Source: an optimization exercise on an open RTL-to-GDS flow (aim: small area, a short achievable clock period and few clock cycles). Production flows keep margins and buffers that such runs may drop. At most, simulation tests tie the RTL to the original design; equivalence was not proved. The series may have gaps, and a smaller design here may also do less where the tests do not look. For run 7, only the layout was checked, not whether the RTL still works. Power is estimated from default activity; no workload was simulated.

==> design/flow/design.v <==
module wisc_cache (
   input         clk,
   input         rst,
   input  [15:0] Addr,
   input  [15:0] DataIn,
   input         Rd,
   input         Wr,
   output [15:0] DataOut,
   output        Done,
   output        Stall,
   output        CacheHit,
   output        err,
   output [51:0] bank_addr,     
   output [63:0] bank_wdata,    
   output [3:0]  bank_we,       
   input  [63:0] bank_rdata     
);
   wire [15:0] M_addr, M_data_in, M_data_out;
   wire M_wr, M_rd, M_stall, M_err;
   wire [3:0] M_busy;
   mem_system #(1) cache0 (
      .DataOut(DataOut), .Done(Done), .Stall(Stall), .CacheHit(CacheHit), .err(err),
      .Addr(Addr), .DataIn(DataIn), .Rd(Rd), .Wr(Wr), .createdump(1'b0),
      .clk(clk), .rst(rst),
      .M_addr(M_addr), .M_data_in(M_data_in), .M_wr(M_wr), .M_rd(M_rd),
      .M_data_out(M_data_out), .M_stall(M_stall), .M_busy(M_busy), .err_mem(M_err));
   wisc_fbm mem (
      .clk(clk), .rst(rst), .addr(M_addr), .data_in(M_data_in), .wr(M_wr), .rd(M_rd),
      .data_out(M_data_out), .stall(M_stall), .busy(M_busy), .err(M_err),
      .bank_addr(bank_addr), .bank_wdata(bank_wdata), .bank_we(bank_we),
      .bank_rdata(bank_rdata));
endmodule
module wisc_fbm (
   input         clk,
   input         rst,
   input  [15:0] addr,
   input  [15:0] data_in,
   input         wr,
   input         rd,
   output [15:0] data_out,
   output        stall,
   output [3:0]  busy,
   output        err,
   output [51:0] bank_addr,
   output [63:0] bank_wdata,
   output [3:0]  bank_we,
   input  [63:0] bank_rdata
);
   wire [3:0] sel;
   assign sel[0] = (addr[2:1] == 2'd0);
   assign sel[1] = (addr[2:1] == 2'd1);
   assign sel[2] = (addr[2:1] == 2'd2);
   assign sel[3] = (addr[2:1] == 2'd3);
   wire [3:0] en = sel & ~busy & {4{wr | rd}};
   assign stall = (wr | rd) & ~rst & (|(sel & busy));
   wire [15:0] d0, d1, d2, d3;
   wire [3:0] berr;
   wisc_bank m0 (.clk(clk), .rst(rst), .data_in(data_in), .addr(addr[15:3]), .wr(wr), .rd(rd), .enable(en[0]),
                 .data_out(d0), .err(berr[0]), .st_addr(bank_addr[12:0]), .st_wdata(bank_wdata[15:0]),
                 .st_we(bank_we[0]), .st_rdata(bank_rdata[15:0]));
   wisc_bank m1 (.clk(clk), .rst(rst), .data_in(data_in), .addr(addr[15:3]), .wr(wr), .rd(rd), .enable(en[1]),
                 .data_out(d1), .err(berr[1]), .st_addr(bank_addr[25:13]), .st_wdata(bank_wdata[31:16]),
                 .st_we(bank_we[1]), .st_rdata(bank_rdata[31:16]));
   wisc_bank m2 (.clk(clk), .rst(rst), .data_in(data_in), .addr(addr[15:3]), .wr(wr), .rd(rd), .enable(en[2]),
                 .data_out(d2), .err(berr[2]), .st_addr(bank_addr[38:26]), .st_wdata(bank_wdata[47:32]),
                 .st_we(bank_we[2]), .st_rdata(bank_rdata[47:32]));
   wisc_bank m3 (.clk(clk), .rst(rst), .data_in(data_in), .addr(addr[15:3]), .wr(wr), .rd(rd), .enable(en[3]),
                 .data_out(d3), .err(berr[3]), .st_addr(bank_addr[51:39]), .st_wdata(bank_wdata[63:48]),
                 .st_we(bank_we[3]), .st_rdata(bank_rdata[63:48]));
   assign data_out = d0 | d1 | d2 | d3;
   assign err = (wr | rd) & ((|berr) | addr[0]);
   reg [3:0] bsy0, bsy1, bsy2;
   always @(posedge clk) begin
      bsy0 <= rst ? 4'd0 : en;
      bsy1 <= rst ? 4'd0 : bsy0;
      bsy2 <= rst ? 4'd0 : bsy1;
   end
   assign busy = bsy0 | bsy1 | bsy2;
endmodule
module wisc_bank (
   input         clk,
   input         rst,
   input  [15:0] data_in,
   input  [12:0] addr,
   input         wr,
   input         rd,
   input         enable,
   output [15:0] data_out,
   output        err,
   output [12:0] st_addr,
   output [15:0] st_wdata,
   output        st_we,
   input  [15:0] st_rdata
);
   wire rd0 = rd & ~wr & enable & ~rst;
   wire wr0 = ~rd & wr & enable & ~rst;
   reg rd1, wr1, rd2, wr2, rd3, wr3;
   reg [12:0] addr_1c;
   reg [15:0] data_in_1c, dout;
   always @(posedge clk) begin
      rd1 <= rst ? 1'b0 : rd0;
      wr1 <= rst ? 1'b0 : wr0;
      rd2 <= rst ? 1'b0 : rd1;
      wr2 <= rst ? 1'b0 : wr1;
      rd3 <= rst ? 1'b0 : rd2;
      wr3 <= rst ? 1'b0 : wr2;
      addr_1c <= rst ? 13'd0 : addr;
      data_in_1c <= rst ? 16'd0 : data_in;
      dout <= rst ? 16'd0 : (rd1 ? st_rdata : 16'd0);
   end
   wire busy = rd1 | rd2 | rd3 | wr1 | wr2 | wr3;
   assign err = ((rd0 | wr0) & busy) | (rd & wr & enable & ~rst);
   assign data_out = dout;
   assign st_addr = addr_1c;
   assign st_wdata = data_in_1c;
   assign st_we = wr1 & ~rst;
endmodule

module mem_system(
   output [15:0] DataOut,
   output        Done,
   output        Stall,
   output        CacheHit,
   output        err,
   input  [15:0] Addr,
   input  [15:0] DataIn,
   input         Rd,
   input         Wr,
   input         createdump,
   input         clk,
   input         rst,
   output [15:0] M_addr,
   output [15:0] M_data_in,
   output        M_wr,
   output        M_rd,
   input  [15:0] M_data_out,
   input         M_stall,
   input  [3:0]  M_busy,
   input         err_mem
   );
   parameter memtype = 0;
   reg [1:0] st;
   wire bank_free = ~M_busy[Addr[2:1]];
   wire can_send = ~(st[1] ^ st[0]);
   assign M_rd = Rd & bank_free & can_send;
   assign M_wr = Wr & bank_free;
   assign M_addr = Addr;
   assign M_data_in = DataIn;
   assign Done = (st == 2'b10) | M_wr;
   assign DataOut = M_data_out;
   assign CacheHit = M_wr & ~st[0];
   assign Stall = Rd | Wr;
   assign err = Addr[0] | (Rd & Wr);
   always @(posedge clk) begin
      if (rst)
         st <= 2'b00;
      else if (st == 2'b01)
         st <= 2'b10;
      else if (st == 2'b10)
         st <= 2'b00;
      else if (M_rd)
         st <= 2'b01;
      else if ((Rd | Wr) & ~Done)
         st <= 2'b11;
      else
         st <= 2'b00;
   end
endmodule
==> design/flow/flow/run.sh <==
#!/bin/bash
# The standard layout, with the port buffers made of buf_1 cells instead of
# the resizer's default choice (clkdlybuf4s50_1), and timing repair aiming
# for more setup slack than the standard flow.
export BUFFER_PORTS_ARGS="-buffer_cell sky130_fd_sc_hd__buf_1"
export SETUP_SLACK_MARGIN=6.4
bash standard.sh > standard.log 2>&1
==> design/flow/standard.sh <==
#!/bin/bash
# synth_recipe.tcl (not shown) runs the flow's synth.tcl, then flattens the netlist and writes it again
# the make line also repeats each setting of config.mk as NAME=value (left out here)
make -C /OpenROAD-flow-scripts/flow DESIGN_CONFIG=/design/flow/config.mk WORK_HOME=/design/flow/orfs CLKGATE_MAP_FILE= SYNTH_SCRIPT=/design/flow/synth_recipe.tcl "${@:-finish}"
==> design/flow/config.mk <==
export PLATFORM = sky130hd
export DESIGN_NAME = wisc_cache
export DESIGN_NICKNAME = wisc_cache
export VERILOG_FILES = /design/flow/design.v
export SDC_FILE = /design/flow/constraint.sdc
export NUM_CORES = 4
export LEC_CHECK = 0
export ABC_CLOCK_PERIOD_IN_PS = 1000
export CAP_MARGIN = 20
export CORE_MARGIN = 2
export CORE_UTILIZATION = 40
export CTS_BUF_LIST = sky130_fd_sc_hd__clkbuf_8
export CTS_CLUSTER_DIAMETER = 60
export CTS_CLUSTER_SIZE = 30
export PLACE_DENSITY = 0.6
export SLEW_MARGIN = 20
==> design/flow/constraint.sdc <==
create_clock -name core_clock -period 12.0 [get_ports {clk}]
set_input_delay 2.4000 -clock core_clock [delete_from_list [all_inputs] [get_ports {clk}]]
set_output_delay 2.4000 -clock core_clock [all_outputs]
set_load 0.01 [all_outputs]
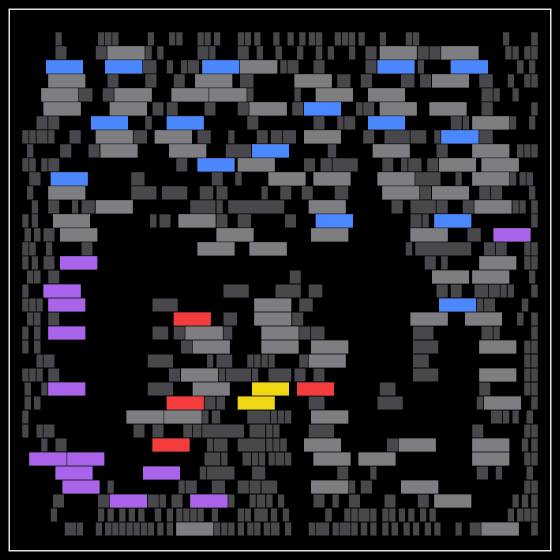
*Where the registers sit, run 1*
legend:
  blue:
    signal: `mem.m0.dout`
    flops: 16
  red:
    signal: `mem.bsy1`
    flops: 4
  purple:
    signal: `mem.m2.addr_1c`
    flops: 13
    where: lower left
  yellow:
    signal: `cache0.st`
    flops: 2
not coloured: 80

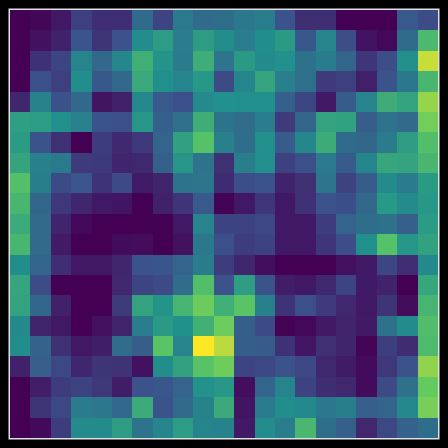
*Wiring heat map, run 1*
The die is cut into 21 by 21 equal tiles; dark purple is low, yellow is high, scaled to the fullest tile. Values are wire area over tile area, all layers added.
mean over tiles: 0.12
fullest tile: 0.39
tiles over half the peak: 18%
nearly empty tiles: 7.3%

==> results.py, run 1 <==
metrics = {
    "sta": {
        "hold_violations": 0,
        "tightestPinTransition_ps": 984,
        "max_freq_mhz": 177,
        "rsz0062_at_grt": "true",
        "setup_viol": 0,
        "tns_ps": 0,
        "fin_crit_sh_pct": 47.0,
        "finalMaxSlewViolations": 0,
        "max_slew_margin_pct": 34.2,
    },
    "clock_tree": {
        "cts_hold_buf": 0,
        "numCtsBuffers": 17,
        "cts_tree": "built",
        "cts_max_path_buffers": 2,
        "cts_root_buf": "clkbuf_8",
        "cts.sinks": 115,
        "clk_pin_slew_ps": 80,
    },
    "synth": {
        "synth.net_count": 487,
        "ys_ff_latch": 115,
        "avgSynthCellArea_um2": 10.6,
        "ys_seq_area_share_pct": 56.5,
        "yosysUniqueCellTypes": 21,
        "yosysTopAreaCell": "dfxtp_1",
        "synth_top_area_share_pct": 56.5,
        "synthArstFlopShare_pct": 0,
        "synth.area.top_cells": "dfxtp_1, buf_4, and2_1",
        "synth_edf_count": 0,
        "synth_area_mm2": 0.00407,
        "synth_most_common_cell": "dfxtp_1",
    },
    "job": {
        "cap_violations": 0,
    },
    "setup_path": {
        "cp_top_family": "multiplexers",
        "slowest_delay_ps": 510,
        "cp-start-kind": "primary input",
        "crit_path_max_fanout": 2,
        "slowest_stage": "mux4_2",
        "path_class": "in2out",
        "crit_chain": "buf_8 -> mux4_2 -> nand2_2 -> nand2b_1 -> clkbuf_2",
        "crit_required_ps": 9600,
        "endpoint_kind": "output port",
    },
    "floorplan": {
        "die_width_um": 105,
        "die_h_um": 105,
        "core_mm2": 0.00982,
    },
    "power_and_ir_drop": {
        "power_density_mw_per_mm2": 168,
        "power_leakage_nw": 1.97,
        "ir_drop_uv": 66.5,
    },
    "global_routing": {
        "antenna_found_initial": 0,
        "grtUsageTotal_pct": 14.2,
        "grt_pass1_vias": 2626,
        "grt_max_degree": 51,
    },
    "finish": {
        "syn2layout_area_growth_pct": 19.7,
        "drive_above_1_share_pct": 7.68,
    },
    "worst_hold_path": {
        "hold_path_class": "reg2reg",
    },
    "detailed_routing": {
        "drt_iter0_drc": 98,
        "drc": 0,
        "postRouteAntennaNets": 0,
        "viasPerCell": 4.17,
    },
    "placement": {
        "port_buffers": 239,
        "dp.cells": 660,
    },
    "run_status": {
        "status": "timing/DRC/antenna clean",
    },
}
Testbench counts for the RTL of run 1, summed over its fixed seeds: cycles 54,679.
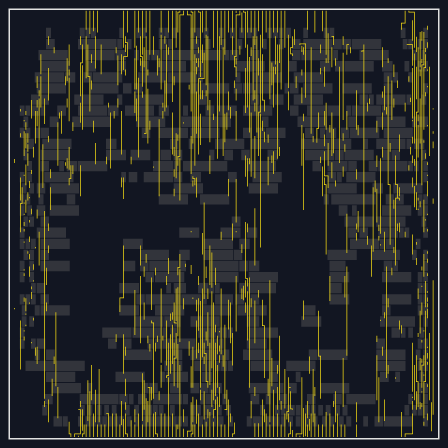
*Met2 routing, run 1*
Cells faint in the background.
share of all routed wire: 53%
nets with wire on the layer: 571
longest straight run: 45.9 µm
main direction: vertical
wire length on this layer: 4260 µm

-- run 1: per-layer routing --
metal  up-vias  global-route usage [%]  wire [µm]
met5         -                       0          0
met4         0                    5.33         87
met3         8                    4.43        609
met2       136                    26.0       4260
met1      1299                    15.0       3090
li1       1449                       -          -
-- run 1: logic make-up after synthesis --
family	after synthesis	synth area share, %
buffers and inverters	105	18.1
AO/OA/AOI/OAI	5	1.11
adder cells (fa/ha/maj)	2	0.614
flip-flops	115	56.5
multiplexers	1	0.553
AND/OR/NAND/NOR	157	23.1
-- run 1: sequential cells by signal, summed over array words and instances (netlist names), 4 cells and up --
name / count
mem.m2.addr_1c: 13
mem.m0.dout: 16
mem.m1.dout: 16
mem.m2.dout: 16
mem.m3.dout: 16
mem.bsy1: 4
mem.bsy0: 4
mem.m1.data_in_1c: 16
mem.bsy2: 4
-- run 1: report_power, final --
| group | internal [W] | switching (W) |
|---|---|---|
| Sequential | 0.000391 | 0.00000669 |
| Clock | 0.000193 | 0.000160 |
| Combinational | 0.0000286 | 0.0000386 |
| Total | 0.000613 | 0.000206 |
-- run 1: final timing paths --
path	cells after the start	start	to	slack (ps)
worst max register to register	5	mem.bsy0[3]	cache0.st[0]	10170
worst min register to register	1	mem.bsy0[2]	mem.bsy1[2]	470
worst max-delay path	5	Addr[1]	Done	6360
worst min-delay path	1	mem.bsy0[2]	mem.bsy1[2]	470
-- run 1: worst reg2reg max path, delay by kind of cell, from the launching register on --
kind / cells / cell delay (ps)
multiplexers: 1 / 490
flip-flops: 1 / 330
buffers and inverters: 1 / 170
AO/OA/AOI/OAI: 2 / 680
AND/OR/NAND/NOR: 1 / 60
-- run 1: stage by stage --
stage	cell area (µm²)	setup WS (ps)	hold WS, ps	utilization [%]
finish	4880	6360	466	49.7
global route	4880	6320	475	49.7
CTS	4870	6350	461	49.6
detailed placement	4440	6130	454	45.2
global placement	4440	6160	450	45.2
floorplan	4070	6440	439	-
-- run 1: layout make-up --
type,instances,area [µm²]
clock inverters,13,151
inverters,5,18.8
multi-input cells,165,1040
repair buffers,244,952
flip-flops and latches,115,2300
well taps,133,166
fillers,978,4940
clock buffers,18,248
-- run 1: layout by cell type, fill, tap and decap left out, types with 4 or more instances in the layout --
cell type / instances
buf_1: 235
nor3_1: 4
or4_1: 16
clkbuf_8: 18
inv_1: 5
dfxtp_1: 115
nor2_1: 18
nor2b_1: 45
and2_1: 64
buf_4: 6
-- run 1: repair_timing --
item | 4_1_cts | 5_1_grt
pin swaps | 2 | 1
setup endpoints to repair | 6 | 3
resized for setup | 7 | 2
setup buffers | 2 | 0
cloned | 0 | 0
### Routing congestion, run 1

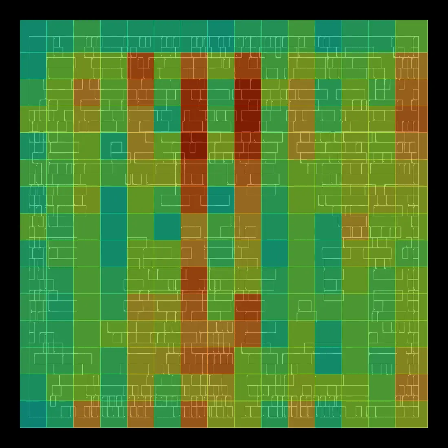

==> run 2: changes to the inputs <==
==> design/flow/flow/run.sh (replaced) <==
#!/bin/bash
# The standard layout, with the port buffers made of buf_1 cells instead of
# the resizer's default choice (clkdlybuf4s50_1), and timing repair aiming
# for more setup slack than the standard flow.
export BUFFER_PORTS_ARGS="-buffer_cell sky130_fd_sc_hd__buf_1"
export SETUP_SLACK_MARGIN=6.6
bash standard.sh > standard.log 2>&1
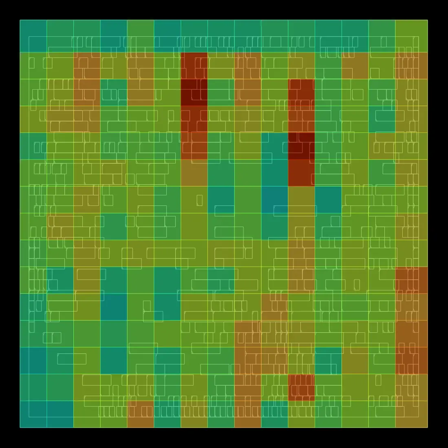
*Routing congestion, run 2*
GRT busiest layer: met2
total track usage: 14.8%
Avg WL per Cell: 12.4 µm

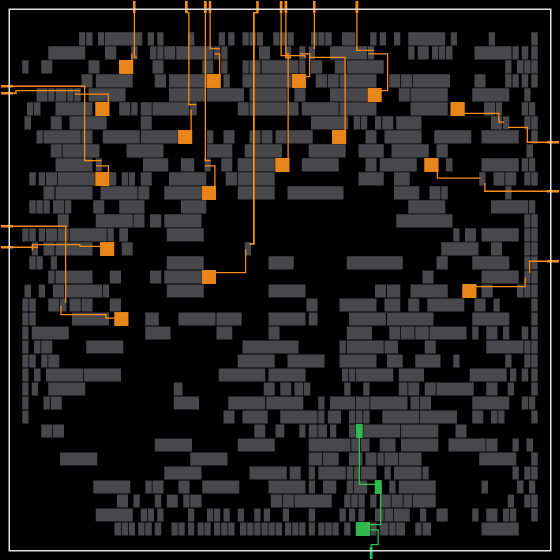
*I/O nets highlighted, run 2*
legend:
  green:
    port: `Rd`
    bits: 1
    direction: input
    edge: bottom
    end_cells: 3
    buffers: 1
    wire: 32.6 µm
  orange:
    port: `DataOut`
    bits: 16
    direction: output
    edge: 9 top, 4 left, 3 right
    end_cells: 16
    buffers: 16
    wire: 429 µm

==> run 2 against run 1 <==
Against the previous run:
- still clean on timing, DRC and antenna
- power is 4.3% higher
- clock power is 8.8% higher
- combinational power is 7.2% higher
- utilization grew 1.4 points
- largest cell class unchanged
- largest power group unchanged
==> results.py, run 2 <==
metrics = {
    "synth": {
        "avgSynthCellArea_um2": 10.6,
        "yosysTopAreaCell": "dfxtp_1",
        "synthArstFlopShare_pct": 0,
        "yosysUniqueCellTypes": 21,
        "synth_edf_count": 0,
        "synth_top_area_share_pct": 56.5,
        "synth.net_count": 487,
    },
    "detailed_routing": {
        "drt_iter0_drc": 58,
        "drc": 0,
    },
    "setup_path": {
        "slowest_stage": "mux4_2",
        "cp-start-kind": "primary input",
        "crit_end": "Done",
        "path_class": "in2out",
        "crit_path_max_fanout": 2,
        "crit_required_ps": 9600,
        "crit-reg2reg-launch": "mem.bsy0[2]",
    },
    "run_status": {
        "status": "timing/DRC/antenna clean",
    },
    "finish": {
        "multi_input_area_mm2": 0.00104,
        "drive_above_1_share_pct": 9.88,
    },
    "power_and_ir_drop": {
        "p_sw_w": 0.000200,
        "seqPwrFrac_pct": 46.6,
        "ir_drop_uv": 59.5,
        "sw_frac_of_total_pct": 23.4,
    },
    "clock_tree": {
        "clk_pin_slew_ps": 70,
        "cts_root_buf": "clkbuf_8",
    },
    "global_routing": {
        "antenna_found_initial": 0,
        "grt_pass1_vias": 2655,
    },
    "sta": {
        "max_freq_mhz": 177,
        "max_slew_margin_pct": 55.9,
        "finalMaxSlewViolations": 0,
    },
}
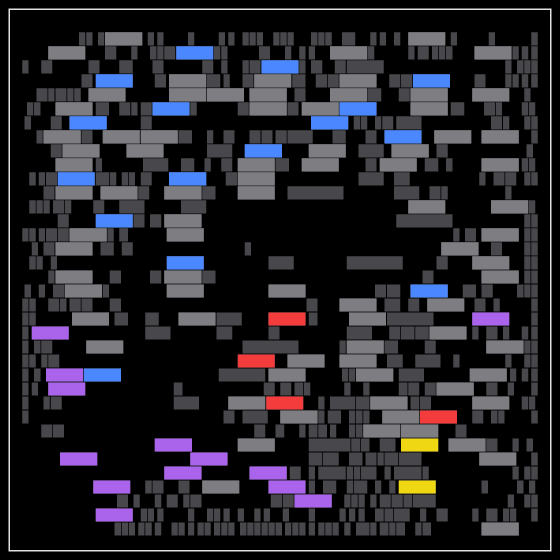
*Where the registers sit, run 2*
legend:
  red:
    signal: `mem.bsy1`
    flops: 4
  blue:
    signal: `mem.m0.dout`
    flops: 16
  yellow:
    signal: `cache0.st`
    flops: 2
  purple:
    signal: `mem.m2.addr_1c`
    flops: 13
not coloured: 80

[run 2: cell counts after synthesis]
Identical to the previous run, type by type.
[run 2: how the worst min path moves through the flow]
stage | endpoint | slack, ps | cells after the start
after global placement | mem.bsy2[1] | 450 | 1
after global routing | mem.bsy2[3] | 480 | 1
after detailed placement | mem.bsy2[3] | 460 | 1
after CTS | mem.bsy1[0] | 460 | 1
after floorplan | mem.bsy2[1] | 440 | 1
final | mem.bsy1[0] | 460 | 1
[run 2: per-layer routing]
layer / wire [µm] / vias up / track usage (%)
met5: 0 / - / 0
met4: 143 / 0 / 7.05
met3: 744 / 12 / 5.86
met2: 4450 / 152 / 26.1
met1: 3350 / 1308 / 15.3
li1: - / 1459 / -
[run 2: what timing repair did]
item,4_1_cts,5_1_grt
gates resized for setup,10,8
hold buffers,0,0
setup buffers,2,4
pin swaps,1,0
gates cloned,0,2
endpoints found under the setup margin,6,6
[run 2: worst max-delay path, delay by kind of cell]
family        cells  cell delay (ps)
mux               1              510
buf+inv           2              200
simple gates      2              130
[run 2: area by class of cell]
class,count,area share [%]
clock buffers,18,4.94
clock inverters,14,3.72
inverters,5,0.374
multi-input cells,165,20.8
flip-flops and latches,115,45.9
well taps,133,3.32
repair buffers,250,20.9
[run 2: logic make-up after synthesis]
kind of cell,share of synthesized area (%)
AND/OR/NAND/NOR,23.1
flip-flops,56.5
buffers and inverters,18.1
AO/OA/AOI/OAI,1.11
adder cells (fa/ha/maj),0.614
multiplexers,0.553
[run 2: through the flow]
stage / area [µm²] / instances
floorplan: 4080 / 385
global placement: 4440 / 660
detailed placement: 4450 / 660
CTS: 4930 / 694
global route: 5020 / 700
finish: 5020 / 700
[run 2: power groups by stage]
stage / clock network (W) / logic, W / registers, W
2_1_floorplan: 0 / 0.0000524 / 0.000408
3_3_place_gp: 0 / 0.0000665 / 0.000407
5_1_grt: 0.000413 / 0.0000791 / 0.000399
4_1_cts: 0.000395 / 0.0000689 / 0.000398
3_5_place_dp: 0 / 0.0000664 / 0.000407
6_report: 0.000384 / 0.0000719 / 0.000398
### Met2 routing, run 2

Cells faint in the background.
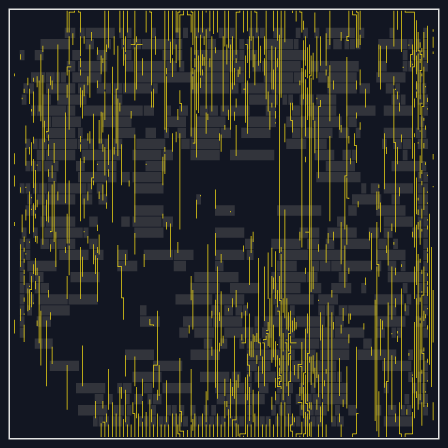

==> run 3: changes to the inputs <==
==> design/flow/flow/run.sh (replaced) <==
#!/bin/bash
# The standard layout, with the port buffers made of buf_1 cells instead of
# the resizer's default choice (clkdlybuf4s50_1), and timing repair aiming
# for more setup slack than the standard flow.
export BUFFER_PORTS_ARGS="-buffer_cell sky130_fd_sc_hd__buf_1"
export SETUP_SLACK_MARGIN=7.0
bash standard.sh > standard.log 2>&1
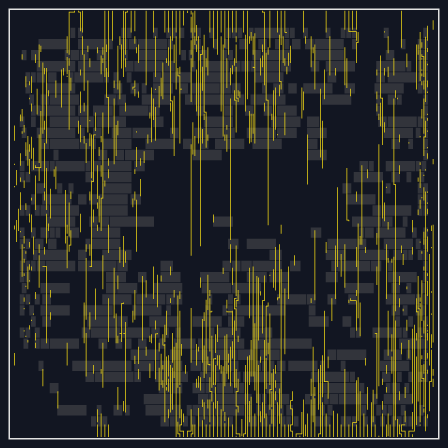
*Met2 routing, run 3*
Cells faint in the background.
share of all routed wire: 49%
nets with wire on the layer: 555

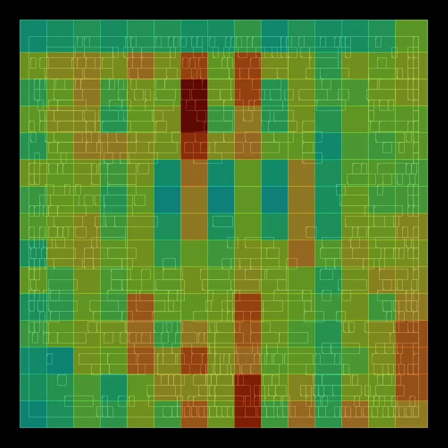
*Routing congestion, run 3*
met2 usage: 26.9%
met3 usage: 6.05%

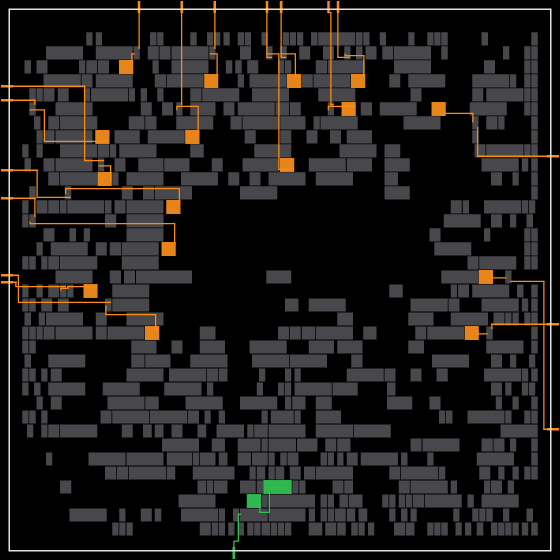
*I/O nets highlighted, run 3*
legend:
  orange:
    port: `DataOut`
    bits: 16
    direction: output
    edge: 7 top, 6 left, 3 right
    end_cells: 16
    buffers: 16
    wire: 434 µm
  green:
    port: `Rd`
    bits: 1
    direction: input
    edge: bottom
    end_cells: 3
    buffers: 1
    wire: 20.4 µm

==> run 3 against run 2 <==
Against the previous run:
- sequential power hardly changed
- register-to-register slack worse by 60 ps
- clock skew is 6.2 ps higher
- clock power is 14% lower
- area after synthesis stayed put
- global-route usage is 0.99 points higher
- count of clock-buffer cells in the layout stayed put
- routed wire length is 0.75% higher
- first-iteration DRC count is 90% higher
==> results.py, run 3 <==
metrics = {
    "sta": {
        "setup_viol": 0,
        "whs_ps": 466,
        "fin_crit_sh_pct": 47.2,
        "max_freq_mhz": 177,
        "hold_violations": 0,
    },
    "setup_path": {
        "critPathLaunch": "Addr[1]",
        "r2r_slack_ps": 9990,
        "slowest_delay_ps": 510,
        "reg2reg_to": "cache0.st[0]",
        "path_class": "in2out",
        "r2r_cells": 6,
        "crit_chain": "buf_8 -> mux4_2 -> nand2_2 -> nand2b_1 -> buf_2",
        "crit_path_max_fanout": 2,
        "cp-start-kind": "primary input",
        "crit_required_ps": 9600,
    },
    "finish": {
        "multi_input_area_mm2": 0.00104,
        "layout_common_cells": "buf_1, dfxtp_1, and2_1",
        "final_common_cell": "buf_1",
        "drive_above_1_share_pct": 10.9,
        "syn2layout_area_growth_pct": 22.6,
    },
    "job": {
        "cap_violations": 0,
    },
    "worst_hold_path": {
        "min_to": "mem.bsy2[0]",
        "hold_path_class": "reg2reg",
        "whs_path_depth": 1,
    },
    "clock_tree": {
        "numCtsBuffers": 17,
        "clk_pin_slew_ps": 60,
        "cts.sinks": 115,
        "cts_max_path_buffers": 2,
        "cts_root_buf": "clkbuf_8",
    },
    "run_status": {
        "status": "timing/DRC/antenna clean",
    },
    "placement": {
        "port_buffers": 239,
    },
    "detailed_routing": {
        "drc": 0,
        "postRouteAntennaNets": 0,
        "viasPerCell": 4.16,
    },
    "synth": {
        "synth_top_area_share_pct": 56.5,
        "ys_seq_area_share_pct": 56.5,
        "synthArstFlopShare_pct": 0,
        "synth.net_count": 487,
        "synth_edf_count": 0,
        "synth_most_common_cell": "dfxtp_1",
    },
    "power_and_ir_drop": {
        "sw_frac_of_total_pct": 25.7,
        "power_density_mw_per_mm2": 160,
        "ir_drop_uv": 71.9,
        "p_sw_w": 0.000206,
        "power.share.clock_pct": 41.2,
        "power_leakage_nw": 2.04,
    },
    "global_routing": {
        "grt_pass1_vias": 2669,
        "grtUsageTotal_pct": 15.8,
        "antenna_found_initial": 0,
    },
}
## run 3: cell counts after synthesis
No cell type changed its count.
## run 3: worst max-delay path: cells and delay by family
kind	cells	cell delay [ps]
muxes	1	510
and+or+nand+nor	2	140
buffers and inverters	2	210
## run 3: cells by family after synthesis
group	synth area share, %
AOI/OAI and AO/OA	1.11
adders and majority gates	0.614
buffers and inverters	18.1
DFF	56.5
muxes	0.553
and+or+nand+nor	23.1
## run 3: final cells by class
cell class                      instances  area share [%]
Sequential cell                       115            46.1
Multi-Input combinational cell        165            20.9
Tap cell                              133            3.33
Timing Repair Buffer                  252            21.7
Clock buffer                           18            4.96
Clock inverter                         14            2.61
Inverter                                5           0.376
## run 3: power by group through the flow
stage | Sequential [W] | Combinational, W | Clock, W
3_5_place_dp | 0.000407 | 0.0000664 | 0
3_3_place_gp | 0.000407 | 0.0000669 | 0
6_report | 0.000398 | 0.0000726 | 0.000330
2_1_floorplan | 0.000408 | 0.0000533 | 0
5_1_grt | 0.000399 | 0.0000800 | 0.000360
4_1_cts | 0.000398 | 0.0000716 | 0.000342
## run 3: metal layers
layer | global-route usage [%] | share of wire (%)
met1 | 17.6 | 42
met5 | 0 | 0
met2 | 26.9 | 49
met4 | 6.48 | 1.4
met3 | 6.05 | 7.5
## run 3: what timing repair did
item / 4_1_cts / 5_1_grt
pin swaps: 1 / 1
resized for setup: 23 / 6
buffers inserted: 4 / 3
gates cloned: 2 / 0
endpoints found under the setup margin: 8 / 8
hold buffers: 0 / 0
## run 3: worst max-delay path by stage
| stage | endpoint | slack (ps) | cells past startpoint |
|---|---|---|---|
| after floorplan | Done | 6470 | 3 |
| after global placement | Done | 6150 | 5 |
| after detailed placement | Done | 6130 | 5 |
| after CTS | Done | 6330 | 5 |
| after global routing | Done | 6300 | 5 |
| final | Done | 6340 | 5 |
## run 3: per-stage QoR
stage	worst slack [ps]	std cells
after floorplan	6470	385
after CTS	6330	699
after global routing	6300	702
after global placement	6150	661
after detailed placement	6130	661
final	6340	702
### Wiring heat map, run 3

The die is cut into 21 by 21 equal tiles; dark purple is low, yellow is high, scaled to the fullest tile. Values are wire area over tile area, all layers added.
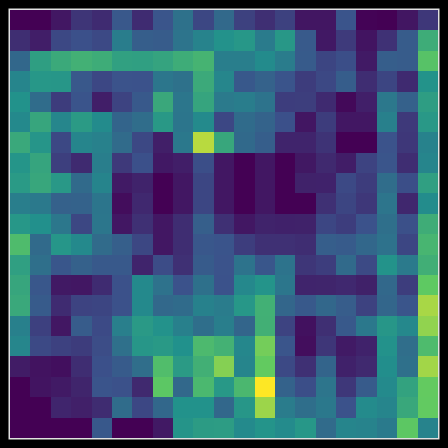

==> run 4: changes to the inputs <==
==> design/flow/flow/run.sh (replaced) <==
#!/bin/bash
# The standard layout, with the port buffers made of buf_1 cells instead of
# the resizer's default choice (clkdlybuf4s50_1), and timing repair aiming
# for more setup slack than the standard flow.
export BUFFER_PORTS_ARGS="-buffer_cell sky130_fd_sc_hd__buf_1"
export SETUP_SLACK_MARGIN=6.4
bash standard.sh > standard.log 2>&1
--- a/design/flow/config.mk
+++ b/design/flow/config.mk
@@ -9,8 +9,6 @@
 export CAP_MARGIN = 20
 export CORE_MARGIN = 2
 export CORE_UTILIZATION = 40
-export CTS_BUF_LIST = sky130_fd_sc_hd__clkbuf_8
-export CTS_CLUSTER_DIAMETER = 60
-export CTS_CLUSTER_SIZE = 30
+export CTS_BUF_LIST = sky130_fd_sc_hd__clkbuf_4
 export PLACE_DENSITY = 0.6
 export SLEW_MARGIN = 20
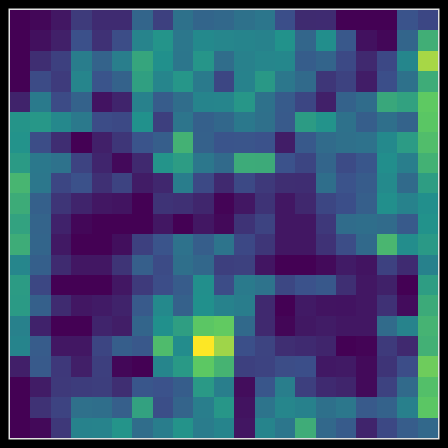
*Wiring heat map, run 4*
The die is cut into 21 by 21 equal tiles; dark purple is low, yellow is high, scaled to the fullest tile. Values are wire area over tile area, all layers added.
tiles over half the peak: 14%
fullest tile: 0.42
mean over tiles: 0.12
nearly empty tiles: 8.2%

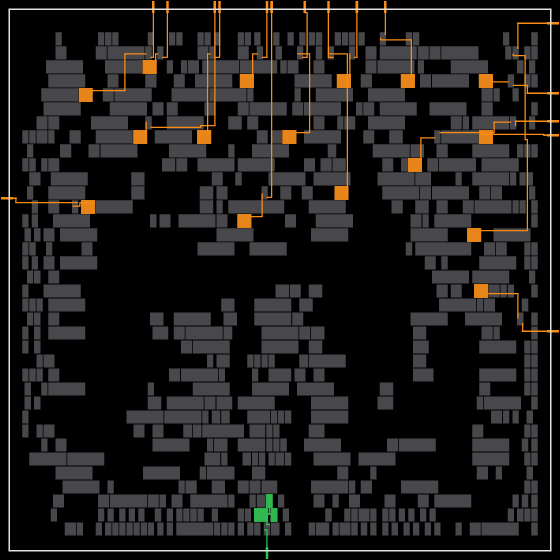
*I/O nets highlighted, run 4*
legend:
  orange:
    port: `DataOut`
    bits: 16
    direction: output
    edge: 10 top, 5 right, 1 left
    end_cells: 16
    buffers: 16
    wire: 412 µm
  green:
    port: `Rd`
    bits: 1
    direction: input
    edge: bottom
    end_cells: 3
    buffers: 1
    wire: 10.8 µm

==> run 4 against run 3 <==
Against the previous run:
- largest cell class unchanged
- via count down 1.1%
- highest routed layer unchanged
- routed wire length shrank 8.5%
- sequential share of layout area rose by 2.3 points
- synthesized cell count stayed put
==> results.py, run 4 <==
metrics = {
    "synth": {
        "ys_ff_latch": 115,
        "synth.net_count": 487,
        "ys_seq_area_share_pct": 56.5,
        "synth_area_mm2": 0.00407,
        "synth_edf_count": 0,
        "synth.area.top_cells": "dfxtp_1, buf_4, and2_1",
        "yosysTopAreaCell": "dfxtp_1",
        "synth_most_common_cell": "dfxtp_1",
        "avgSynthCellArea_um2": 10.6,
        "synthArstFlopShare_pct": 0,
    },
    "finish": {
        "syn2layout_area_growth_pct": 16.9,
        "layout_common_cells": "buf_1, dfxtp_1, and2_1",
        "drive_above_1_share_pct": 7.50,
        "final_common_cell": "buf_1",
    },
    "sta": {
        "tns_ps": 0,
        "max_freq_mhz": 177,
        "setup_viol": 0,
        "fin_crit_sh_pct": 47.0,
        "max_slew_margin_pct": 34.3,
        "rsz0062_at_grt": "true",
        "hold_violations": 0,
        "finalMaxSlewViolations": 0,
    },
    "global_routing": {
        "grt_pass1_vias": 2628,
        "antenna_found_initial": 0,
    },
    "floorplan": {
        "die_width_um": 105,
        "die_area_mm2": 0.0110,
        "die_h_um": 105,
        "num_rows": 36,
        "core_mm2": 0.00982,
    },
    "setup_path": {
        "crit_path_max_fanout": 2,
        "critPathLaunch": "Addr[1]",
        "reg2reg_to": "cache0.st[0]",
        "endpoint_kind": "output port",
        "r2r_cells": 5,
    },
    "power_and_ir_drop": {
        "ir_drop_uv": 57.1,
    },
    "run_status": {
        "status": "timing/DRC/antenna clean",
    },
    "worst_hold_path": {
        "whs_path_depth": 1,
        "worstHoldStart": "mem.bsy0[2]",
        "hold_path_class": "reg2reg",
        "min_to": "mem.bsy1[2]",
    },
    "clock_tree": {
        "cts_hold_buf": 0,
        "cts_tree": "built",
        "clk_pin_slew_ps": 110,
        "numCtsBuffers": 17,
    },
    "placement": {
        "place_area_mm2": 0.00444,
    },
    "job": {
        "cap_violations": 0,
    },
    "detailed_routing": {
        "postRouteAntennaNets": 0,
        "drt_iter0_drc": 67,
    },
}
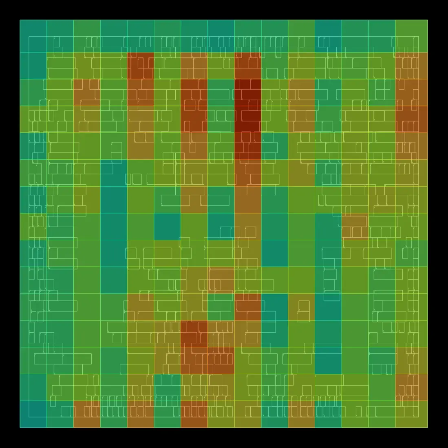
*Routing congestion, run 4*
GR Util met1: 15.1%
total track usage: 14.2%
Avg WL per Cell: 11.6 µm
met3 usage: 4.43%
final core occ: 48.5%

-- run 4: worst max-delay path by stage --
stage | to | slack, ps | depth (start not counted)
after floorplan | bank_we[0] | 6440 | 4
after global placement | Done | 6160 | 5
after detailed placement | Done | 6130 | 5
after CTS | Done | 6350 | 5
after global routing | Done | 6320 | 5
final | Done | 6360 | 5
-- run 4: metrics by stage --
stage / utilization [%] / setup slack [ps] / hold WS (ps) / std cells
global route: 48.5 / 6320 / 477 / 693
global placement: 45.2 / 6160 / 450 / 660
finish: 48.5 / 6360 / 468 / 693
CTS: 48.5 / 6350 / 462 / 693
floorplan: - / 6440 / 439 / 385
detailed placement: 45.2 / 6130 / 454 / 660
-- run 4: layout make-up --
| cell class | instances | area, µm² |
|---|---|---|
| clock inverters | 14 | 155 |
| repair buffers | 244 | 952 |
| well taps | 133 | 166 |
| fillers | 1001 | 5060 |
| clock buffers | 17 | 128 |
| multi-input cells | 165 | 1040 |
| inverters | 5 | 18.8 |
| flip-flops and latches | 115 | 2300 |
-- run 4: kinds of logic after synthesis --
family,Yosys count,synth area share [%]
simple gates,157,23.1
flops,115,56.5
buf+inv,105,18.1
compound gates,5,1.11
fa+ha+maj,2,0.614
mux,1,0.553
-- run 4: critical path, stage by stage --
cell and delay (ps):
buf_8 70, mux4_2 510, nand2_2 80, nand2b_1 60
clkbuf_2 120
-- run 4: per-layer routing --
layer	vias to the layer above	track usage [%]	routed length, µm
li1	1452	-	-
met1	1296	15.1	3100
met2	139	25.8	4250
met3	4	4.43	595
met4	0	5.90	60
met5	-	0	0
-- run 4: repair_timing --
item	in CTS	in global routing
endpoints found under the setup margin	6	3
buffers inserted	2	0
pin swaps	2	1
gates resized for setup	7	2
-- run 4: power by group --
group	switching [W]	internal [W]
clock network	0.000150	0.000126
logic	0.0000386	0.0000286
registers	0.00000674	0.000391
total	0.000195	0.000546
==> run 5: changes to the inputs <==
--- a/design/flow/config.mk
+++ b/design/flow/config.mk
@@ -6,9 +6,9 @@
 export NUM_CORES = 4
 export LEC_CHECK = 0
 export ABC_CLOCK_PERIOD_IN_PS = 1000
-export CAP_MARGIN = 20
+export CAP_MARGIN = 0
 export CORE_MARGIN = 2
 export CORE_UTILIZATION = 40
 export CTS_BUF_LIST = sky130_fd_sc_hd__clkbuf_4
 export PLACE_DENSITY = 0.6
-export SLEW_MARGIN = 20
+export SLEW_MARGIN = 0
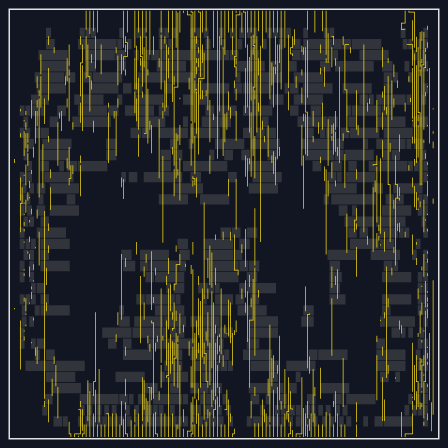
*Met2 routing, run 5*
Cells faint in the background.
wire length on this layer: 4250 µm
share of all routed wire: 53%

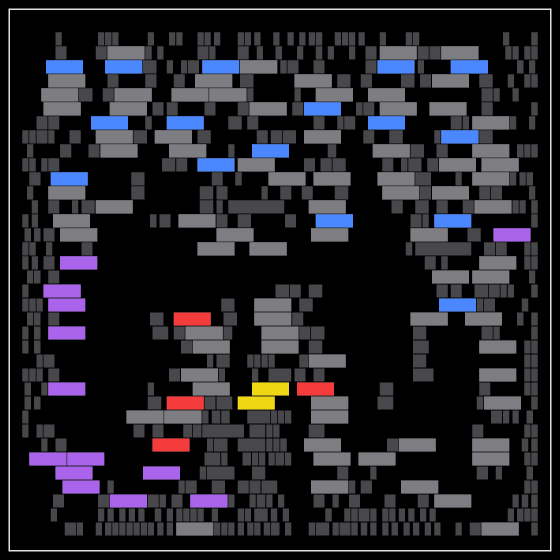
*Where the registers sit, run 5*
legend:
  yellow:
    signal: `cache0.st`
    flops: 2
  red:
    signal: `mem.bsy1`
    flops: 4
  blue:
    signal: `mem.m0.dout`
    flops: 16
  purple:
    signal: `mem.m2.addr_1c`
    flops: 13
    where: lower left

==> run 5 against run 4 <==
Against the previous run:
- hold slack unchanged
- clock power about the same
- clock skew is the same
- sequential share of layout area is the same
- power unchanged
- area after synthesis is the same
- synthesized cell count unchanged
==> results.py, run 5 <==
metrics = {
    "run_status": {
        "status": "timing/DRC/antenna clean",
    },
    "detailed_routing": {
        "drt_iter0_drc": 67,
        "drc": 0,
        "postRouteAntennaNets": 0,
        "viasPerCell": 4.17,
        "wl_per_cell_um": 11.6,
    },
    "floorplan": {
        "die_width_um": 105,
        "die_h_um": 105,
        "die_area_mm2": 0.0110,
        "core_mm2": 0.00982,
    },
    "sta": {
        "max_slew_margin_pct": 34.3,
        "fin_crit_sh_pct": 47.0,
        "setup_viol": 0,
        "tns_ps": 0,
    },
    "synth": {
        "synth.area.top_cells": "dfxtp_1, buf_4, and2_1",
        "avgSynthCellArea_um2": 10.6,
        "ys_seq_area_share_pct": 56.5,
        "synth_edf_count": 0,
        "yosysUniqueCellTypes": 21,
        "synth_top_area_share_pct": 56.5,
        "synthArstFlopShare_pct": 0,
        "ys_ff_latch": 115,
        "synth_most_common_cell": "dfxtp_1",
        "synth.net_count": 487,
        "yosysTopAreaCell": "dfxtp_1",
    },
    "setup_path": {
        "cp_num_cells": 5,
        "path_class": "in2out",
        "crit_path_max_fanout": 2,
        "slowest_delay_ps": 510,
        "crit_chain": "buf_8 -> mux4_2 -> nand2_2 -> nand2b_1 -> clkbuf_2",
        "r2r_slack_ps": 10150,
        "crit_buf_inv": 2,
        "crit-reg2reg-launch": "mem.bsy0[3]",
        "r2r_cells": 5,
        "crit_required_ps": 9600,
        "reg2reg_to": "cache0.st[0]",
        "cp-start-kind": "primary input",
    },
    "clock_tree": {
        "clk_pin_slew_ps": 110,
        "cts_tree": "built",
        "cts.sinks": 115,
        "numCtsBuffers": 17,
        "cts_max_path_buffers": 2,
        "cts_root_buf": "clkbuf_4",
    },
    "global_routing": {
        "grtUsageTotal_pct": 14.2,
        "antenna_found_initial": 0,
        "grt_max_degree": 51,
        "grt_pass1_vias": 2628,
    },
    "placement": {
        "pre_cts_slack_ps": 6130,
        "port_buffers": 239,
    },
    "finish": {
        "syn2layout_area_growth_pct": 16.9,
        "drive_above_1_share_pct": 7.50,
        "final_common_cell": "buf_1",
    },
    "power_and_ir_drop": {
        "power_leakage_nw": 1.92,
        "ir_drop_uv": 57.1,
    },
    "worst_hold_path": {
        "hold_path_class": "reg2reg",
        "whs_path_depth": 1,
        "min_to": "mem.bsy1[2]",
    },
    "job": {
        "cap_violations": 0,
    },
}
## run 5: layout make-up
cell class,count,area [µm²]
Tap cell,133,166
Sequential cell,115,2300
Multi-Input combinational cell,165,1040
Inverter,5,18.8
Clock inverter,14,155
Clock buffer,17,128
Fill cell,1001,5060
Timing Repair Buffer,244,952
## run 5: kinds of logic (layout without fill, tap and decap cells)
group / count (synthesis) / in the layout / synth area share, %
AND/OR/NAND/NOR: 157 / 157 / 23.1
flip-flops: 115 / 115 / 56.5
buffers and inverters: 105 / 280 / 18.1
AO/OA/AOI/OAI: 5 / 5 / 1.11
adder cells (fa/ha/maj): 2 / 2 / 0.614
multiplexers: 1 / 1 / 0.553
## run 5: worst max-delay path by stage
stage / to / startpoint / slack [ps]
after floorplan: bank_we[0] / rst / 6440
after global placement: Done / Addr[1] / 6160
after detailed placement: Done / Addr[1] / 6130
after CTS: Done / Addr[1] / 6350
after global routing: Done / Addr[1] / 6320
final: Done / Addr[1] / 6360
## run 5: power breakdown
part	switching, W	total [W]	internal (W)
Clock	0.000150	0.000275	0.000126
Sequential	0.00000674	0.000398	0.000391
Combinational	0.0000386	0.0000672	0.0000286
Total	0.000195	0.000741	0.000546
## run 5: routing by layer
| metal | wire (µm) | part of all wire [%] | vias up | GRT usage, % |
|---|---|---|---|---|
| met5 | 0 | 0 | - | 0 |
| met4 | 60 | 0.75 | 0 | 5.90 |
| met3 | 595 | 7.4 | 4 | 4.43 |
| met2 | 4250 | 53 | 139 | 25.8 |
| met1 | 3100 | 39 | 1296 | 15.1 |
| li1 | - | - | 1452 | - |
## run 5: through the flow
step                      util (%)  instances
after floorplan                  -        385
after global placement        45.2        660
after detailed placement      45.2        660
after CTS                     48.5        693
after global routing          48.5        693
final                         48.5        693
## run 5: what timing repair did
item / 4_1_cts / 5_1_grt
hold buffers: 0 / 0
setup buffers: 2 / 0
endpoints found under the setup margin: 6 / 3
resized for setup: 7 / 2
pin swaps: 2 / 1
==> run 6: changes to the inputs <==
==> design/flow/flow/run.sh (replaced) <==
#!/bin/bash
# The standard layout, with the port buffers made of buf_1 cells instead of
# the resizer's default choice (clkdlybuf4s50_1), and larger clock-tree sink
# clusters.
export BUFFER_PORTS_ARGS="-buffer_cell sky130_fd_sc_hd__buf_1"
export CTS_ARGS="-sink_clustering_enable -repair_clock_nets -sink_clustering_size 40 -sink_clustering_max_diameter 200 -buf_list sky130_fd_sc_hd__clkbuf_8"
bash standard.sh > standard.log 2>&1
--- a/design/flow/config.mk
+++ b/design/flow/config.mk
@@ -6,9 +6,11 @@
 export NUM_CORES = 4
 export LEC_CHECK = 0
 export ABC_CLOCK_PERIOD_IN_PS = 1000
-export CAP_MARGIN = 0
+export CAP_MARGIN = 20
 export CORE_MARGIN = 2
 export CORE_UTILIZATION = 40
-export CTS_BUF_LIST = sky130_fd_sc_hd__clkbuf_4
+export CTS_BUF_LIST = sky130_fd_sc_hd__clkbuf_8
+export CTS_CLUSTER_DIAMETER = 60
+export CTS_CLUSTER_SIZE = 30
 export PLACE_DENSITY = 0.6
-export SLEW_MARGIN = 0
+export SLEW_MARGIN = 20
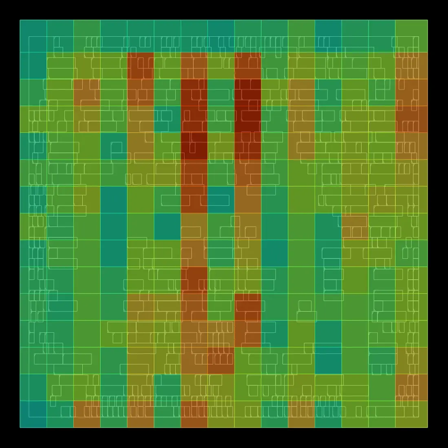
*Routing congestion, run 6*
GR Util met1: 15.0%
total track usage: 14.1%
final core occ: 49.3%
met2 usage: 25.8%
Avg WL per Cell: 11.6 µm

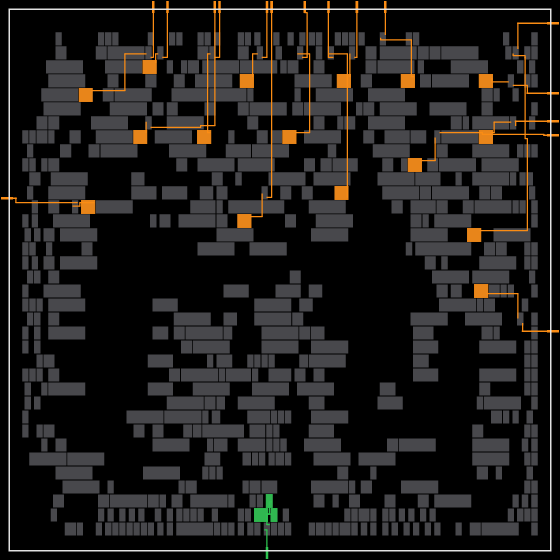
*I/O nets highlighted, run 6*
legend:
  green:
    port: `Rd`
    bits: 1
    direction: input
    edge: bottom
    end_cells: 3
    buffers: 1
    wire: 10.8 µm
  orange:
    port: `DataOut`
    bits: 16
    direction: output
    edge: 10 top, 5 right, 1 left
    end_cells: 16
    buffers: 16
    wire: 412 µm

==> run 6 against run 5 <==
Against the previous run:
- cell area rose by 1.7%
- combinational power fell by 3%
- count of clock-buffer cells in the layout rose by 1
- global-route usage fell by 0.11 points
- clock skew fell by 5.7 ps
- power rose by 10%
- sequential power barely moved
- clock power rose by 28%
- sequential share of layout area fell by 0.82 points
- via count fell by 0.24%
- non-clock buffer count fell by 2
- first-iteration DRC count rose by 25%
- critical path type unchanged
==> results.py, run 6 <==
metrics = {
    "clock_tree": {
        "clk_pin_slew_ps": 80,
        "numCtsBuffers": 17,
        "cts_root_buf": "clkbuf_8",
        "cts.repair.resized": 0,
        "cts_max_path_buffers": 2,
        "cts.sinks": 115,
    },
    "synth": {
        "ys_seq_area_share_pct": 56.5,
        "synth_area_mm2": 0.00407,
        "synth.net_count": 487,
        "synth.area.top_cells": "dfxtp_1, buf_4, and2_1",
        "yosysTopAreaCell": "dfxtp_1",
        "avgSynthCellArea_um2": 10.6,
        "synth_most_common_cell": "dfxtp_1",
        "synthArstFlopShare_pct": 0,
        "ys_ff_latch": 115,
    },
    "placement": {
        "port_buffers": 239,
    },
    "job": {
        "cap_violations": 0,
    },
    "run_status": {
        "status": "timing/DRC/antenna clean",
    },
    "setup_path": {
        "cp-start-kind": "primary input",
        "cp_top_family": "multiplexers",
        "slowest_stage": "mux4_2",
        "crit_chain": "buf_1 -> mux4_2 -> nand2_1 -> nand2b_1 -> buf_1",
        "slowest_delay_ps": 600,
        "crit_required_ps": 9600,
        "path_common_cell": "buf_1",
        "r2r_slack_ps": 10240,
    },
    "finish": {
        "seq_area_mm2": 0.00230,
        "layout_common_cells": "buf_1, dfxtp_1, and2_1",
        "fillCellCount": 978,
        "syn2layout_area_growth_pct": 18.9,
        "drive_above_1_share_pct": 6.63,
    },
    "floorplan": {
        "die_width_um": 105,
        "num_rows": 36,
        "die_area_mm2": 0.0110,
    },
    "power_and_ir_drop": {
        "pwr-share-comb_pct": 8.0,
        "seqPwrFrac_pct": 48.8,
        "power.share.clock_pct": 43.2,
        "sw_frac_of_total_pct": 25.2,
        "power_leakage_nw": 1.95,
        "ir_drop_uv": 66.5,
    },
    "detailed_routing": {
        "postRouteAntennaNets": 0,
        "viasPerCell": 4.17,
        "drt_iter0_drc": 84,
    },
    "global_routing": {
        "grt_pass1_vias": 2607,
        "grt_max_degree": 51,
    },
    "sta": {
        "setup_viol": 0,
        "tns_ps": 0,
    },
}
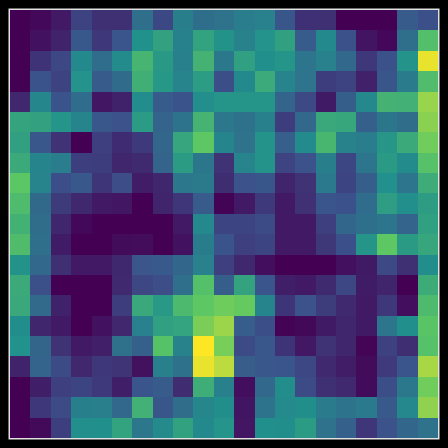
*Wiring heat map, run 6*
The die is cut into 21 by 21 equal tiles; dark purple is low, yellow is high, scaled to the fullest tile. Values are wire area over tile area, all layers added.
nearly empty tiles: 7.3%
mean over tiles: 0.12
fullest tile: 0.37
tiles over half the peak: 21%

==> run 6: layout make-up <==
cell class,count,area share (%)
sequential,115,47.5
multi-input combinational,165,21.4
timing repair buffer,242,19.0
clock buffer,18,5.12
tap,133,3.44
clock inverter,13,3.13
inverter,5,0.388
==> run 6: routing by layer <==
metal  GRT usage [%]  wire (µm)  vias to the layer above
met3            4.43        616                        8
li1                -          -                     1446
met4            5.33         87                        0
met2            25.8       4230                      137
met1            15.0       3090                     1293
met5               0          0                        -
==> run 6: cell families (layout without fill, tap and decap cells) <==
kind of cell             count (synthesis)  in the layout  synth area share, %
flip-flops                             115            115                 56.5
multiplexers                             1              1                0.553
AO/OA/AOI/OAI                            5              5                 1.11
AND/OR/NAND/NOR                        157            157                 23.1
adder cells (fa/ha/maj)                  2              2                0.614
buffers and inverters                  105            278                 18.1
==> run 6: metrics by stage <==
| stage | cells | hold WS [ps] | area, µm² | worst slack [ps] |
|---|---|---|---|---|
| floorplan | 385 | 439 | 4070 | 6440 |
| global placement | 660 | 450 | 4440 | 6160 |
| detailed placement | 660 | 454 | 4440 | 6130 |
| CTS | 691 | 461 | 4840 | 6130 |
| global route | 691 | 475 | 4840 | 6060 |
| finish | 691 | 466 | 4840 | 6130 |
==> run 6: power by group through the flow <==
stage / clock network [W] / registers, W / logic (W)
floorplan: 0 / 0.000408 / 0.0000523
global placement: 0 / 0.000406 / 0.0000659
detailed placement: 0 / 0.000407 / 0.0000662
CTS: 0.000366 / 0.000398 / 0.0000665
global route: 0.000382 / 0.000399 / 0.0000726
finish: 0.000353 / 0.000398 / 0.0000654
==> run 6: path summary, 6_finish.rpt <==
kind                    start            to  cells after the start
setup reg to reg  mem.bsy0[3]  cache0.st[0]                      4
setup / recovery      Addr[1]          Done                      5
hold / removal    mem.bsy0[2]   mem.bsy1[2]                      1
hold reg to reg   mem.bsy0[2]   mem.bsy1[2]                      1
### Met2 routing, run 6

Cells faint in the background.
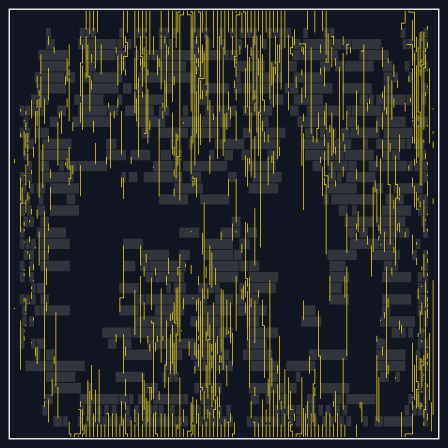

==> run 7: changes to the inputs <==
--- a/design/flow/design.v
+++ b/design/flow/design.v
@@ -139,30 +139,21 @@
    input         err_mem
    );
    parameter memtype = 0;
-   reg [1:0] st;
+   reg rd1, rd2;      
+   reg wait_q;        
    wire bank_free = ~M_busy[Addr[2:1]];
-   wire can_send = ~(st[1] ^ st[0]);
-   assign M_rd = Rd & bank_free & can_send;
+   assign M_rd = Rd & bank_free & ~rd1 & ~rd2;
    assign M_wr = Wr & bank_free;
    assign M_addr = Addr;
    assign M_data_in = DataIn;
-   assign Done = (st == 2'b10) | M_wr;
+   assign Done = rd2 | M_wr;
    assign DataOut = M_data_out;
-   assign CacheHit = M_wr & ~st[0];
+   assign CacheHit = Done & ~wait_q;
    assign Stall = Rd | Wr;
-   assign err = Addr[0] | (Rd & Wr);
+   assign err = err_mem | Addr[0];
    always @(posedge clk) begin
-      if (rst)
-         st <= 2'b00;
-      else if (st == 2'b01)
-         st <= 2'b10;
-      else if (st == 2'b10)
-         st <= 2'b00;
-      else if (M_rd)
-         st <= 2'b01;
-      else if ((Rd | Wr) & ~Done)
-         st <= 2'b11;
-      else
-         st <= 2'b00;
+      rd1 <= rst ? 1'b0 : M_rd;
+      rd2 <= rst ? 1'b0 : rd1;
+      wait_q <= rst ? 1'b0 : (Rd | Wr) & ~Done;
    end
 endmodule
==> design/flow/run.sh (new file) <==
#!/bin/bash
# synth_recipe.tcl (not shown) runs the flow's synth.tcl, then flattens the netlist and writes it again
# the make line also repeats each setting of config.mk as NAME=value (left out here)
make -C /OpenROAD-flow-scripts/flow DESIGN_CONFIG=/design/flow/config.mk WORK_HOME=/design/flow/orfs CLKGATE_MAP_FILE= SYNTH_SCRIPT=/design/flow/synth_recipe.tcl finish
==> design/flow/config.mk (replaced) <==
export PLATFORM = sky130hd
export DESIGN_NAME = wisc_cache
export DESIGN_NICKNAME = wisc_cache
export VERILOG_FILES = /design/flow/design.v
export SDC_FILE = /design/flow/constraint.sdc
export NUM_CORES = 4
export LEC_CHECK = 0
export CAP_MARGIN = 20
export CORE_MARGIN = 2
export CORE_UTILIZATION = 40
export PLACE_DENSITY = 0.6
export SLEW_MARGIN = 20
removed: design/flow/flow/run.sh
removed: design/flow/standard.sh
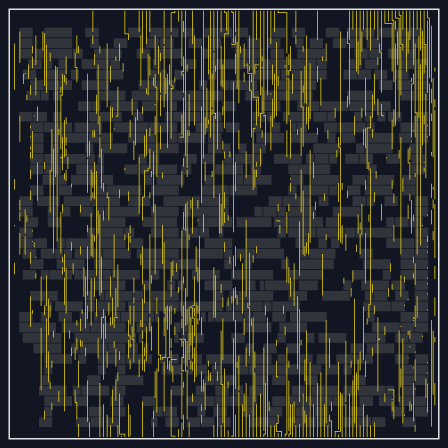
*Met2 routing, run 7*
Cells faint in the background.
share of all routed wire: 50%
longest straight run: 46.6 µm

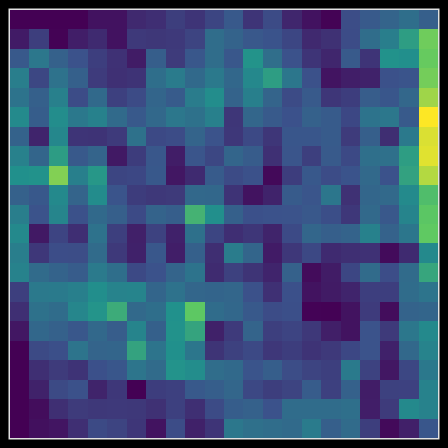
*Wiring heat map, run 7*
The die is cut into 22 by 22 equal tiles; dark purple is low, yellow is high, scaled to the fullest tile. Values are wire area over tile area, all layers added.
fullest tile: 0.51
nearly empty tiles: 2.9%
mean over tiles: 0.14
tiles over half the peak: 6.2%

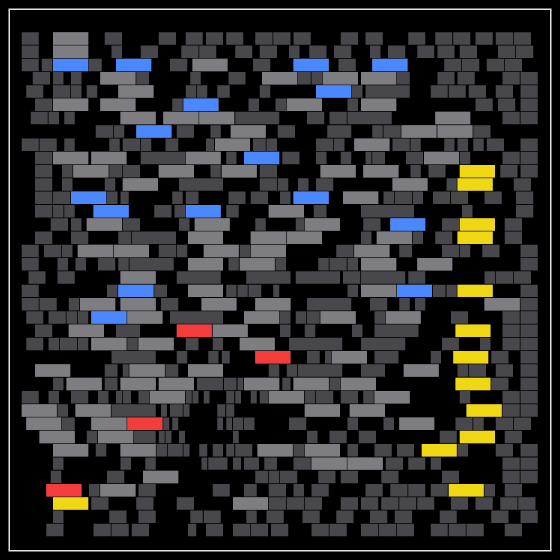
*Where the registers sit, run 7*
legend:
  blue:
    signal: `mem.m0.dout`
    flops: 16
  red:
    signal: `mem.bsy1`
    flops: 4
  yellow:
    signal: `mem.m1.addr_1c`
    flops: 13

==> run 7 against run 6 <==
Against the previous run:
- cell area is 45% higher
- largest cell class unchanged
- still clean
- die area is 11% higher
- clock skew is 0.94 ps lower
- maximum frequency is 18% lower
==> results.py, run 7 <==
metrics = {
    "run_status": {
        "status": "timing/DRC/antenna clean",
    },
    "finish": {
        "layout_common_cells": "clkdlybuf4s50_1, dfxtp_1, and2_1",
        "drive_above_1_share_pct": 6.53,
        "syn2layout_area_growth_pct": 55.0,
        "final_cell_area_mm2": 0.00703,
        "multi_input_area_mm2": 0.00118,
        "final_common_cell": "clkdlybuf4s50_1",
    },
    "job": {
        "cap_violations": 0,
    },
    "global_routing": {
        "antenna_found_initial": 1,
        "grt_pass1_vias": 3091,
        "grt_max_degree": 63,
    },
    "placement": {
        "place_area_mm2": 0.00642,
        "pre_cts_slack_ps": 4880,
        "dp.cells": 705,
        "port_buffers": 239,
    },
    "sta": {
        "tns_ps": 0,
        "setup_ws_ps": 4870,
        "finalMaxSlewViolations": 0,
        "hold_violations": 0,
        "setup_viol": 0,
        "max_freq_mhz": 140,
        "rsz0062_at_grt": "false",
        "fin_crit_sh_pct": 59.4,
        "tightestPinTransition_ps": 737,
    },
    "detailed_routing": {
        "drt_iter0_drc": 71,
        "wl_per_cell_um": 14.5,
        "postRouteAntennaNets": 0,
        "drc": 0,
    },
    "synth": {
        "ys_seq_area_share_pct": 58.2,
        "ys_ff_latch": 132,
        "yosysUniqueCellTypes": 26,
        "avgSynthCellArea_um2": 10.8,
        "synth_top_area_share_pct": 58.2,
        "synth_area_mm2": 0.00454,
    },
    "setup_path": {
        "crit_path_max_fanout": 5,
        "crit_required_ps": 9600,
        "endpoint_kind": "output port",
    },
    "clock_tree": {
        "cts.sinks": 132,
        "clk_pin_slew_ps": 50,
        "cts_max_path_buffers": 2,
        "cts_root_buf": "clkbuf_16",
        "cts.repair.resized": 0,
        "numCtsBuffers": 17,
        "cts_hold_buf": 0,
    },
    "floorplan": {
        "num_rows": 38,
        "core_mm2": 0.0109,
        "die_area_mm2": 0.0122,
        "die_width_um": 111,
    },
    "power_and_ir_drop": {
        "power_density_mw_per_mm2": 154,
        "power_leakage_nw": 2.85,
        "ir_drop_uv": 100,
    },
    "worst_hold_path": {
        "hold_path_class": "reg2reg",
    },
}
==> run 7: cell count changes after synthesis, sizes merged, moves of 3 or more <==
cell / before / now
nor2b: 45 / 60
a21oi: 0 / 3
dfxtp: 115 / 132
inv: 5 / 0
nor4: 0 / 3
==> run 7: final cells by class <==
| cell class | instances | share of cell area [%] |
|---|---|---|
| antenna | 1 | 0.0356 |
| clock buffer | 23 | 6.94 |
| clock inverter | 9 | 1.78 |
| multi-input combinational | 189 | 16.7 |
| sequential | 132 | 37.6 |
| tap | 140 | 2.49 |
| timing repair buffer | 244 | 34.5 |
==> run 7: per-stage QoR <==
step / hold slack (ps) / util (%)
after floorplan: 433 / -
final: 464 / 64.3
after global placement: 448 / 58.7
after CTS: 465 / 64.3
after detailed placement: 457 / 58.7
after global routing: 476 / 64.3
==> run 7: final timing paths <==
path	slack (ps)	end	cells past startpoint	start
worst max-delay path	4870	CacheHit	7	Addr[2]
worst min-delay path	460	cache0.rd2	1	cache0.rd1
worst max register to register	10410	cache0.wait_q	5	mem.bsy2[1]
worst min register to register	460	cache0.rd2	1	cache0.rd1
==> run 7: power breakdown <==
group	switching [W]	internal (W)
registers	0.00000657	0.000448
clock network	0.000174	0.000348
logic	0.0000348	0.0000722
==> run 7: metal layers <==
layer	global-route usage (%)	vias up	share of wire (%)	routed length, µm
li1	-	1576	-	-
met1	18.8	1483	39	4210
met2	29.9	140	50	5380
met3	7.35	10	8.7	927
met4	5.67	0	1.6	167
met5	0	-	0	0
==> run 7: worst max-delay path: stages <==
cell and delay, ps:
clkdlybuf4s50_1 520, nor4_1 700, o21ai_0 150, o21ai_0 130, a21o_1 180, nor2b_1 130
clkdlybuf4s50_1 530
==> run 7: cell families after synthesis <==
| kind of cell | after synthesis | share of synthesized area [%] |
|---|---|---|
| AO/OA/AOI/OAI | 11 | 1.85 |
| buffers and inverters | 101 | 15.9 |
| flip-flops | 132 | 58.2 |
| multiplexers | 1 | 0.221 |
| AND/OR/NAND/NOR | 177 | 23.8 |
### Routing congestion, run 7

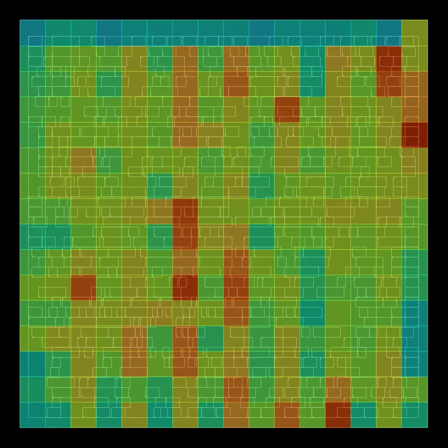

==> run 8: changes to the inputs <==
--- a/design/flow/design.v
+++ b/design/flow/design.v
@@ -139,21 +139,61 @@
    input         err_mem
    );
    parameter memtype = 0;
-   reg rd1, rd2;      
-   reg wait_q;        
-   wire bank_free = ~M_busy[Addr[2:1]];
-   assign M_rd = Rd & bank_free & ~rd1 & ~rd2;
+   reg         line_v;           
+   reg  [15:3] line_tag;
+   reg  [3:0]  word_v;           
+   reg  [15:0] w0, w1, w2, w3;
+   reg  [1:0]  st;
+   wire [1:0] wd = Addr[2:1];
+   wire tag_hit = line_v & (line_tag == Addr[15:3]);
+   wire [15:0] cword = wd[1] ? (wd[0] ? w3 : w2) : (wd[0] ? w1 : w0);
+   wire bank_free = ~M_busy[wd];
+   wire can_send = ~(st[1] ^ st[0]);
+   wire rd_hit = Rd & tag_hit & word_v[wd] & can_send;
+   wire rd_arr = (st == 2'b10);
+   assign M_rd = Rd & ~rd_hit & bank_free & can_send;
    assign M_wr = Wr & bank_free;
    assign M_addr = Addr;
    assign M_data_in = DataIn;
-   assign Done = rd2 | M_wr;
-   assign DataOut = M_data_out;
-   assign CacheHit = Done & ~wait_q;
+   assign Done = rd_hit | rd_arr | M_wr;
+   assign DataOut = rd_arr ? M_data_out : cword;
+   assign CacheHit = (rd_hit | M_wr) & ~st[0];
    assign Stall = Rd | Wr;
-   assign err = err_mem | Addr[0];
+   assign err = Addr[0] | (Rd & Wr);
+   wire put = (M_wr & tag_hit) | rd_arr;
+   wire [15:0] put_d = rd_arr ? M_data_out : DataIn;
    always @(posedge clk) begin
-      rd1 <= rst ? 1'b0 : M_rd;
-      rd2 <= rst ? 1'b0 : rd1;
-      wait_q <= rst ? 1'b0 : (Rd | Wr) & ~Done;
+      if (rst) begin
+         st <= 2'b00;
+         line_v <= 1'b0;
+         word_v <= 4'b0000;
+      end else begin
+         if (st == 2'b01)
+            st <= 2'b10;
+         else if (st == 2'b10)
+            st <= 2'b00;
+         else if (M_rd)
+            st <= 2'b01;
+         else if ((Rd | Wr) & ~Done)
+            st <= 2'b11;
+         else
+            st <= 2'b00;
+         if (M_rd & ~tag_hit) begin
+            line_v <= 1'b1;
+            word_v <= 4'b0000;
+         end else if (put) begin
+            word_v[wd] <= 1'b1;
+         end
+      end
+      if (M_rd & ~tag_hit)
+         line_tag <= Addr[15:3];
+      if (put) begin
+         case (wd)
+            2'd0: w0 <= put_d;
+            2'd1: w1 <= put_d;
+            2'd2: w2 <= put_d;
+            2'd3: w3 <= put_d;
+         endcase
+      end
    end
 endmodule
==> design/flow/flow/run.sh (new file) <==
#!/bin/bash
# The standard layout, with the port buffers made of buf_1 cells instead of
# the resizer's default choice (clkdlybuf4s50_1), and timing repair aiming
# for more setup slack than the standard flow.
export BUFFER_PORTS_ARGS="-buffer_cell sky130_fd_sc_hd__buf_1"
export SETUP_SLACK_MARGIN=6.4
bash standard.sh > standard.log 2>&1
==> design/flow/standard.sh (new file) <==
#!/bin/bash
# synth_recipe.tcl (not shown) runs the flow's synth.tcl, then flattens the netlist and writes it again
# the make line also repeats each setting of config.mk as NAME=value (left out here)
make -C /OpenROAD-flow-scripts/flow DESIGN_CONFIG=/design/flow/config.mk WORK_HOME=/design/flow/orfs CLKGATE_MAP_FILE= SYNTH_SCRIPT=/design/flow/synth_recipe.tcl "${@:-finish}"
--- a/design/flow/config.mk
+++ b/design/flow/config.mk
@@ -5,8 +5,12 @@
 export SDC_FILE = /design/flow/constraint.sdc
 export NUM_CORES = 4
 export LEC_CHECK = 0
+export ABC_CLOCK_PERIOD_IN_PS = 1000
 export CAP_MARGIN = 20
 export CORE_MARGIN = 2
 export CORE_UTILIZATION = 40
+export CTS_BUF_LIST = sky130_fd_sc_hd__clkbuf_8
+export CTS_CLUSTER_DIAMETER = 60
+export CTS_CLUSTER_SIZE = 30
 export PLACE_DENSITY = 0.6
 export SLEW_MARGIN = 20
removed: design/flow/run.sh
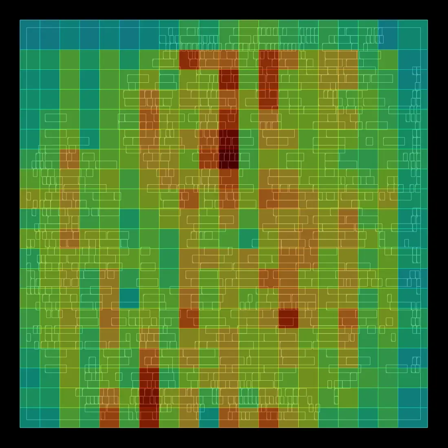
*Routing congestion, run 8*
final core occ: 47.2%
met3 usage: 3.68%
total track usage: 16.0%

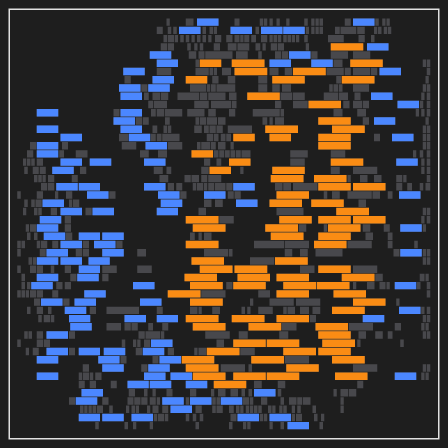
*Sequential cells coloured by instance or generate block, run 8*
legend:
  orange:
    scope: `cache0`
    flops: 84
  blue:
    scope: `mem`
    flops: 113
    where: spread over the die

==> run 8 against run 7 <==
Against the previous run:
- area after synthesis up 66%
- maximum frequency is 15% higher
- sequential cell count rose by 65
- routed wire length grew 47%
- non-clock buffer count increased by 13
- sequential share of layout area is 16 points higher
- global-route usage down 1.2 points
- via count up 44%
==> results.py, run 8 <==
metrics = {
    "sta": {
        "setup_ws_ps": 5800,
        "whs_ps": 465,
        "tns_ps": 0,
        "max_freq_mhz": 161,
        "setup_viol": 0,
    },
    "setup_path": {
        "crit_required_ps": 9600,
        "endpoint_kind": "output port",
        "cp-start-kind": "primary input",
        "crit_path_max_fanout": 3,
        "slowest_delay_ps": 540,
        "crit_chain": "clkbuf_2 -> xnor2_1 -> nand4_1 -> or4_4 -> o21ai_4 -> and2_4 -> buf_6",
        "slowest_stage": "or4_4",
    },
    "synth": {
        "avgSynthCellArea_um2": 12.8,
        "synth-xor-area-share_pct": 1.51,
        "synth_fa_ha_area_share_pct": 0.332,
        "synth_area_mm2": 0.00755,
        "synth_mux_area_share_pct": 5.07,
        "ys_seq_area_share_pct": 62.5,
        "synth_top_area_share_pct": 31.8,
        "yosysUniqueCellTypes": 39,
        "synth.net_count": 694,
        "ys_ff_latch": 197,
        "synthArstFlopShare_pct": 0,
        "yosys.area_share.simple_pct": 15.0,
    },
    "placement": {
        "port_buffers": 239,
        "pre_cts_slack_ps": 5140,
    },
    "global_routing": {
        "use_met2_pct": 26.6,
        "use_met1_pct": 20.3,
        "antenna_found_initial": 0,
        "grt_pass1_vias": 4666,
    },
    "run_status": {
        "status": "timing/DRC/antenna clean",
    },
    "power_and_ir_drop": {
        "power_density_mw_per_mm2": 157,
        "ir_drop_uv": 70.8,
    },
    "worst_hold_path": {
        "hold_path_class": "reg2reg",
    },
    "detailed_routing": {
        "wl_per_cell_um": 15.7,
        "drt_iter0_drc": 177,
        "drc": 0,
        "postRouteAntennaNets": 0,
    },
    "finish": {
        "final_common_cell": "buf_1",
        "layout_common_cells": "buf_1, dfxtp_1, edfxtp_1",
        "antenna-diode-count": 0,
        "drive_above_1_share_pct": 15.1,
    },
    "clock_tree": {
        "numCtsBuffers": 17,
        "cts.sinks": 197,
        "cts_root_buf": "clkbuf_8",
    },
    "floorplan": {
        "die_area_mm2": 0.0200,
        "num_rows": 50,
        "die_width_um": 141,
    },
}
Testbench counts for the RTL of run 8, summed over its fixed seeds: cycles 54,441.
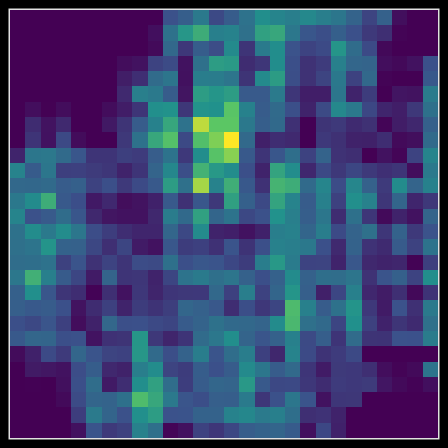
*Wiring heat map, run 8*
The die is cut into 28 by 28 equal tiles; dark purple is low, yellow is high, scaled to the fullest tile. Values are wire area over tile area, all layers added.
fullest tile: 0.53
emptiest ninth of the die: upper left
tiles over half the peak: 6.8%
densest ninth of the die: top centre
nearly empty tiles: 15%

[run 8: kinds of logic (layout without fill, tap and decap cells)]
group,after synthesis,after routing
flip-flops,197,197
buffers and inverters,118,293
adder cells (fa/ha/maj),2,2
AO/OA/AOI/OAI,53,53
multiplexers,17,17
XOR/XNOR,13,13
AND/OR/NAND/NOR,192,192
[run 8: worst paths after layout]
| check | start | end | slack (ps) | depth (start not counted) |
|---|---|---|---|---|
| hold reg to reg | cache0.line_v | cache0.line_v | 460 | 2 |
| setup reg to reg | cache0.line_tag[12] | cache0.w0[14] | 9100 | 7 |
| setup / recovery | Addr[11] | CacheHit | 5800 | 7 |
| hold / removal | cache0.line_v | cache0.line_v | 460 | 2 |
[run 8: metrics by stage]
step | instance area (µm²) | utilization [%] | cells
6_report | 8770 | 47.2 | 1001
5_1_grt | 8770 | 47.2 | 1001
4_1_cts | 8710 | 46.9 | 1000
3_5_place_dp | 8070 | 43.4 | 957
3_3_place_gp | 8070 | 43.4 | 957
2_1_floorplan | 7670 | - | 592
[run 8: area by class of cell]
| cell class | instances | area [µm²] |
|---|---|---|
| multi-input cells | 277 | 2130 |
| fillers | 1705 | 9810 |
| clock buffers | 17 | 234 |
| flip-flops and latches | 197 | 4710 |
| repair buffers | 257 | 1200 |
| well taps | 234 | 293 |
| inverters | 4 | 15.0 |
| clock inverters | 15 | 184 |
[run 8: power by group]
group | leakage [nW] | internal (W) | switching, W
Combinational | 1.23 | 0.0000836 | 0.000111
Clock | 0.211 | 0.000178 | 0.000256
Sequential | 1.68 | 0.000736 | 0.0000116
Total | 3.12 | 0.000998 | 0.000379
[run 8: layer usage]
| metal | vias to the layer above | wire, µm |
|---|---|---|
| met5 | - | 0 |
| met4 | 0 | 288 |
| met3 | 18 | 807 |
| met2 | 157 | 7710 |
| met1 | 2174 | 6940 |
| li1 | 2274 | - |
[run 8: critical path: cells and delay by family]
family,cells,cell delay [ps]
AO/OA/AOI/OAI,1,160
XOR/XNOR,1,180
buffers and inverters,2,200
AND/OR/NAND/NOR,3,860
[run 8: repair_timing]
action	in CTS	in global routing
gates resized for setup	28	20
buffers inserted	8	1
gates cloned	3	0
endpoints found under the setup margin	22	18
pin swaps	6	11
### I/O nets highlighted, run 8

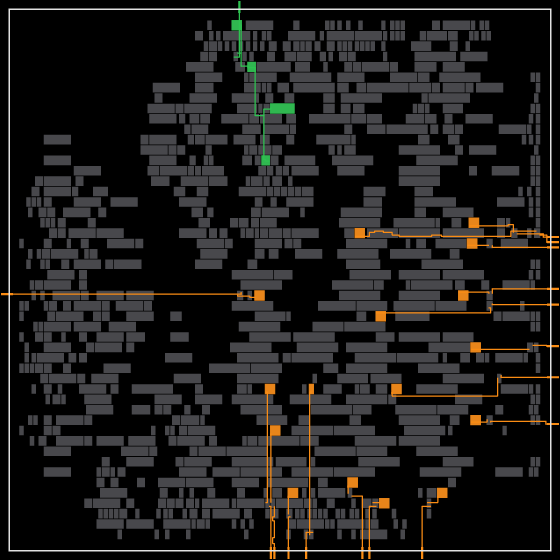

==> run 9: changes to the inputs <==
--- a/design/flow/design.v
+++ b/design/flow/design.v
@@ -139,61 +139,30 @@
    input         err_mem
    );
    parameter memtype = 0;
-   reg         line_v;           
-   reg  [15:3] line_tag;
-   reg  [3:0]  word_v;           
-   reg  [15:0] w0, w1, w2, w3;
-   reg  [1:0]  st;
-   wire [1:0] wd = Addr[2:1];
-   wire tag_hit = line_v & (line_tag == Addr[15:3]);
-   wire [15:0] cword = wd[1] ? (wd[0] ? w3 : w2) : (wd[0] ? w1 : w0);
-   wire bank_free = ~M_busy[wd];
+   reg [1:0] st;
+   wire bank_free = ~M_busy[Addr[2:1]];
    wire can_send = ~(st[1] ^ st[0]);
-   wire rd_hit = Rd & tag_hit & word_v[wd] & can_send;
-   wire rd_arr = (st == 2'b10);
-   assign M_rd = Rd & ~rd_hit & bank_free & can_send;
+   assign M_rd = Rd & bank_free & can_send;
    assign M_wr = Wr & bank_free;
    assign M_addr = Addr;
    assign M_data_in = DataIn;
-   assign Done = rd_hit | rd_arr | M_wr;
-   assign DataOut = rd_arr ? M_data_out : cword;
-   assign CacheHit = (rd_hit | M_wr) & ~st[0];
+   assign Done = (st == 2'b10) | M_wr;
+   assign DataOut = M_data_out;
+   assign CacheHit = M_wr & ~st[0];
    assign Stall = Rd | Wr;
    assign err = Addr[0] | (Rd & Wr);
-   wire put = (M_wr & tag_hit) | rd_arr;
-   wire [15:0] put_d = rd_arr ? M_data_out : DataIn;
    always @(posedge clk) begin
-      if (rst) begin
+      if (rst)
          st <= 2'b00;
-         line_v <= 1'b0;
-         word_v <= 4'b0000;
-      end else begin
-         if (st == 2'b01)
-            st <= 2'b10;
-         else if (st == 2'b10)
-            st <= 2'b00;
-         else if (M_rd)
-            st <= 2'b01;
-         else if ((Rd | Wr) & ~Done)
-            st <= 2'b11;
-         else
-            st <= 2'b00;
-         if (M_rd & ~tag_hit) begin
-            line_v <= 1'b1;
-            word_v <= 4'b0000;
-         end else if (put) begin
-            word_v[wd] <= 1'b1;
-         end
-      end
-      if (M_rd & ~tag_hit)
-         line_tag <= Addr[15:3];
-      if (put) begin
-         case (wd)
-            2'd0: w0 <= put_d;
-            2'd1: w1 <= put_d;
-            2'd2: w2 <= put_d;
-            2'd3: w3 <= put_d;
-         endcase
-      end
+      else if (st == 2'b01)
+         st <= 2'b10;
+      else if (st == 2'b10)
+         st <= 2'b00;
+      else if (M_rd)
+         st <= 2'b01;
+      else if ((Rd | Wr) & ~Done)
+         st <= 2'b11;
+      else
+         st <= 2'b00;
    end
 endmodule
==> design/flow/flow/run.sh (replaced) <==
#!/bin/bash
# The standard layout with three changes:
#  - the port buffers are buf_1 cells instead of the resizer's default
#    choice (clkdlybuf4s50_1);
#  - timing repair aims for more setup slack than the standard flow;
#  - after the standard synthesis, each mux4 cell is rebuilt from NAND gates
#    (flow/eco.tcl), which is faster from its select inputs.
set -euo pipefail
export BUFFER_PORTS_ARGS="-buffer_cell sky130_fd_sc_hd__buf_1"
export SETUP_SLACK_MARGIN=6.7
bash standard.sh synth > synth.log 2>&1
R=$PWD/orfs/results/$FLOW_PLATFORM/wisc_cache/base
cat > eco_run.tcl <<EOT
read_db $R/1_synth.odb
source $PWD/flow/eco.tcl
write_db $R/1_synth.odb
EOT
openroad -no_init -exit eco_run.tcl > eco.log 2>&1
touch $R/1_synth.sdc
bash standard.sh > standard.log 2>&1
==> design/flow/flow/eco.tcl (new file) <==
# Replace each mux4 cell of the synthesized netlist with the same function
# built from NAND gates (two inverters, four nand3, one nand4), which is
# faster from the select inputs.
set db [ord::get_db]
set block [ord::get_db_block]
proc master {name} {
  set m [[ord::get_db] findMaster $name]
  if {$m eq "NULL" || $m eq ""} { error "no master $name" }
  return $m
}
proc pin_net {inst pin} { return [[$inst findITerm $pin] getNet] }
set n 0
foreach inst [$block getInsts] {
  set mname [[$inst getMaster] getName]
  if {![string match sky130_fd_sc_hd__mux4_* $mname]} { continue }
  set name [$inst getName]
  set a0 [pin_net $inst A0]; set a1 [pin_net $inst A1]
  set a2 [pin_net $inst A2]; set a3 [pin_net $inst A3]
  set s0 [pin_net $inst S0]; set s1 [pin_net $inst S1]
  set x  [pin_net $inst X]
  foreach it [$inst getITerms] { $it disconnect }
  odb::dbInst_destroy $inst
  set s0n [odb::dbNet_create $block ${name}_eco_s0n]
  set s1n [odb::dbNet_create $block ${name}_eco_s1n]
  set i0 [odb::dbInst_create $block [master sky130_fd_sc_hd__inv_1] ${name}_eco_i0]
  [$i0 findITerm A] connect $s0; [$i0 findITerm Y] connect $s0n
  set i1 [odb::dbInst_create $block [master sky130_fd_sc_hd__inv_1] ${name}_eco_i1]
  [$i1 findITerm A] connect $s1; [$i1 findITerm Y] connect $s1n
  set ts {}
  foreach {k sa sb d} [list 0 $s1n $s0n $a0 1 $s1n $s0 $a1 2 $s1 $s0n $a2 3 $s1 $s0 $a3] {
    set t [odb::dbNet_create $block ${name}_eco_t$k]
    set g [odb::dbInst_create $block [master sky130_fd_sc_hd__nand3_1] ${name}_eco_g$k]
    [$g findITerm A] connect $sa; [$g findITerm B] connect $sb; [$g findITerm C] connect $d
    [$g findITerm Y] connect $t
    lappend ts $t
  }
  set o [odb::dbInst_create $block [master sky130_fd_sc_hd__nand4_1] ${name}_eco_o]
  foreach p {A B C D} t $ts { [$o findITerm $p] connect $t }
  [$o findITerm Y] connect $x
  incr n
}
puts "ECO replaced $n mux4 cells"
--- a/design/flow/config.mk
+++ b/design/flow/config.mk
@@ -9,8 +9,6 @@
 export CAP_MARGIN = 20
 export CORE_MARGIN = 2
 export CORE_UTILIZATION = 40
-export CTS_BUF_LIST = sky130_fd_sc_hd__clkbuf_8
-export CTS_CLUSTER_DIAMETER = 60
-export CTS_CLUSTER_SIZE = 30
+export CTS_BUF_LIST = sky130_fd_sc_hd__clkbuf_4
 export PLACE_DENSITY = 0.6
 export SLEW_MARGIN = 20
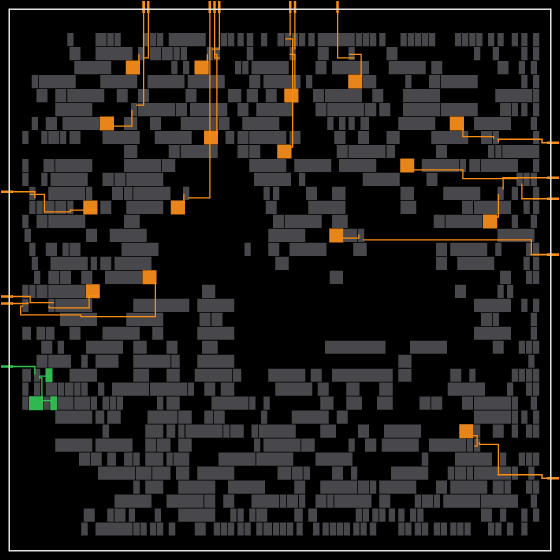
*I/O nets highlighted, run 9*
legend:
  orange:
    port: `DataOut`
    bits: 16
    direction: output
    edge: 8 top, 5 right, 3 left
    end_cells: 16
    buffers: 16
    wire: 392 µm
  green:
    port: `Rd`
    bits: 1
    direction: input
    edge: left
    end_cells: 3
    buffers: 1
    wire: 16.6 µm

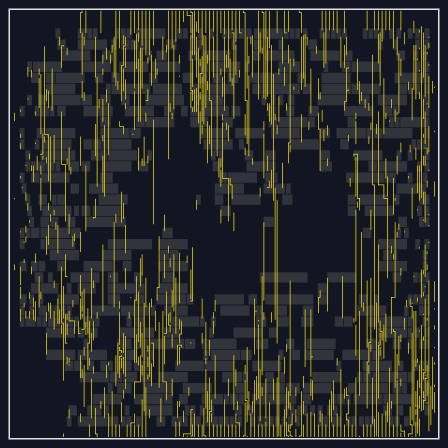
*Met2 routing, run 9*
Cells faint in the background.
longest straight run: 42.0 µm
wire length on this layer: 4430 µm
share of all routed wire: 51%

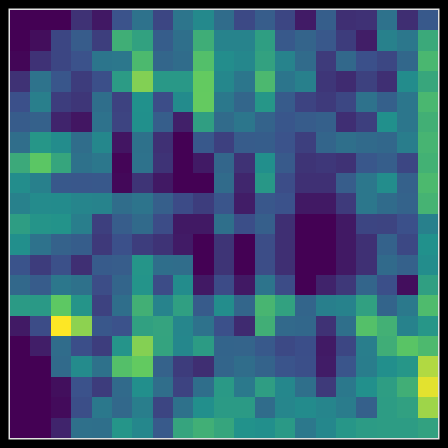
*Wiring heat map, run 9*
The die is cut into 21 by 21 equal tiles; dark purple is low, yellow is high, scaled to the fullest tile. Values are wire area over tile area, all layers added.
emptiest ninth of the die: centre
fullest tile: 0.38
mean over tiles: 0.13
tiles over half the peak: 20%
densest ninth of the die: lower right
nearly empty tiles: 6.8%

==> run 9 against run 8 <==
Against the previous run:
- still clean on timing, DRC and antenna
- synthesized cell count is 34% lower
- combinational power is 63% lower
- clock power is 41% lower
- register-to-register slack better by 1300 ps
- global-route usage is 0.19 points higher
- first-iteration DRC count is 72% lower
- largest power group unchanged
==> results.py, run 9 <==
metrics = {
    "detailed_routing": {
        "wl_per_cell_um": 12.4,
        "drc": 0,
        "drt_iter0_drc": 49,
    },
    "floorplan": {
        "num_rows": 36,
        "die_area_mm2": 0.0110,
        "core_mm2": 0.00986,
    },
    "placement": {
        "port_buffers": 239,
    },
    "global_routing": {
        "grt_pass1_vias": 2721,
        "antenna_found_initial": 1,
        "grt_max_degree": 26,
    },
    "power_and_ir_drop": {
        "sw_frac_of_total_pct": 27.2,
        "ir_drop_uv": 56.4,
        "pwr-share-comb_pct": 10.0,
        "power.share.clock_pct": 35.2,
        "power_density_mw_per_mm2": 146,
        "p_sw_w": 0.000197,
        "p_int_w": 0.000527,
    },
    "finish": {
        "layout_common_cells": "buf_1, dfxtp_1, and2_1",
        "syn2layout_area_growth_pct": 21.1,
    },
    "clock_tree": {
        "cts_max_path_buffers": 2,
        "numCtsBuffers": 17,
        "clk_pin_slew_ps": 110,
        "cts.sinks": 115,
    },
    "sta": {
        "tightestPinTransition_ps": 711,
        "hold_violations": 0,
        "finalMaxSlewViolations": 0,
    },
    "synth": {
        "avgSynthCellArea_um2": 10.4,
    },
    "run_status": {
        "status": "timing/DRC/antenna clean",
    },
    "setup_path": {
        "cp-start-kind": "primary input",
        "slowest_stage": "nand4_1",
        "crit_chain": "buf_12 -> inv_12 -> nand3_2 -> nand4_1 -> nand2_2 -> nor2_2 -> buf_2",
        "crit_buf_inv": 3,
        "crit_required_ps": 9600,
        "path_class": "in2out",
        "crit_path_max_fanout": 4,
    },
}
Testbench counts for the RTL of run 9, summed over its fixed seeds: cycles 54,679.
==> run 9: timing repair <==
action                     4_1_cts  5_1_grt
gates cloned                     2        0
buffers inserted                 5        1
setup endpoints to repair        8        6
pin swaps                        3        1
hold buffers                     0        0
gates resized for setup         23        2
==> run 9: cell type report <==
type,count,area [µm²]
multi-input combinational,169,1070
antenna,1,2.50
timing repair buffer,251,1100
clock buffer,17,128
fill,979,4920
inverter,7,43.8
clock inverter,15,134
tap,133,166
sequential,115,2300
==> run 9: power by group through the flow <==
stage	clock network [W]	logic, W	registers (W)
2_1_floorplan	0	0.0000518	0.000407
3_3_place_gp	0	0.0000653	0.000405
3_5_place_dp	0	0.0000653	0.000406
4_1_cts	0.000266	0.0000734	0.000397
5_1_grt	0.000285	0.0000806	0.000398
6_report	0.000255	0.0000726	0.000397
==> run 9: worst paths after layout <==
check	startpoint	to	slack (ps)	cells past startpoint
max	Addr[2]	CacheHit	6540	7
min	mem.bsy0[3]	mem.bsy1[3]	470	1
max reg2reg	mem.bsy1[3]	cache0.st[0]	10360	6
min reg2reg	mem.bsy0[3]	mem.bsy1[3]	470	1
==> run 9: routing by layer <==
layer | routed length (µm) | GRT usage, %
met5 | 0 | 0
met4 | 157 | 8.00
met3 | 551 | 5.43
met2 | 4430 | 26.9
met1 | 3630 | 18.5
==> run 9: per-stage QoR <==
step | hold slack (ps) | utilization (%) | setup WS [ps] | std cells | cell area, µm²
floorplan | 439 | - | 6670 | 391 | 4140
global placement | 450 | 45.6 | 6050 | 667 | 4500
detailed placement | 458 | 45.6 | 5990 | 667 | 4500
CTS | 472 | 50.0 | 6540 | 706 | 4930
global route | 479 | 50.1 | 6440 | 708 | 4940
finish | 472 | 50.1 | 6540 | 708 | 4940
### Routing congestion, run 9

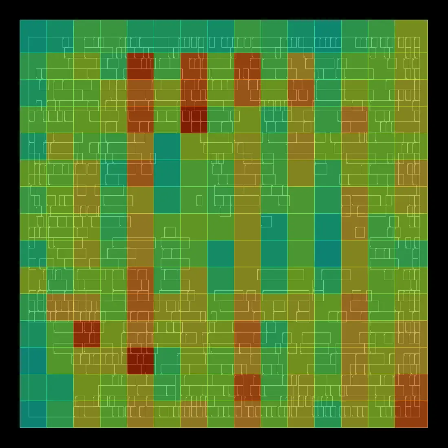

==> run 10: changes to the inputs <==
--- a/design/flow/flow/run.sh
+++ b/design/flow/flow/run.sh
@@ -7,7 +7,7 @@
 #    (flow/eco.tcl), which is faster from its select inputs.
 set -euo pipefail
 export BUFFER_PORTS_ARGS="-buffer_cell sky130_fd_sc_hd__buf_1"
-export SETUP_SLACK_MARGIN=6.7
+export SETUP_SLACK_MARGIN=6.55
 bash standard.sh synth > synth.log 2>&1
 R=$PWD/orfs/results/$FLOW_PLATFORM/wisc_cache/base
 cat > eco_run.tcl <<EOT
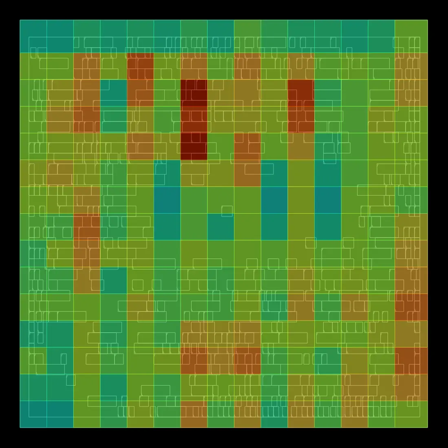
*Routing congestion, run 10*
Avg WL per Cell: 12.5 µm
final core occ: 49.3%
met2 usage: 28.1%

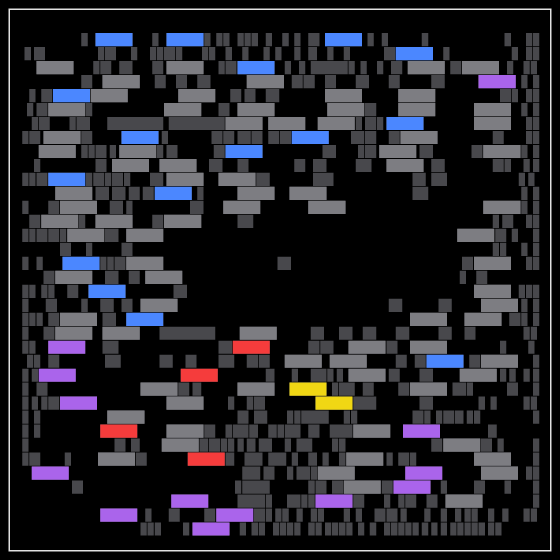
*Where the registers sit, run 10*
legend:
  red:
    signal: `mem.bsy1`
    flops: 4
  yellow:
    signal: `cache0.st`
    flops: 2
  purple:
    signal: `mem.m2.addr_1c`
    flops: 13
  blue:
    signal: `mem.m0.dout`
    flops: 16

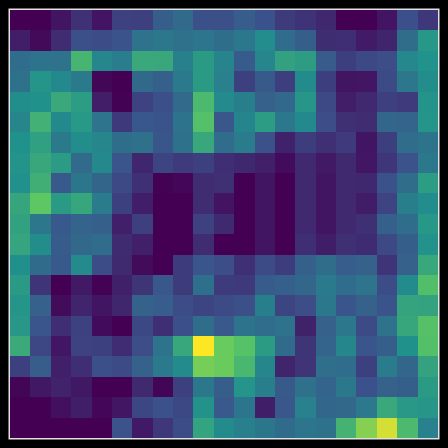
*Wiring heat map, run 10*
The die is cut into 21 by 21 equal tiles; dark purple is low, yellow is high, scaled to the fullest tile. Values are wire area over tile area, all layers added.
emptiest ninth of the die: centre
densest ninth of the die: lower right
tiles over half the peak: 16%
nearly empty tiles: 9.1%

==> run 10 against run 9 <==
Against the previous run:
- utilization fell by 0.79 points
- sequential share of layout area grew 0.74 points
- via count up 0.65%
- sequential power about the same
- sequential cell count unchanged
- routed wire length is 0.35% higher
- global-route usage fell by 0.28 points
- critical path depth unchanged
- highest routed layer unchanged
==> results.py, run 10 <==
metrics = {
    "job": {
        "cap_violations": 0,
    },
    "worst_hold_path": {
        "hold_path_class": "reg2reg",
        "whs_path_depth": 1,
    },
    "setup_path": {
        "r2r_slack_ps": 10410,
        "cp_top_family": "simple AND/OR/NAND/NOR gates",
        "r2r_cells": 6,
        "crit_buf_inv": 3,
        "crit_chain": "buf_8 -> inv_4 -> nand3_2 -> nand4_1 -> nand2_2 -> nor2_1 -> buf_2",
        "path_class": "in2out",
        "slowest_delay_ps": 140,
        "crit-reg2reg-launch": "mem.bsy0[3]",
        "crit_path_max_fanout": 4,
        "crit_required_ps": 9600,
    },
    "sta": {
        "finalMaxSlewViolations": 0,
        "fin_crit_sh_pct": 45.6,
        "rsz0062_at_grt": "true",
        "hold_violations": 0,
        "setup_viol": 0,
        "tns_ps": 0,
    },
    "synth": {
        "avgSynthCellArea_um2": 10.4,
    },
    "detailed_routing": {
        "drc": 0,
        "drt_iter0_drc": 102,
    },
    "clock_tree": {
        "cts_hold_buf": 0,
        "numCtsBuffers": 17,
        "cts_tree": "built",
        "cts_max_path_buffers": 2,
        "cts_root_buf": "clkbuf_4",
        "cts.sinks": 115,
    },
    "run_status": {
        "status": "timing/DRC/antenna clean",
    },
    "floorplan": {
        "core_mm2": 0.00986,
        "die_h_um": 105,
        "die_area_mm2": 0.0110,
    },
    "finish": {
        "antenna-diode-count": 0,
        "fillCellCount": 956,
    },
    "power_and_ir_drop": {
        "ir_drop_uv": 93.1,
        "power_leakage_nw": 1.98,
        "power_density_mw_per_mm2": 160,
    },
    "global_routing": {
        "grt_pass1_vias": 2728,
    },
}
[run 10: cell types whose count changed in the layout (fill, tap and decap cells not counted), sizes merged]
cell      before  now
bufinv         1    3
bufbuf         2    0
inv           10   15
clkinv         8    2
buf          249  245
diode          1    0
clkbuf        17   18
clkinvlp       3    2
[run 10: layout make-up]
type                       count  share of cell area [%]
sequential                   115                    47.3
multi-input combinational    169                    21.7
timing repair buffer         246                    20.3
clock inverter                15                    4.01
tap                          133                    3.42
clock buffer                  17                    2.62
inverter                       7                   0.643
[run 10: how the worst max path moves through the flow]
stage / end / cells past startpoint / start / slack (ps)
2_1_floorplan: CacheHit / 5 / Addr[1] / 6630
3_3_place_gp: Done / 7 / Addr[1] / 6250
3_5_place_dp: Done / 7 / Addr[2] / 6190
4_1_cts: CacheHit / 7 / Addr[1] / 6500
5_1_grt: CacheHit / 7 / Addr[2] / 6480
6_report: CacheHit / 7 / Addr[2] / 6530
[run 10: power by group]
group	switching, W	internal, W
registers	0.00000666	0.000391
clock network	0.000161	0.000151
logic	0.0000389	0.0000284
[run 10: through the flow]
step / cell area, µm² / setup slack [ps] / std cells / utilization [%] / hold slack, ps
floorplan: 4090 / 6630 / 391 / - / 439
CTS: 4850 / 6500 / 702 / 49.2 / 461
global placement: 4470 / 6250 / 668 / 45.3 / 452
global route: 4870 / 6480 / 702 / 49.3 / 470
finish: 4870 / 6530 / 702 / 49.3 / 467
detailed placement: 4470 / 6190 / 668 / 45.3 / 459
[run 10: per-layer routing]
| layer | track usage [%] | part of all wire (%) |
|---|---|---|
| met4 | 5.05 | 0.77 |
| met1 | 17.0 | 38 |
| met3 | 6.92 | 8.7 |
| met5 | 0 | 0 |
| met2 | 28.1 | 52 |
[run 10: repair_timing]
item                       4_1_cts  5_1_grt
setup endpoints to repair        6        6
hold endpoints to repair         0        0
pin swaps                        4        3
gates resized for setup         18        3
buffers inserted                 2        0
### Met2 routing, run 10

Cells faint in the background.
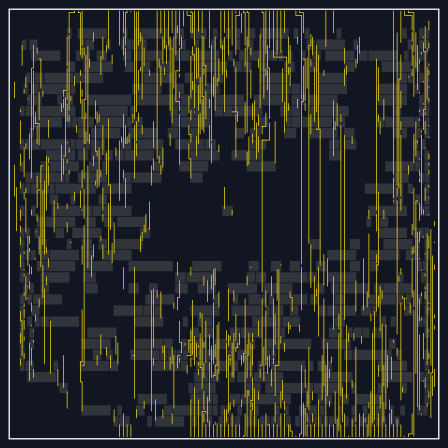

==> run 11: changes to the inputs <==
--- a/design/flow/flow/run.sh
+++ b/design/flow/flow/run.sh
@@ -7,7 +7,7 @@
 #    (flow/eco.tcl), which is faster from its select inputs.
 set -euo pipefail
 export BUFFER_PORTS_ARGS="-buffer_cell sky130_fd_sc_hd__buf_1"
-export SETUP_SLACK_MARGIN=6.55
+export SETUP_SLACK_MARGIN=6.3
 bash standard.sh synth > synth.log 2>&1
 R=$PWD/orfs/results/$FLOW_PLATFORM/wisc_cache/base
 cat > eco_run.tcl <<EOT
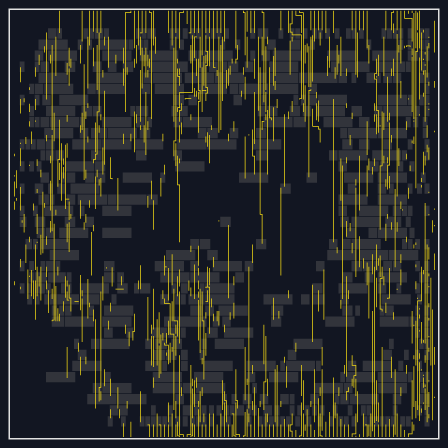
*Met2 routing, run 11*
Cells faint in the background.
share of all routed wire: 49%
nets with wire on the layer: 575
main direction: vertical

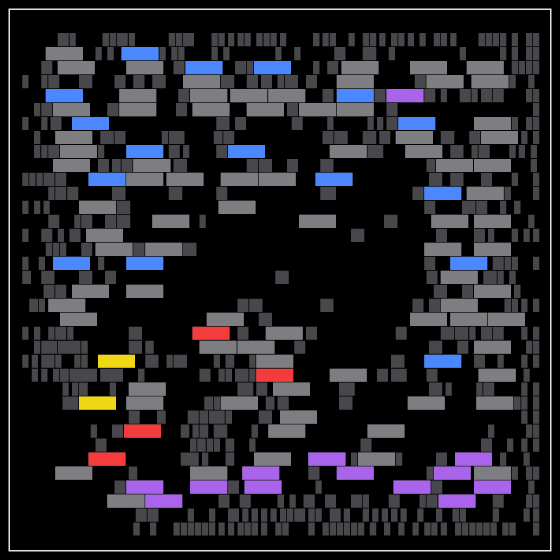
*Where the registers sit, run 11*
legend:
  yellow:
    signal: `cache0.st`
    flops: 2
  red:
    signal: `mem.bsy1`
    flops: 4
  blue:
    signal: `mem.m0.dout`
    flops: 16
  purple:
    signal: `mem.m2.addr_1c`
    flops: 13
not coloured: 80

==> run 11 against run 10 <==
Against the previous run:
- largest power group unchanged
- routed wire length decreased by 5.2%
- critical endpoint unchanged
- largest cell class unchanged
- area after synthesis stayed put
- power fell by 11%
- critical path type unchanged
- still clean on timing, DRC and antenna
==> results.py, run 11 <==
metrics = {
    "sta": {
        "tightestPinTransition_ps": 517,
        "whs_ps": 468,
        "fin_crit_sh_pct": 46.4,
        "tns_ps": 0,
        "setup_viol": 0,
        "max_slew_margin_pct": 65.2,
    },
    "global_routing": {
        "antenna_found_initial": 0,
        "grtUsageTotal_pct": 15.2,
        "grt_max_degree": 51,
        "grt_pass1_vias": 2665,
    },
    "floorplan": {
        "die_width_um": 105,
        "core_mm2": 0.00986,
        "die_area_mm2": 0.0110,
    },
    "setup_path": {
        "crit_path_max_fanout": 7,
        "endpoint_kind": "output port",
        "cp-start-kind": "primary input",
        "path_class": "in2out",
        "crit_required_ps": 9600,
    },
    "finish": {
        "seq_area_mm2": 0.00230,
    },
    "clock_tree": {
        "cts_root_buf": "clkbuf_4",
        "numCtsBuffers": 17,
        "clk_pin_slew_ps": 100,
    },
    "power_and_ir_drop": {
        "power_density_mw_per_mm2": 147,
    },
    "detailed_routing": {
        "drc": 0,
    },
    "run_status": {
        "status": "timing/DRC/antenna clean",
    },
    "worst_hold_path": {
        "hold_path_class": "reg2reg",
    },
}
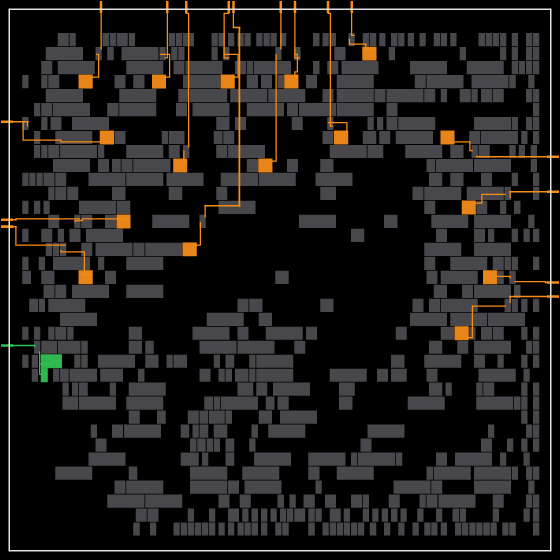
*I/O nets highlighted, run 11*
legend:
  orange:
    port: `DataOut`
    bits: 16
    direction: output
    edge: 9 top, 4 right, 3 left
    end_cells: 16
    buffers: 16
    wire: 359 µm
  green:
    port: `Rd`
    bits: 1
    direction: input
    edge: left
    end_cells: 3
    buffers: 1
    wire: 14.6 µm

[run 11: worst paths after layout]
check	to	slack, ps	cells past startpoint
max reg2reg	cache0.st[0]	10390	6
min reg2reg	mem.bsy2[3]	470	1
min	mem.bsy2[3]	470	1
max	CacheHit	6440	7
[run 11: layer usage]
metal | vias up | GRT usage [%] | part of all wire (%)
li1 | 1476 | - | -
met1 | 1289 | 16.8 | 42
met2 | 128 | 25.4 | 49
met3 | 11 | 6.67 | 7.3
met4 | 0 | 6.38 | 1.5
met5 | - | 0 | 0
[run 11: repair_timing]
action                     CTS  global route
setup endpoints to repair    2             2
setup buffers                1             0
gates resized for setup      0             8
gates cloned                 0             0
hold buffers                 0             0
pin swaps                    1             3
[run 11: through the flow]
| stage | setup WS (ps) | cells | util [%] |
|---|---|---|---|
| detailed placement | 6180 | 668 | 45.3 |
| floorplan | 6440 | 391 | - |
| global route | 6310 | 701 | 47.9 |
| finish | 6440 | 702 | 47.9 |
| global placement | 6230 | 668 | 45.3 |
| CTS | 6340 | 701 | 47.8 |
[run 11: cell type report]
| class | count | area share [%] |
|---|---|---|
| antenna | 1 | 0.0530 |
| sequential | 115 | 48.7 |
| tap | 133 | 3.52 |
| clock inverter | 15 | 2.33 |
| clock buffer | 17 | 2.70 |
| inverter | 7 | 0.556 |
| multi-input combinational | 169 | 22.1 |
| timing repair buffer | 245 | 20.0 |
[run 11: where the power goes]
group          internal, W  leakage, nW  switching (W)
Combinational    0.0000265        0.852      0.0000379
Clock            0.0000826        0.121       0.000150
Sequential        0.000390        0.935     0.00000656
Total             0.000500         1.91       0.000195
[run 11: worst max-delay path, stage by stage]
cell	delay (ps)
buf_2	140
inv_1	80
nand3_1	60
nand4_1	140
nand2_1	80
nor2_1	120
buf_2	140
### Routing congestion, run 11

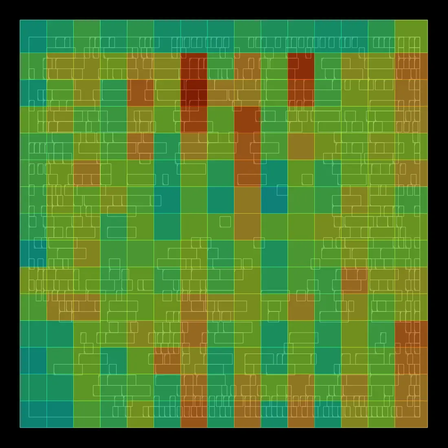

==> run 12: changes to the inputs <==
--- a/design/flow/flow/run.sh
+++ b/design/flow/flow/run.sh
@@ -7,7 +7,7 @@
 #    (flow/eco.tcl), which is faster from its select inputs.
 set -euo pipefail
 export BUFFER_PORTS_ARGS="-buffer_cell sky130_fd_sc_hd__buf_1"
-export SETUP_SLACK_MARGIN=6.3
+export SETUP_SLACK_MARGIN=6.0
 bash standard.sh synth > synth.log 2>&1
 R=$PWD/orfs/results/$FLOW_PLATFORM/wisc_cache/base
 cat > eco_run.tcl <<EOT
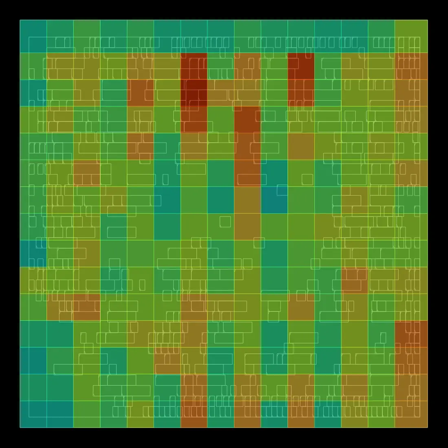
*Routing congestion, run 12*
final core occ: 47.9%
total track usage: 15.1%
met3 usage: 6.67%
met2 usage: 25.4%

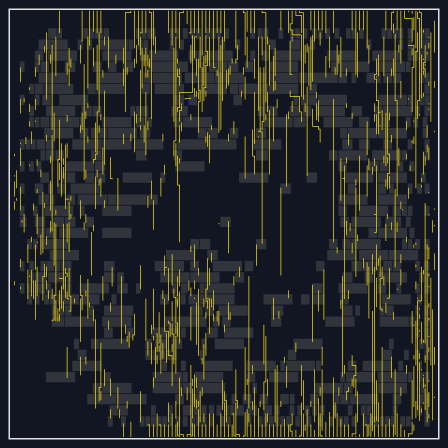
*Met2 routing, run 12*
Cells faint in the background.
nets with wire on the layer: 575
wire length on this layer: 4140 µm
share of all routed wire: 50%

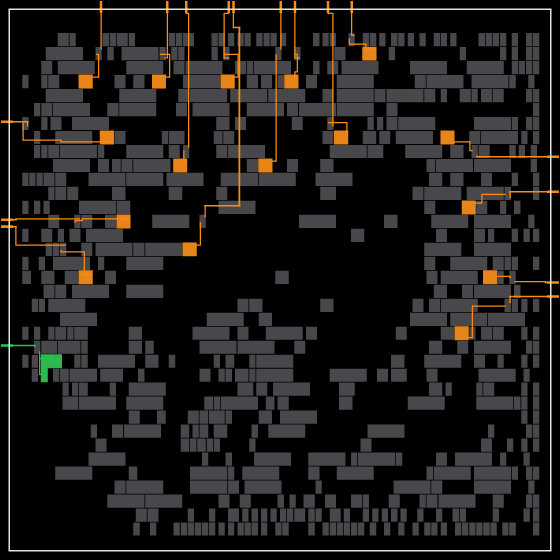
*I/O nets highlighted, run 12*
legend:
  orange:
    port: `DataOut`
    bits: 16
    direction: output
    edge: 9 top, 4 right, 3 left
    end_cells: 16
    buffers: 16
    wire: 359 µm
  green:
    port: `Rd`
    bits: 1
    direction: input
    edge: left
    end_cells: 3
    buffers: 1
    wire: 14.6 µm

==> run 12 against run 11 <==
Against the previous run:
- still clean on timing, DRC and antenna
- hold slack worse by 0.81 ps
- clock power hardly changed
- sequential cell count unchanged
- combinational power barely moved
==> results.py, run 12 <==
metrics = {
    "sta": {
        "setup_ws_ps": 6290,
        "max_slew_margin_pct": 65.0,
        "finalMaxSlewViolations": 0,
        "tns_ps": 0,
        "hold_violations": 0,
        "fin_crit_sh_pct": 47.6,
        "tightestPinTransition_ps": 519,
        "max_freq_mhz": 175,
    },
    "job": {
        "cap_violations": 0,
    },
    "floorplan": {
        "core_mm2": 0.00986,
        "die_area_mm2": 0.0110,
        "num_rows": 36,
        "die_h_um": 105,
        "die_width_um": 105,
    },
    "global_routing": {
        "grt_pass1_vias": 2666,
        "grt_max_degree": 51,
        "antenna_found_initial": 0,
    },
    "detailed_routing": {
        "drc": 0,
        "wl_per_cell_um": 11.9,
        "drt_iter0_drc": 55,
        "postRouteAntennaNets": 0,
        "viasPerCell": 4.13,
    },
    "finish": {
        "final_common_cell": "buf_1",
        "layout_common_cells": "buf_1, dfxtp_1, and2_1",
        "drive_above_1_share_pct": 7.21,
    },
    "clock_tree": {
        "cts.sinks": 115,
        "cts_max_path_buffers": 2,
        "cts_tree": "built",
        "cts.repair.resized": 0,
        "clk_pin_slew_ps": 100,
        "cts_root_buf": "clkbuf_4",
    },
    "power_and_ir_drop": {
        "power_leakage_nw": 1.90,
        "power_density_mw_per_mm2": 147,
        "ir_drop_uv": 56.9,
    },
    "placement": {
        "pre_cts_slack_ps": 6180,
        "place_congestion": 0.709,
    },
    "setup_path": {
        "crit_required_ps": 9600,
        "endpoint_kind": "output port",
        "slowest_stage": "nand4_1",
        "slowest_delay_ps": 200,
        "path_class": "in2out",
        "crit_chain": "buf_1 -> inv_1 -> nand3_1 -> nand4_1 -> nand2_1 -> nand2b_1 -> buf_1",
        "cp-start-kind": "primary input",
        "arrival_ps": 3310,
        "path_common_cell": "buf_1",
    },
    "worst_hold_path": {
        "hold_path_class": "reg2reg",
    },
    "run_status": {
        "status": "timing/DRC/antenna clean",
    },
    "synth": {
        "synth.net_count": 493,
        "avgSynthCellArea_um2": 10.4,
        "synth_area_mm2": 0.00408,
    },
}
run 12: layout make-up:
cell class,count,area (µm²)
clock inverter,15,110
inverter,7,26.3
clock buffer,17,128
antenna,1,2.50
fill,1000,5140
sequential,115,2300
tap,133,166
timing repair buffer,246,951
multi-input combinational,169,1040
run 12: where the power goes:
group	total (W)	switching [W]	internal (W)	leakage [nW]
Clock	0.000233	0.000150	0.0000826	0.121
Combinational	0.0000645	0.0000378	0.0000267	0.847
Sequential	0.000397	0.00000652	0.000390	0.935
Total	0.000694	0.000195	0.000500	1.90
run 12: worst paths after layout:
kind                     from  slack (ps)      endpoint  depth (start not counted)
hold reg to reg   mem.bsy0[3]         470   mem.bsy1[3]                          1
hold / removal    mem.bsy0[3]         470   mem.bsy1[3]                          1
setup / recovery      Addr[1]        6290          Done                          7
setup reg to reg  mem.bsy0[1]       10330  cache0.st[0]                          6
run 12: per-layer routing:
metal / wire (µm) / part of all wire [%] / track usage [%] / vias up
met2: 4140 / 50 / 25.4 / 122
li1: - / - / - / 1475
met3: 605 / 7.3 / 6.67 / 12
met5: 0 / 0 / 0 / -
met1: 3460 / 41 / 16.6 / 1295
met4: 136 / 1.6 / 6.38 / 0
run 12: worst max-delay path: cells and delay by family:
kind                   cells  cell delay [ps]
buffers and inverters      3              400
AND/OR/NAND/NOR            4              510
run 12: what timing repair did:
action	4_1_cts	5_1_grt
setup buffers	0	2
hold buffers	0	0
endpoints found under the setup margin	0	2
run 12: per-stage QoR:
step	hold WS (ps)	cells	cell area, µm²
2_1_floorplan	439	391	4080
3_3_place_gp	448	668	4470
3_5_place_dp	456	668	4470
4_1_cts	465	700	4710
5_1_grt	480	702	4720
6_report	468	703	4720
### Where the registers sit, run 12

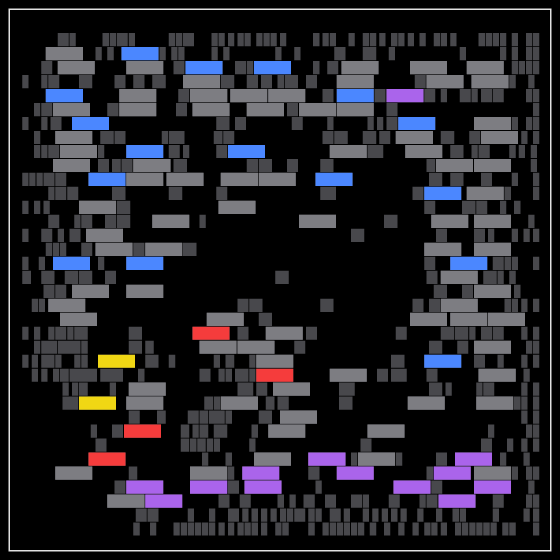

==> run 13: changes to the inputs <==
--- a/design/flow/flow/run.sh
+++ b/design/flow/flow/run.sh
@@ -7,7 +7,7 @@
 #    (flow/eco.tcl), which is faster from its select inputs.
 set -euo pipefail
 export BUFFER_PORTS_ARGS="-buffer_cell sky130_fd_sc_hd__buf_1"
-export SETUP_SLACK_MARGIN=6.0
+export SETUP_SLACK_MARGIN=6.4
 bash standard.sh synth > synth.log 2>&1
 R=$PWD/orfs/results/$FLOW_PLATFORM/wisc_cache/base
 cat > eco_run.tcl <<EOT
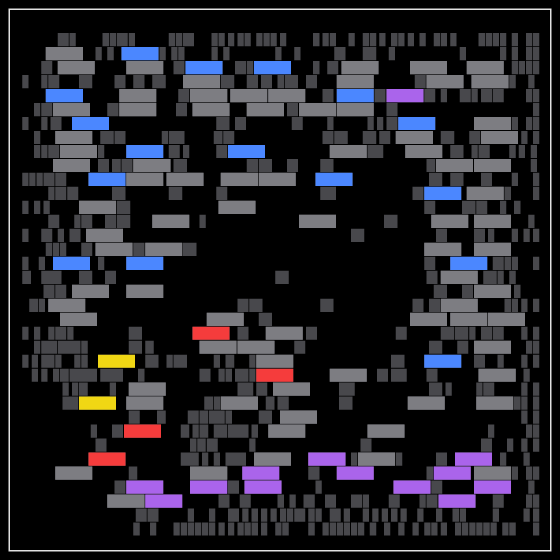
*Where the registers sit, run 13*
legend:
  purple:
    signal: `mem.m2.addr_1c`
    flops: 13
  blue:
    signal: `mem.m0.dout`
    flops: 16
  red:
    signal: `mem.bsy1`
    flops: 4
  yellow:
    signal: `cache0.st`
    flops: 2
not coloured: 80

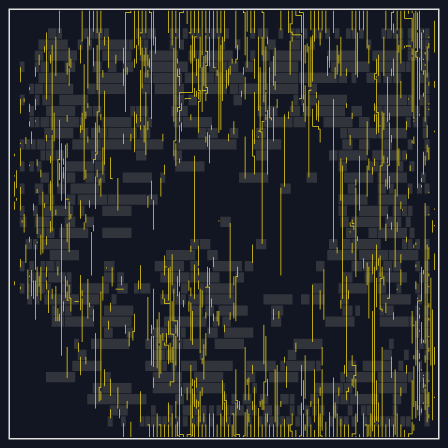
*Met2 routing, run 13*
Cells faint in the background.
wire length on this layer: 4130 µm
share of all routed wire: 49%
main direction: vertical
longest straight run: 43.5 µm
nets with wire on the layer: 576

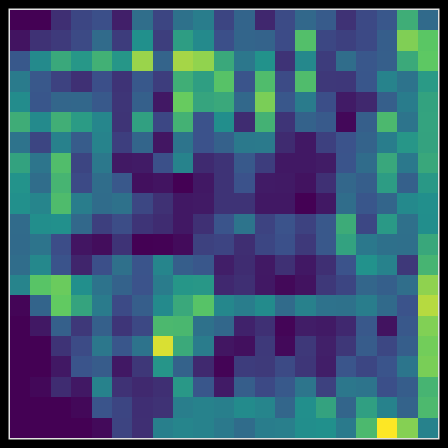
*Wiring heat map, run 13*
The die is cut into 21 by 21 equal tiles; dark purple is low, yellow is high, scaled to the fullest tile. Values are wire area over tile area, all layers added.
nearly empty tiles: 5.0%
tiles over half the peak: 18%
mean over tiles: 0.12

==> run 13 against run 12 <==
Against the previous run:
- highest routed layer unchanged
- critical endpoint is now CacheHit
- clock power hardly changed
- count of clock-buffer cells in the layout stayed put
- still clean on timing, DRC and antenna
- power hardly changed
- synthesized cell count stayed put
- register-to-register slack better by 60 ps
- global-route usage is 0.053 points higher
- largest power group unchanged
==> results.py, run 13 <==
metrics = {
    "sta": {
        "hold_violations": 0,
        "finalMaxSlewViolations": 0,
        "max_slew_margin_pct": 65.2,
        "setup_viol": 0,
    },
    "worst_hold_path": {
        "min_to": "mem.bsy2[3]",
        "worstHoldStart": "mem.bsy1[3]",
    },
    "clock_tree": {
        "cts.sinks": 115,
        "cts_root_buf": "clkbuf_4",
        "cts_tree": "built",
    },
    "detailed_routing": {
        "postRouteAntennaNets": 0,
        "wl_per_cell_um": 11.9,
        "drt_iter0_drc": 58,
    },
    "finish": {
        "fillCellCount": 1005,
        "final_common_cell": "buf_1",
        "drive_above_1_share_pct": 8.10,
    },
    "synth": {
        "synth.net_count": 493,
    },
    "setup_path": {
        "arrival_ps": 3100,
        "slowest_delay_ps": 140,
        "crit_chain": "buf_6 -> inv_2 -> nand3_1 -> nand4_1 -> nand2_1 -> nor2_1 -> buf_2",
        "crit_path_max_fanout": 7,
        "crit_required_ps": 9600,
        "reg2reg_to": "cache0.st[0]",
    },
    "floorplan": {
        "die_width_um": 105,
        "core_mm2": 0.00986,
    },
    "power_and_ir_drop": {
        "ir_drop_uv": 56.8,
        "p_sw_w": 0.000195,
    },
    "global_routing": {
        "grtUsageTotal_pct": 15.2,
        "grt_max_degree": 51,
    },
    "run_status": {
        "status": "timing/DRC/antenna clean",
    },
    "job": {
        "cap_violations": 0,
    },
}
## run 13: final cells by class
type | instances | area, µm² | share of cell area, %
Tap cell | 133 | 166 | 3.51
Sequential cell | 115 | 2300 | 48.5
Timing Repair Buffer | 245 | 963 | 20.3
Inverter | 7 | 28.8 | 0.607
Antenna cell | 1 | 2.50 | 0.0527
Multi-Input combinational cell | 169 | 1040 | 22.0
Clock buffer | 17 | 128 | 2.69
Clock inverter | 15 | 110 | 2.32
## run 13: power groups by stage
stage	registers, W	logic [W]	clock network [W]
after floorplan	0.000407	0.0000503	0
after global placement	0.000406	0.0000642	0
after detailed placement	0.000406	0.0000642	0
after CTS	0.000397	0.0000654	0.000242
after global routing	0.000399	0.0000729	0.000264
final	0.000397	0.0000651	0.000233
## run 13: repair_timing
action                                  CTS  global route
endpoints found under the setup margin    2             6
gates resized for setup                   3            10
buffers inserted                          1             0
pin swaps                                 1             4
## run 13: per-stage QoR
| stage | cells | power (W) | worst slack [ps] | instance area, µm² |
|---|---|---|---|---|
| CTS | 701 | 0.000705 | 6410 | 4720 |
| global route | 701 | 0.000736 | 6380 | 4740 |
| global placement | 668 | 0.000470 | 6230 | 4470 |
| finish | 702 | 0.000695 | 6500 | 4740 |
| floorplan | 391 | 0.000458 | 6440 | 4080 |
| detailed placement | 668 | 0.000470 | 6180 | 4470 |
## run 13: metal layers
layer  GRT usage [%]  up-vias  wire length, µm
met4            6.38        0              131
met2            25.4      128             4130
met1            16.8     1296             3480
met5               0        -                0
li1                -     1478                -
met3            6.67       13              614
## run 13: worst max path at each step
stage	start	to
after floorplan	rst	bank_we[0]
after global placement	Addr[1]	Done
after detailed placement	Addr[2]	Done
after CTS	Addr[1]	CacheHit
after global routing	Addr[1]	CacheHit
final	Addr[2]	CacheHit

==> gallery <==
I/O nets highlighted.
picture 1
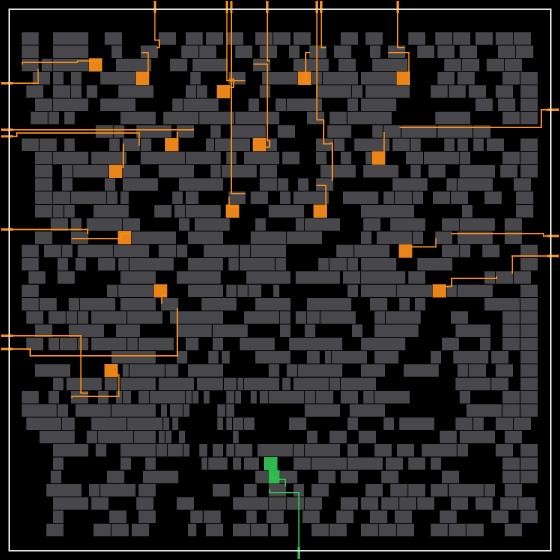
picture 2
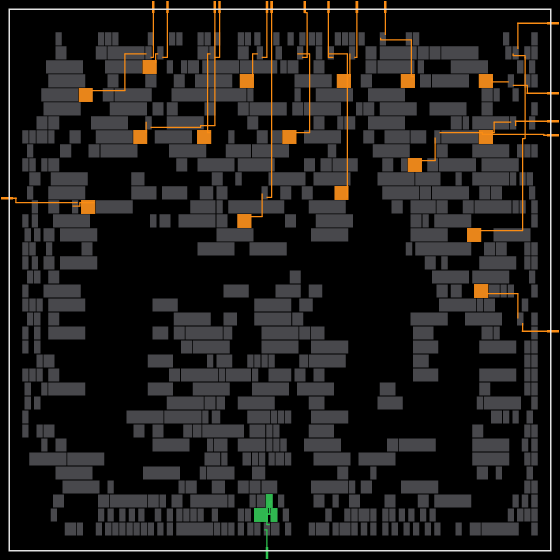
picture 3
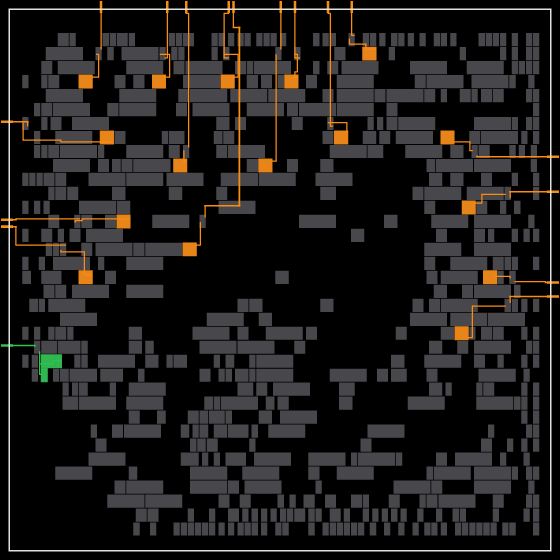
picture 4
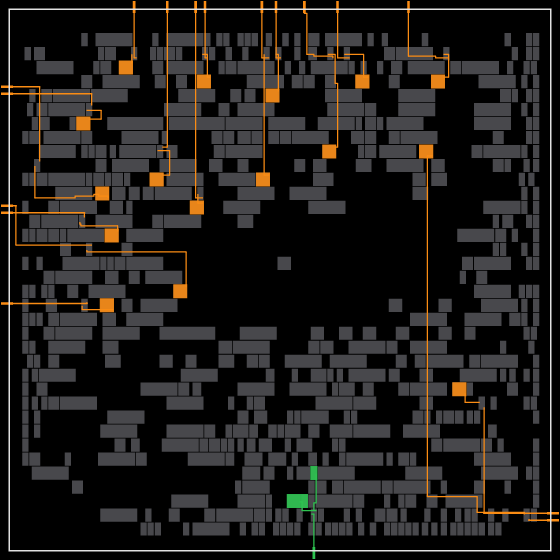
| from | picture |
|---|---|
| run 1 | picture 2 |
| run 7 | picture 1 |
| run 10 | picture 4 |
| run 13 | picture 3 |

-- port drivers added, routing unchanged --
The flow's constraints put no driver on any port. The routed layouts listed below were extracted and timed again, unchanged, in two steps. Step 1 (the two cells are an assumption about what drives the block):
set clk [get_ports {clk}]
set_driving_cell -lib_cell sky130_fd_sc_hd__clkbuf_16 $clk
set_driving_cell -lib_cell sky130_fd_sc_hd__buf_2 [delete_from_list [all_inputs] $clk]
Step 2, shift: input delay + t, output delay - t, t = (earliest + latest rising clock arrival at the registers) / 2. This alone moves slack from input paths to output paths. Slacks: no drivers / after step 1 / after step 2; pairs: no drivers / after step 1.
run | t (ns) | setup slack, ns | hold WS [ns] | clock arrival spread, ns | cell pins on the clock port's net
run 1 | 0.430 | 6.360 / 6.305 / 6.305 | 0.466 / 0.466 / 0.466 | 0.013 / 0.013 | 1
run 2 | 0.439 | 6.356 / 6.296 / 6.296 | 0.458 / 0.458 / 0.458 | 0.010 / 0.009 | 1
run 3 | 0.438 | 6.337 / 6.272 / 6.272 | 0.466 / 0.466 / 0.466 | 0.014 / 0.015 | 1
run 4 | 0.488 | 6.356 / 6.302 / 6.302 | 0.468 / 0.468 / 0.468 | 0.018 / 0.018 | 1
run 5 | 0.488 | 6.356 / 6.302 / 6.302 | 0.468 / 0.468 / 0.468 | 0.018 / 0.018 | 1
run 6 | 0.430 | 6.134 / 6.106 / 6.106 | 0.466 / 0.466 / 0.466 | 0.013 / 0.013 | 1
run 7 | 0.423 | 4.868 / 4.846 / 4.846 | 0.464 / 0.464 / 0.464 | 0.011 / 0.011 | 1
run 8 | 0.495 | 5.804 / 5.753 / 5.753 | 0.465 / 0.465 / 0.465 | 0.018 / 0.017 | 1
run 9 | 0.518 | 6.544 / 6.486 / 6.486 | 0.472 / 0.472 / 0.472 | 0.021 / 0.021 | 1
run 10 | 0.504 | 6.532 / 6.492 / 6.492 | 0.467 / 0.467 / 0.467 | 0.018 / 0.019 | 1
run 11 | 0.518 | 6.436 / 6.407 / 6.407 | 0.468 / 0.468 / 0.468 | 0.017 / 0.016 | 1
run 12 | 0.519 | 6.287 / 6.257 / 6.257 | 0.468 / 0.468 / 0.468 | 0.018 / 0.018 | 1
run 13 | 0.517 | 6.502 / 6.463 / 6.463 | 0.469 / 0.469 / 0.469 | 0.016 / 0.016 | 1
After both steps every run listed still meets setup and hold. For run 3, which loses most, drivers alone change the setup slack by -0.065 ns; drivers and shift together by -0.065 ns.
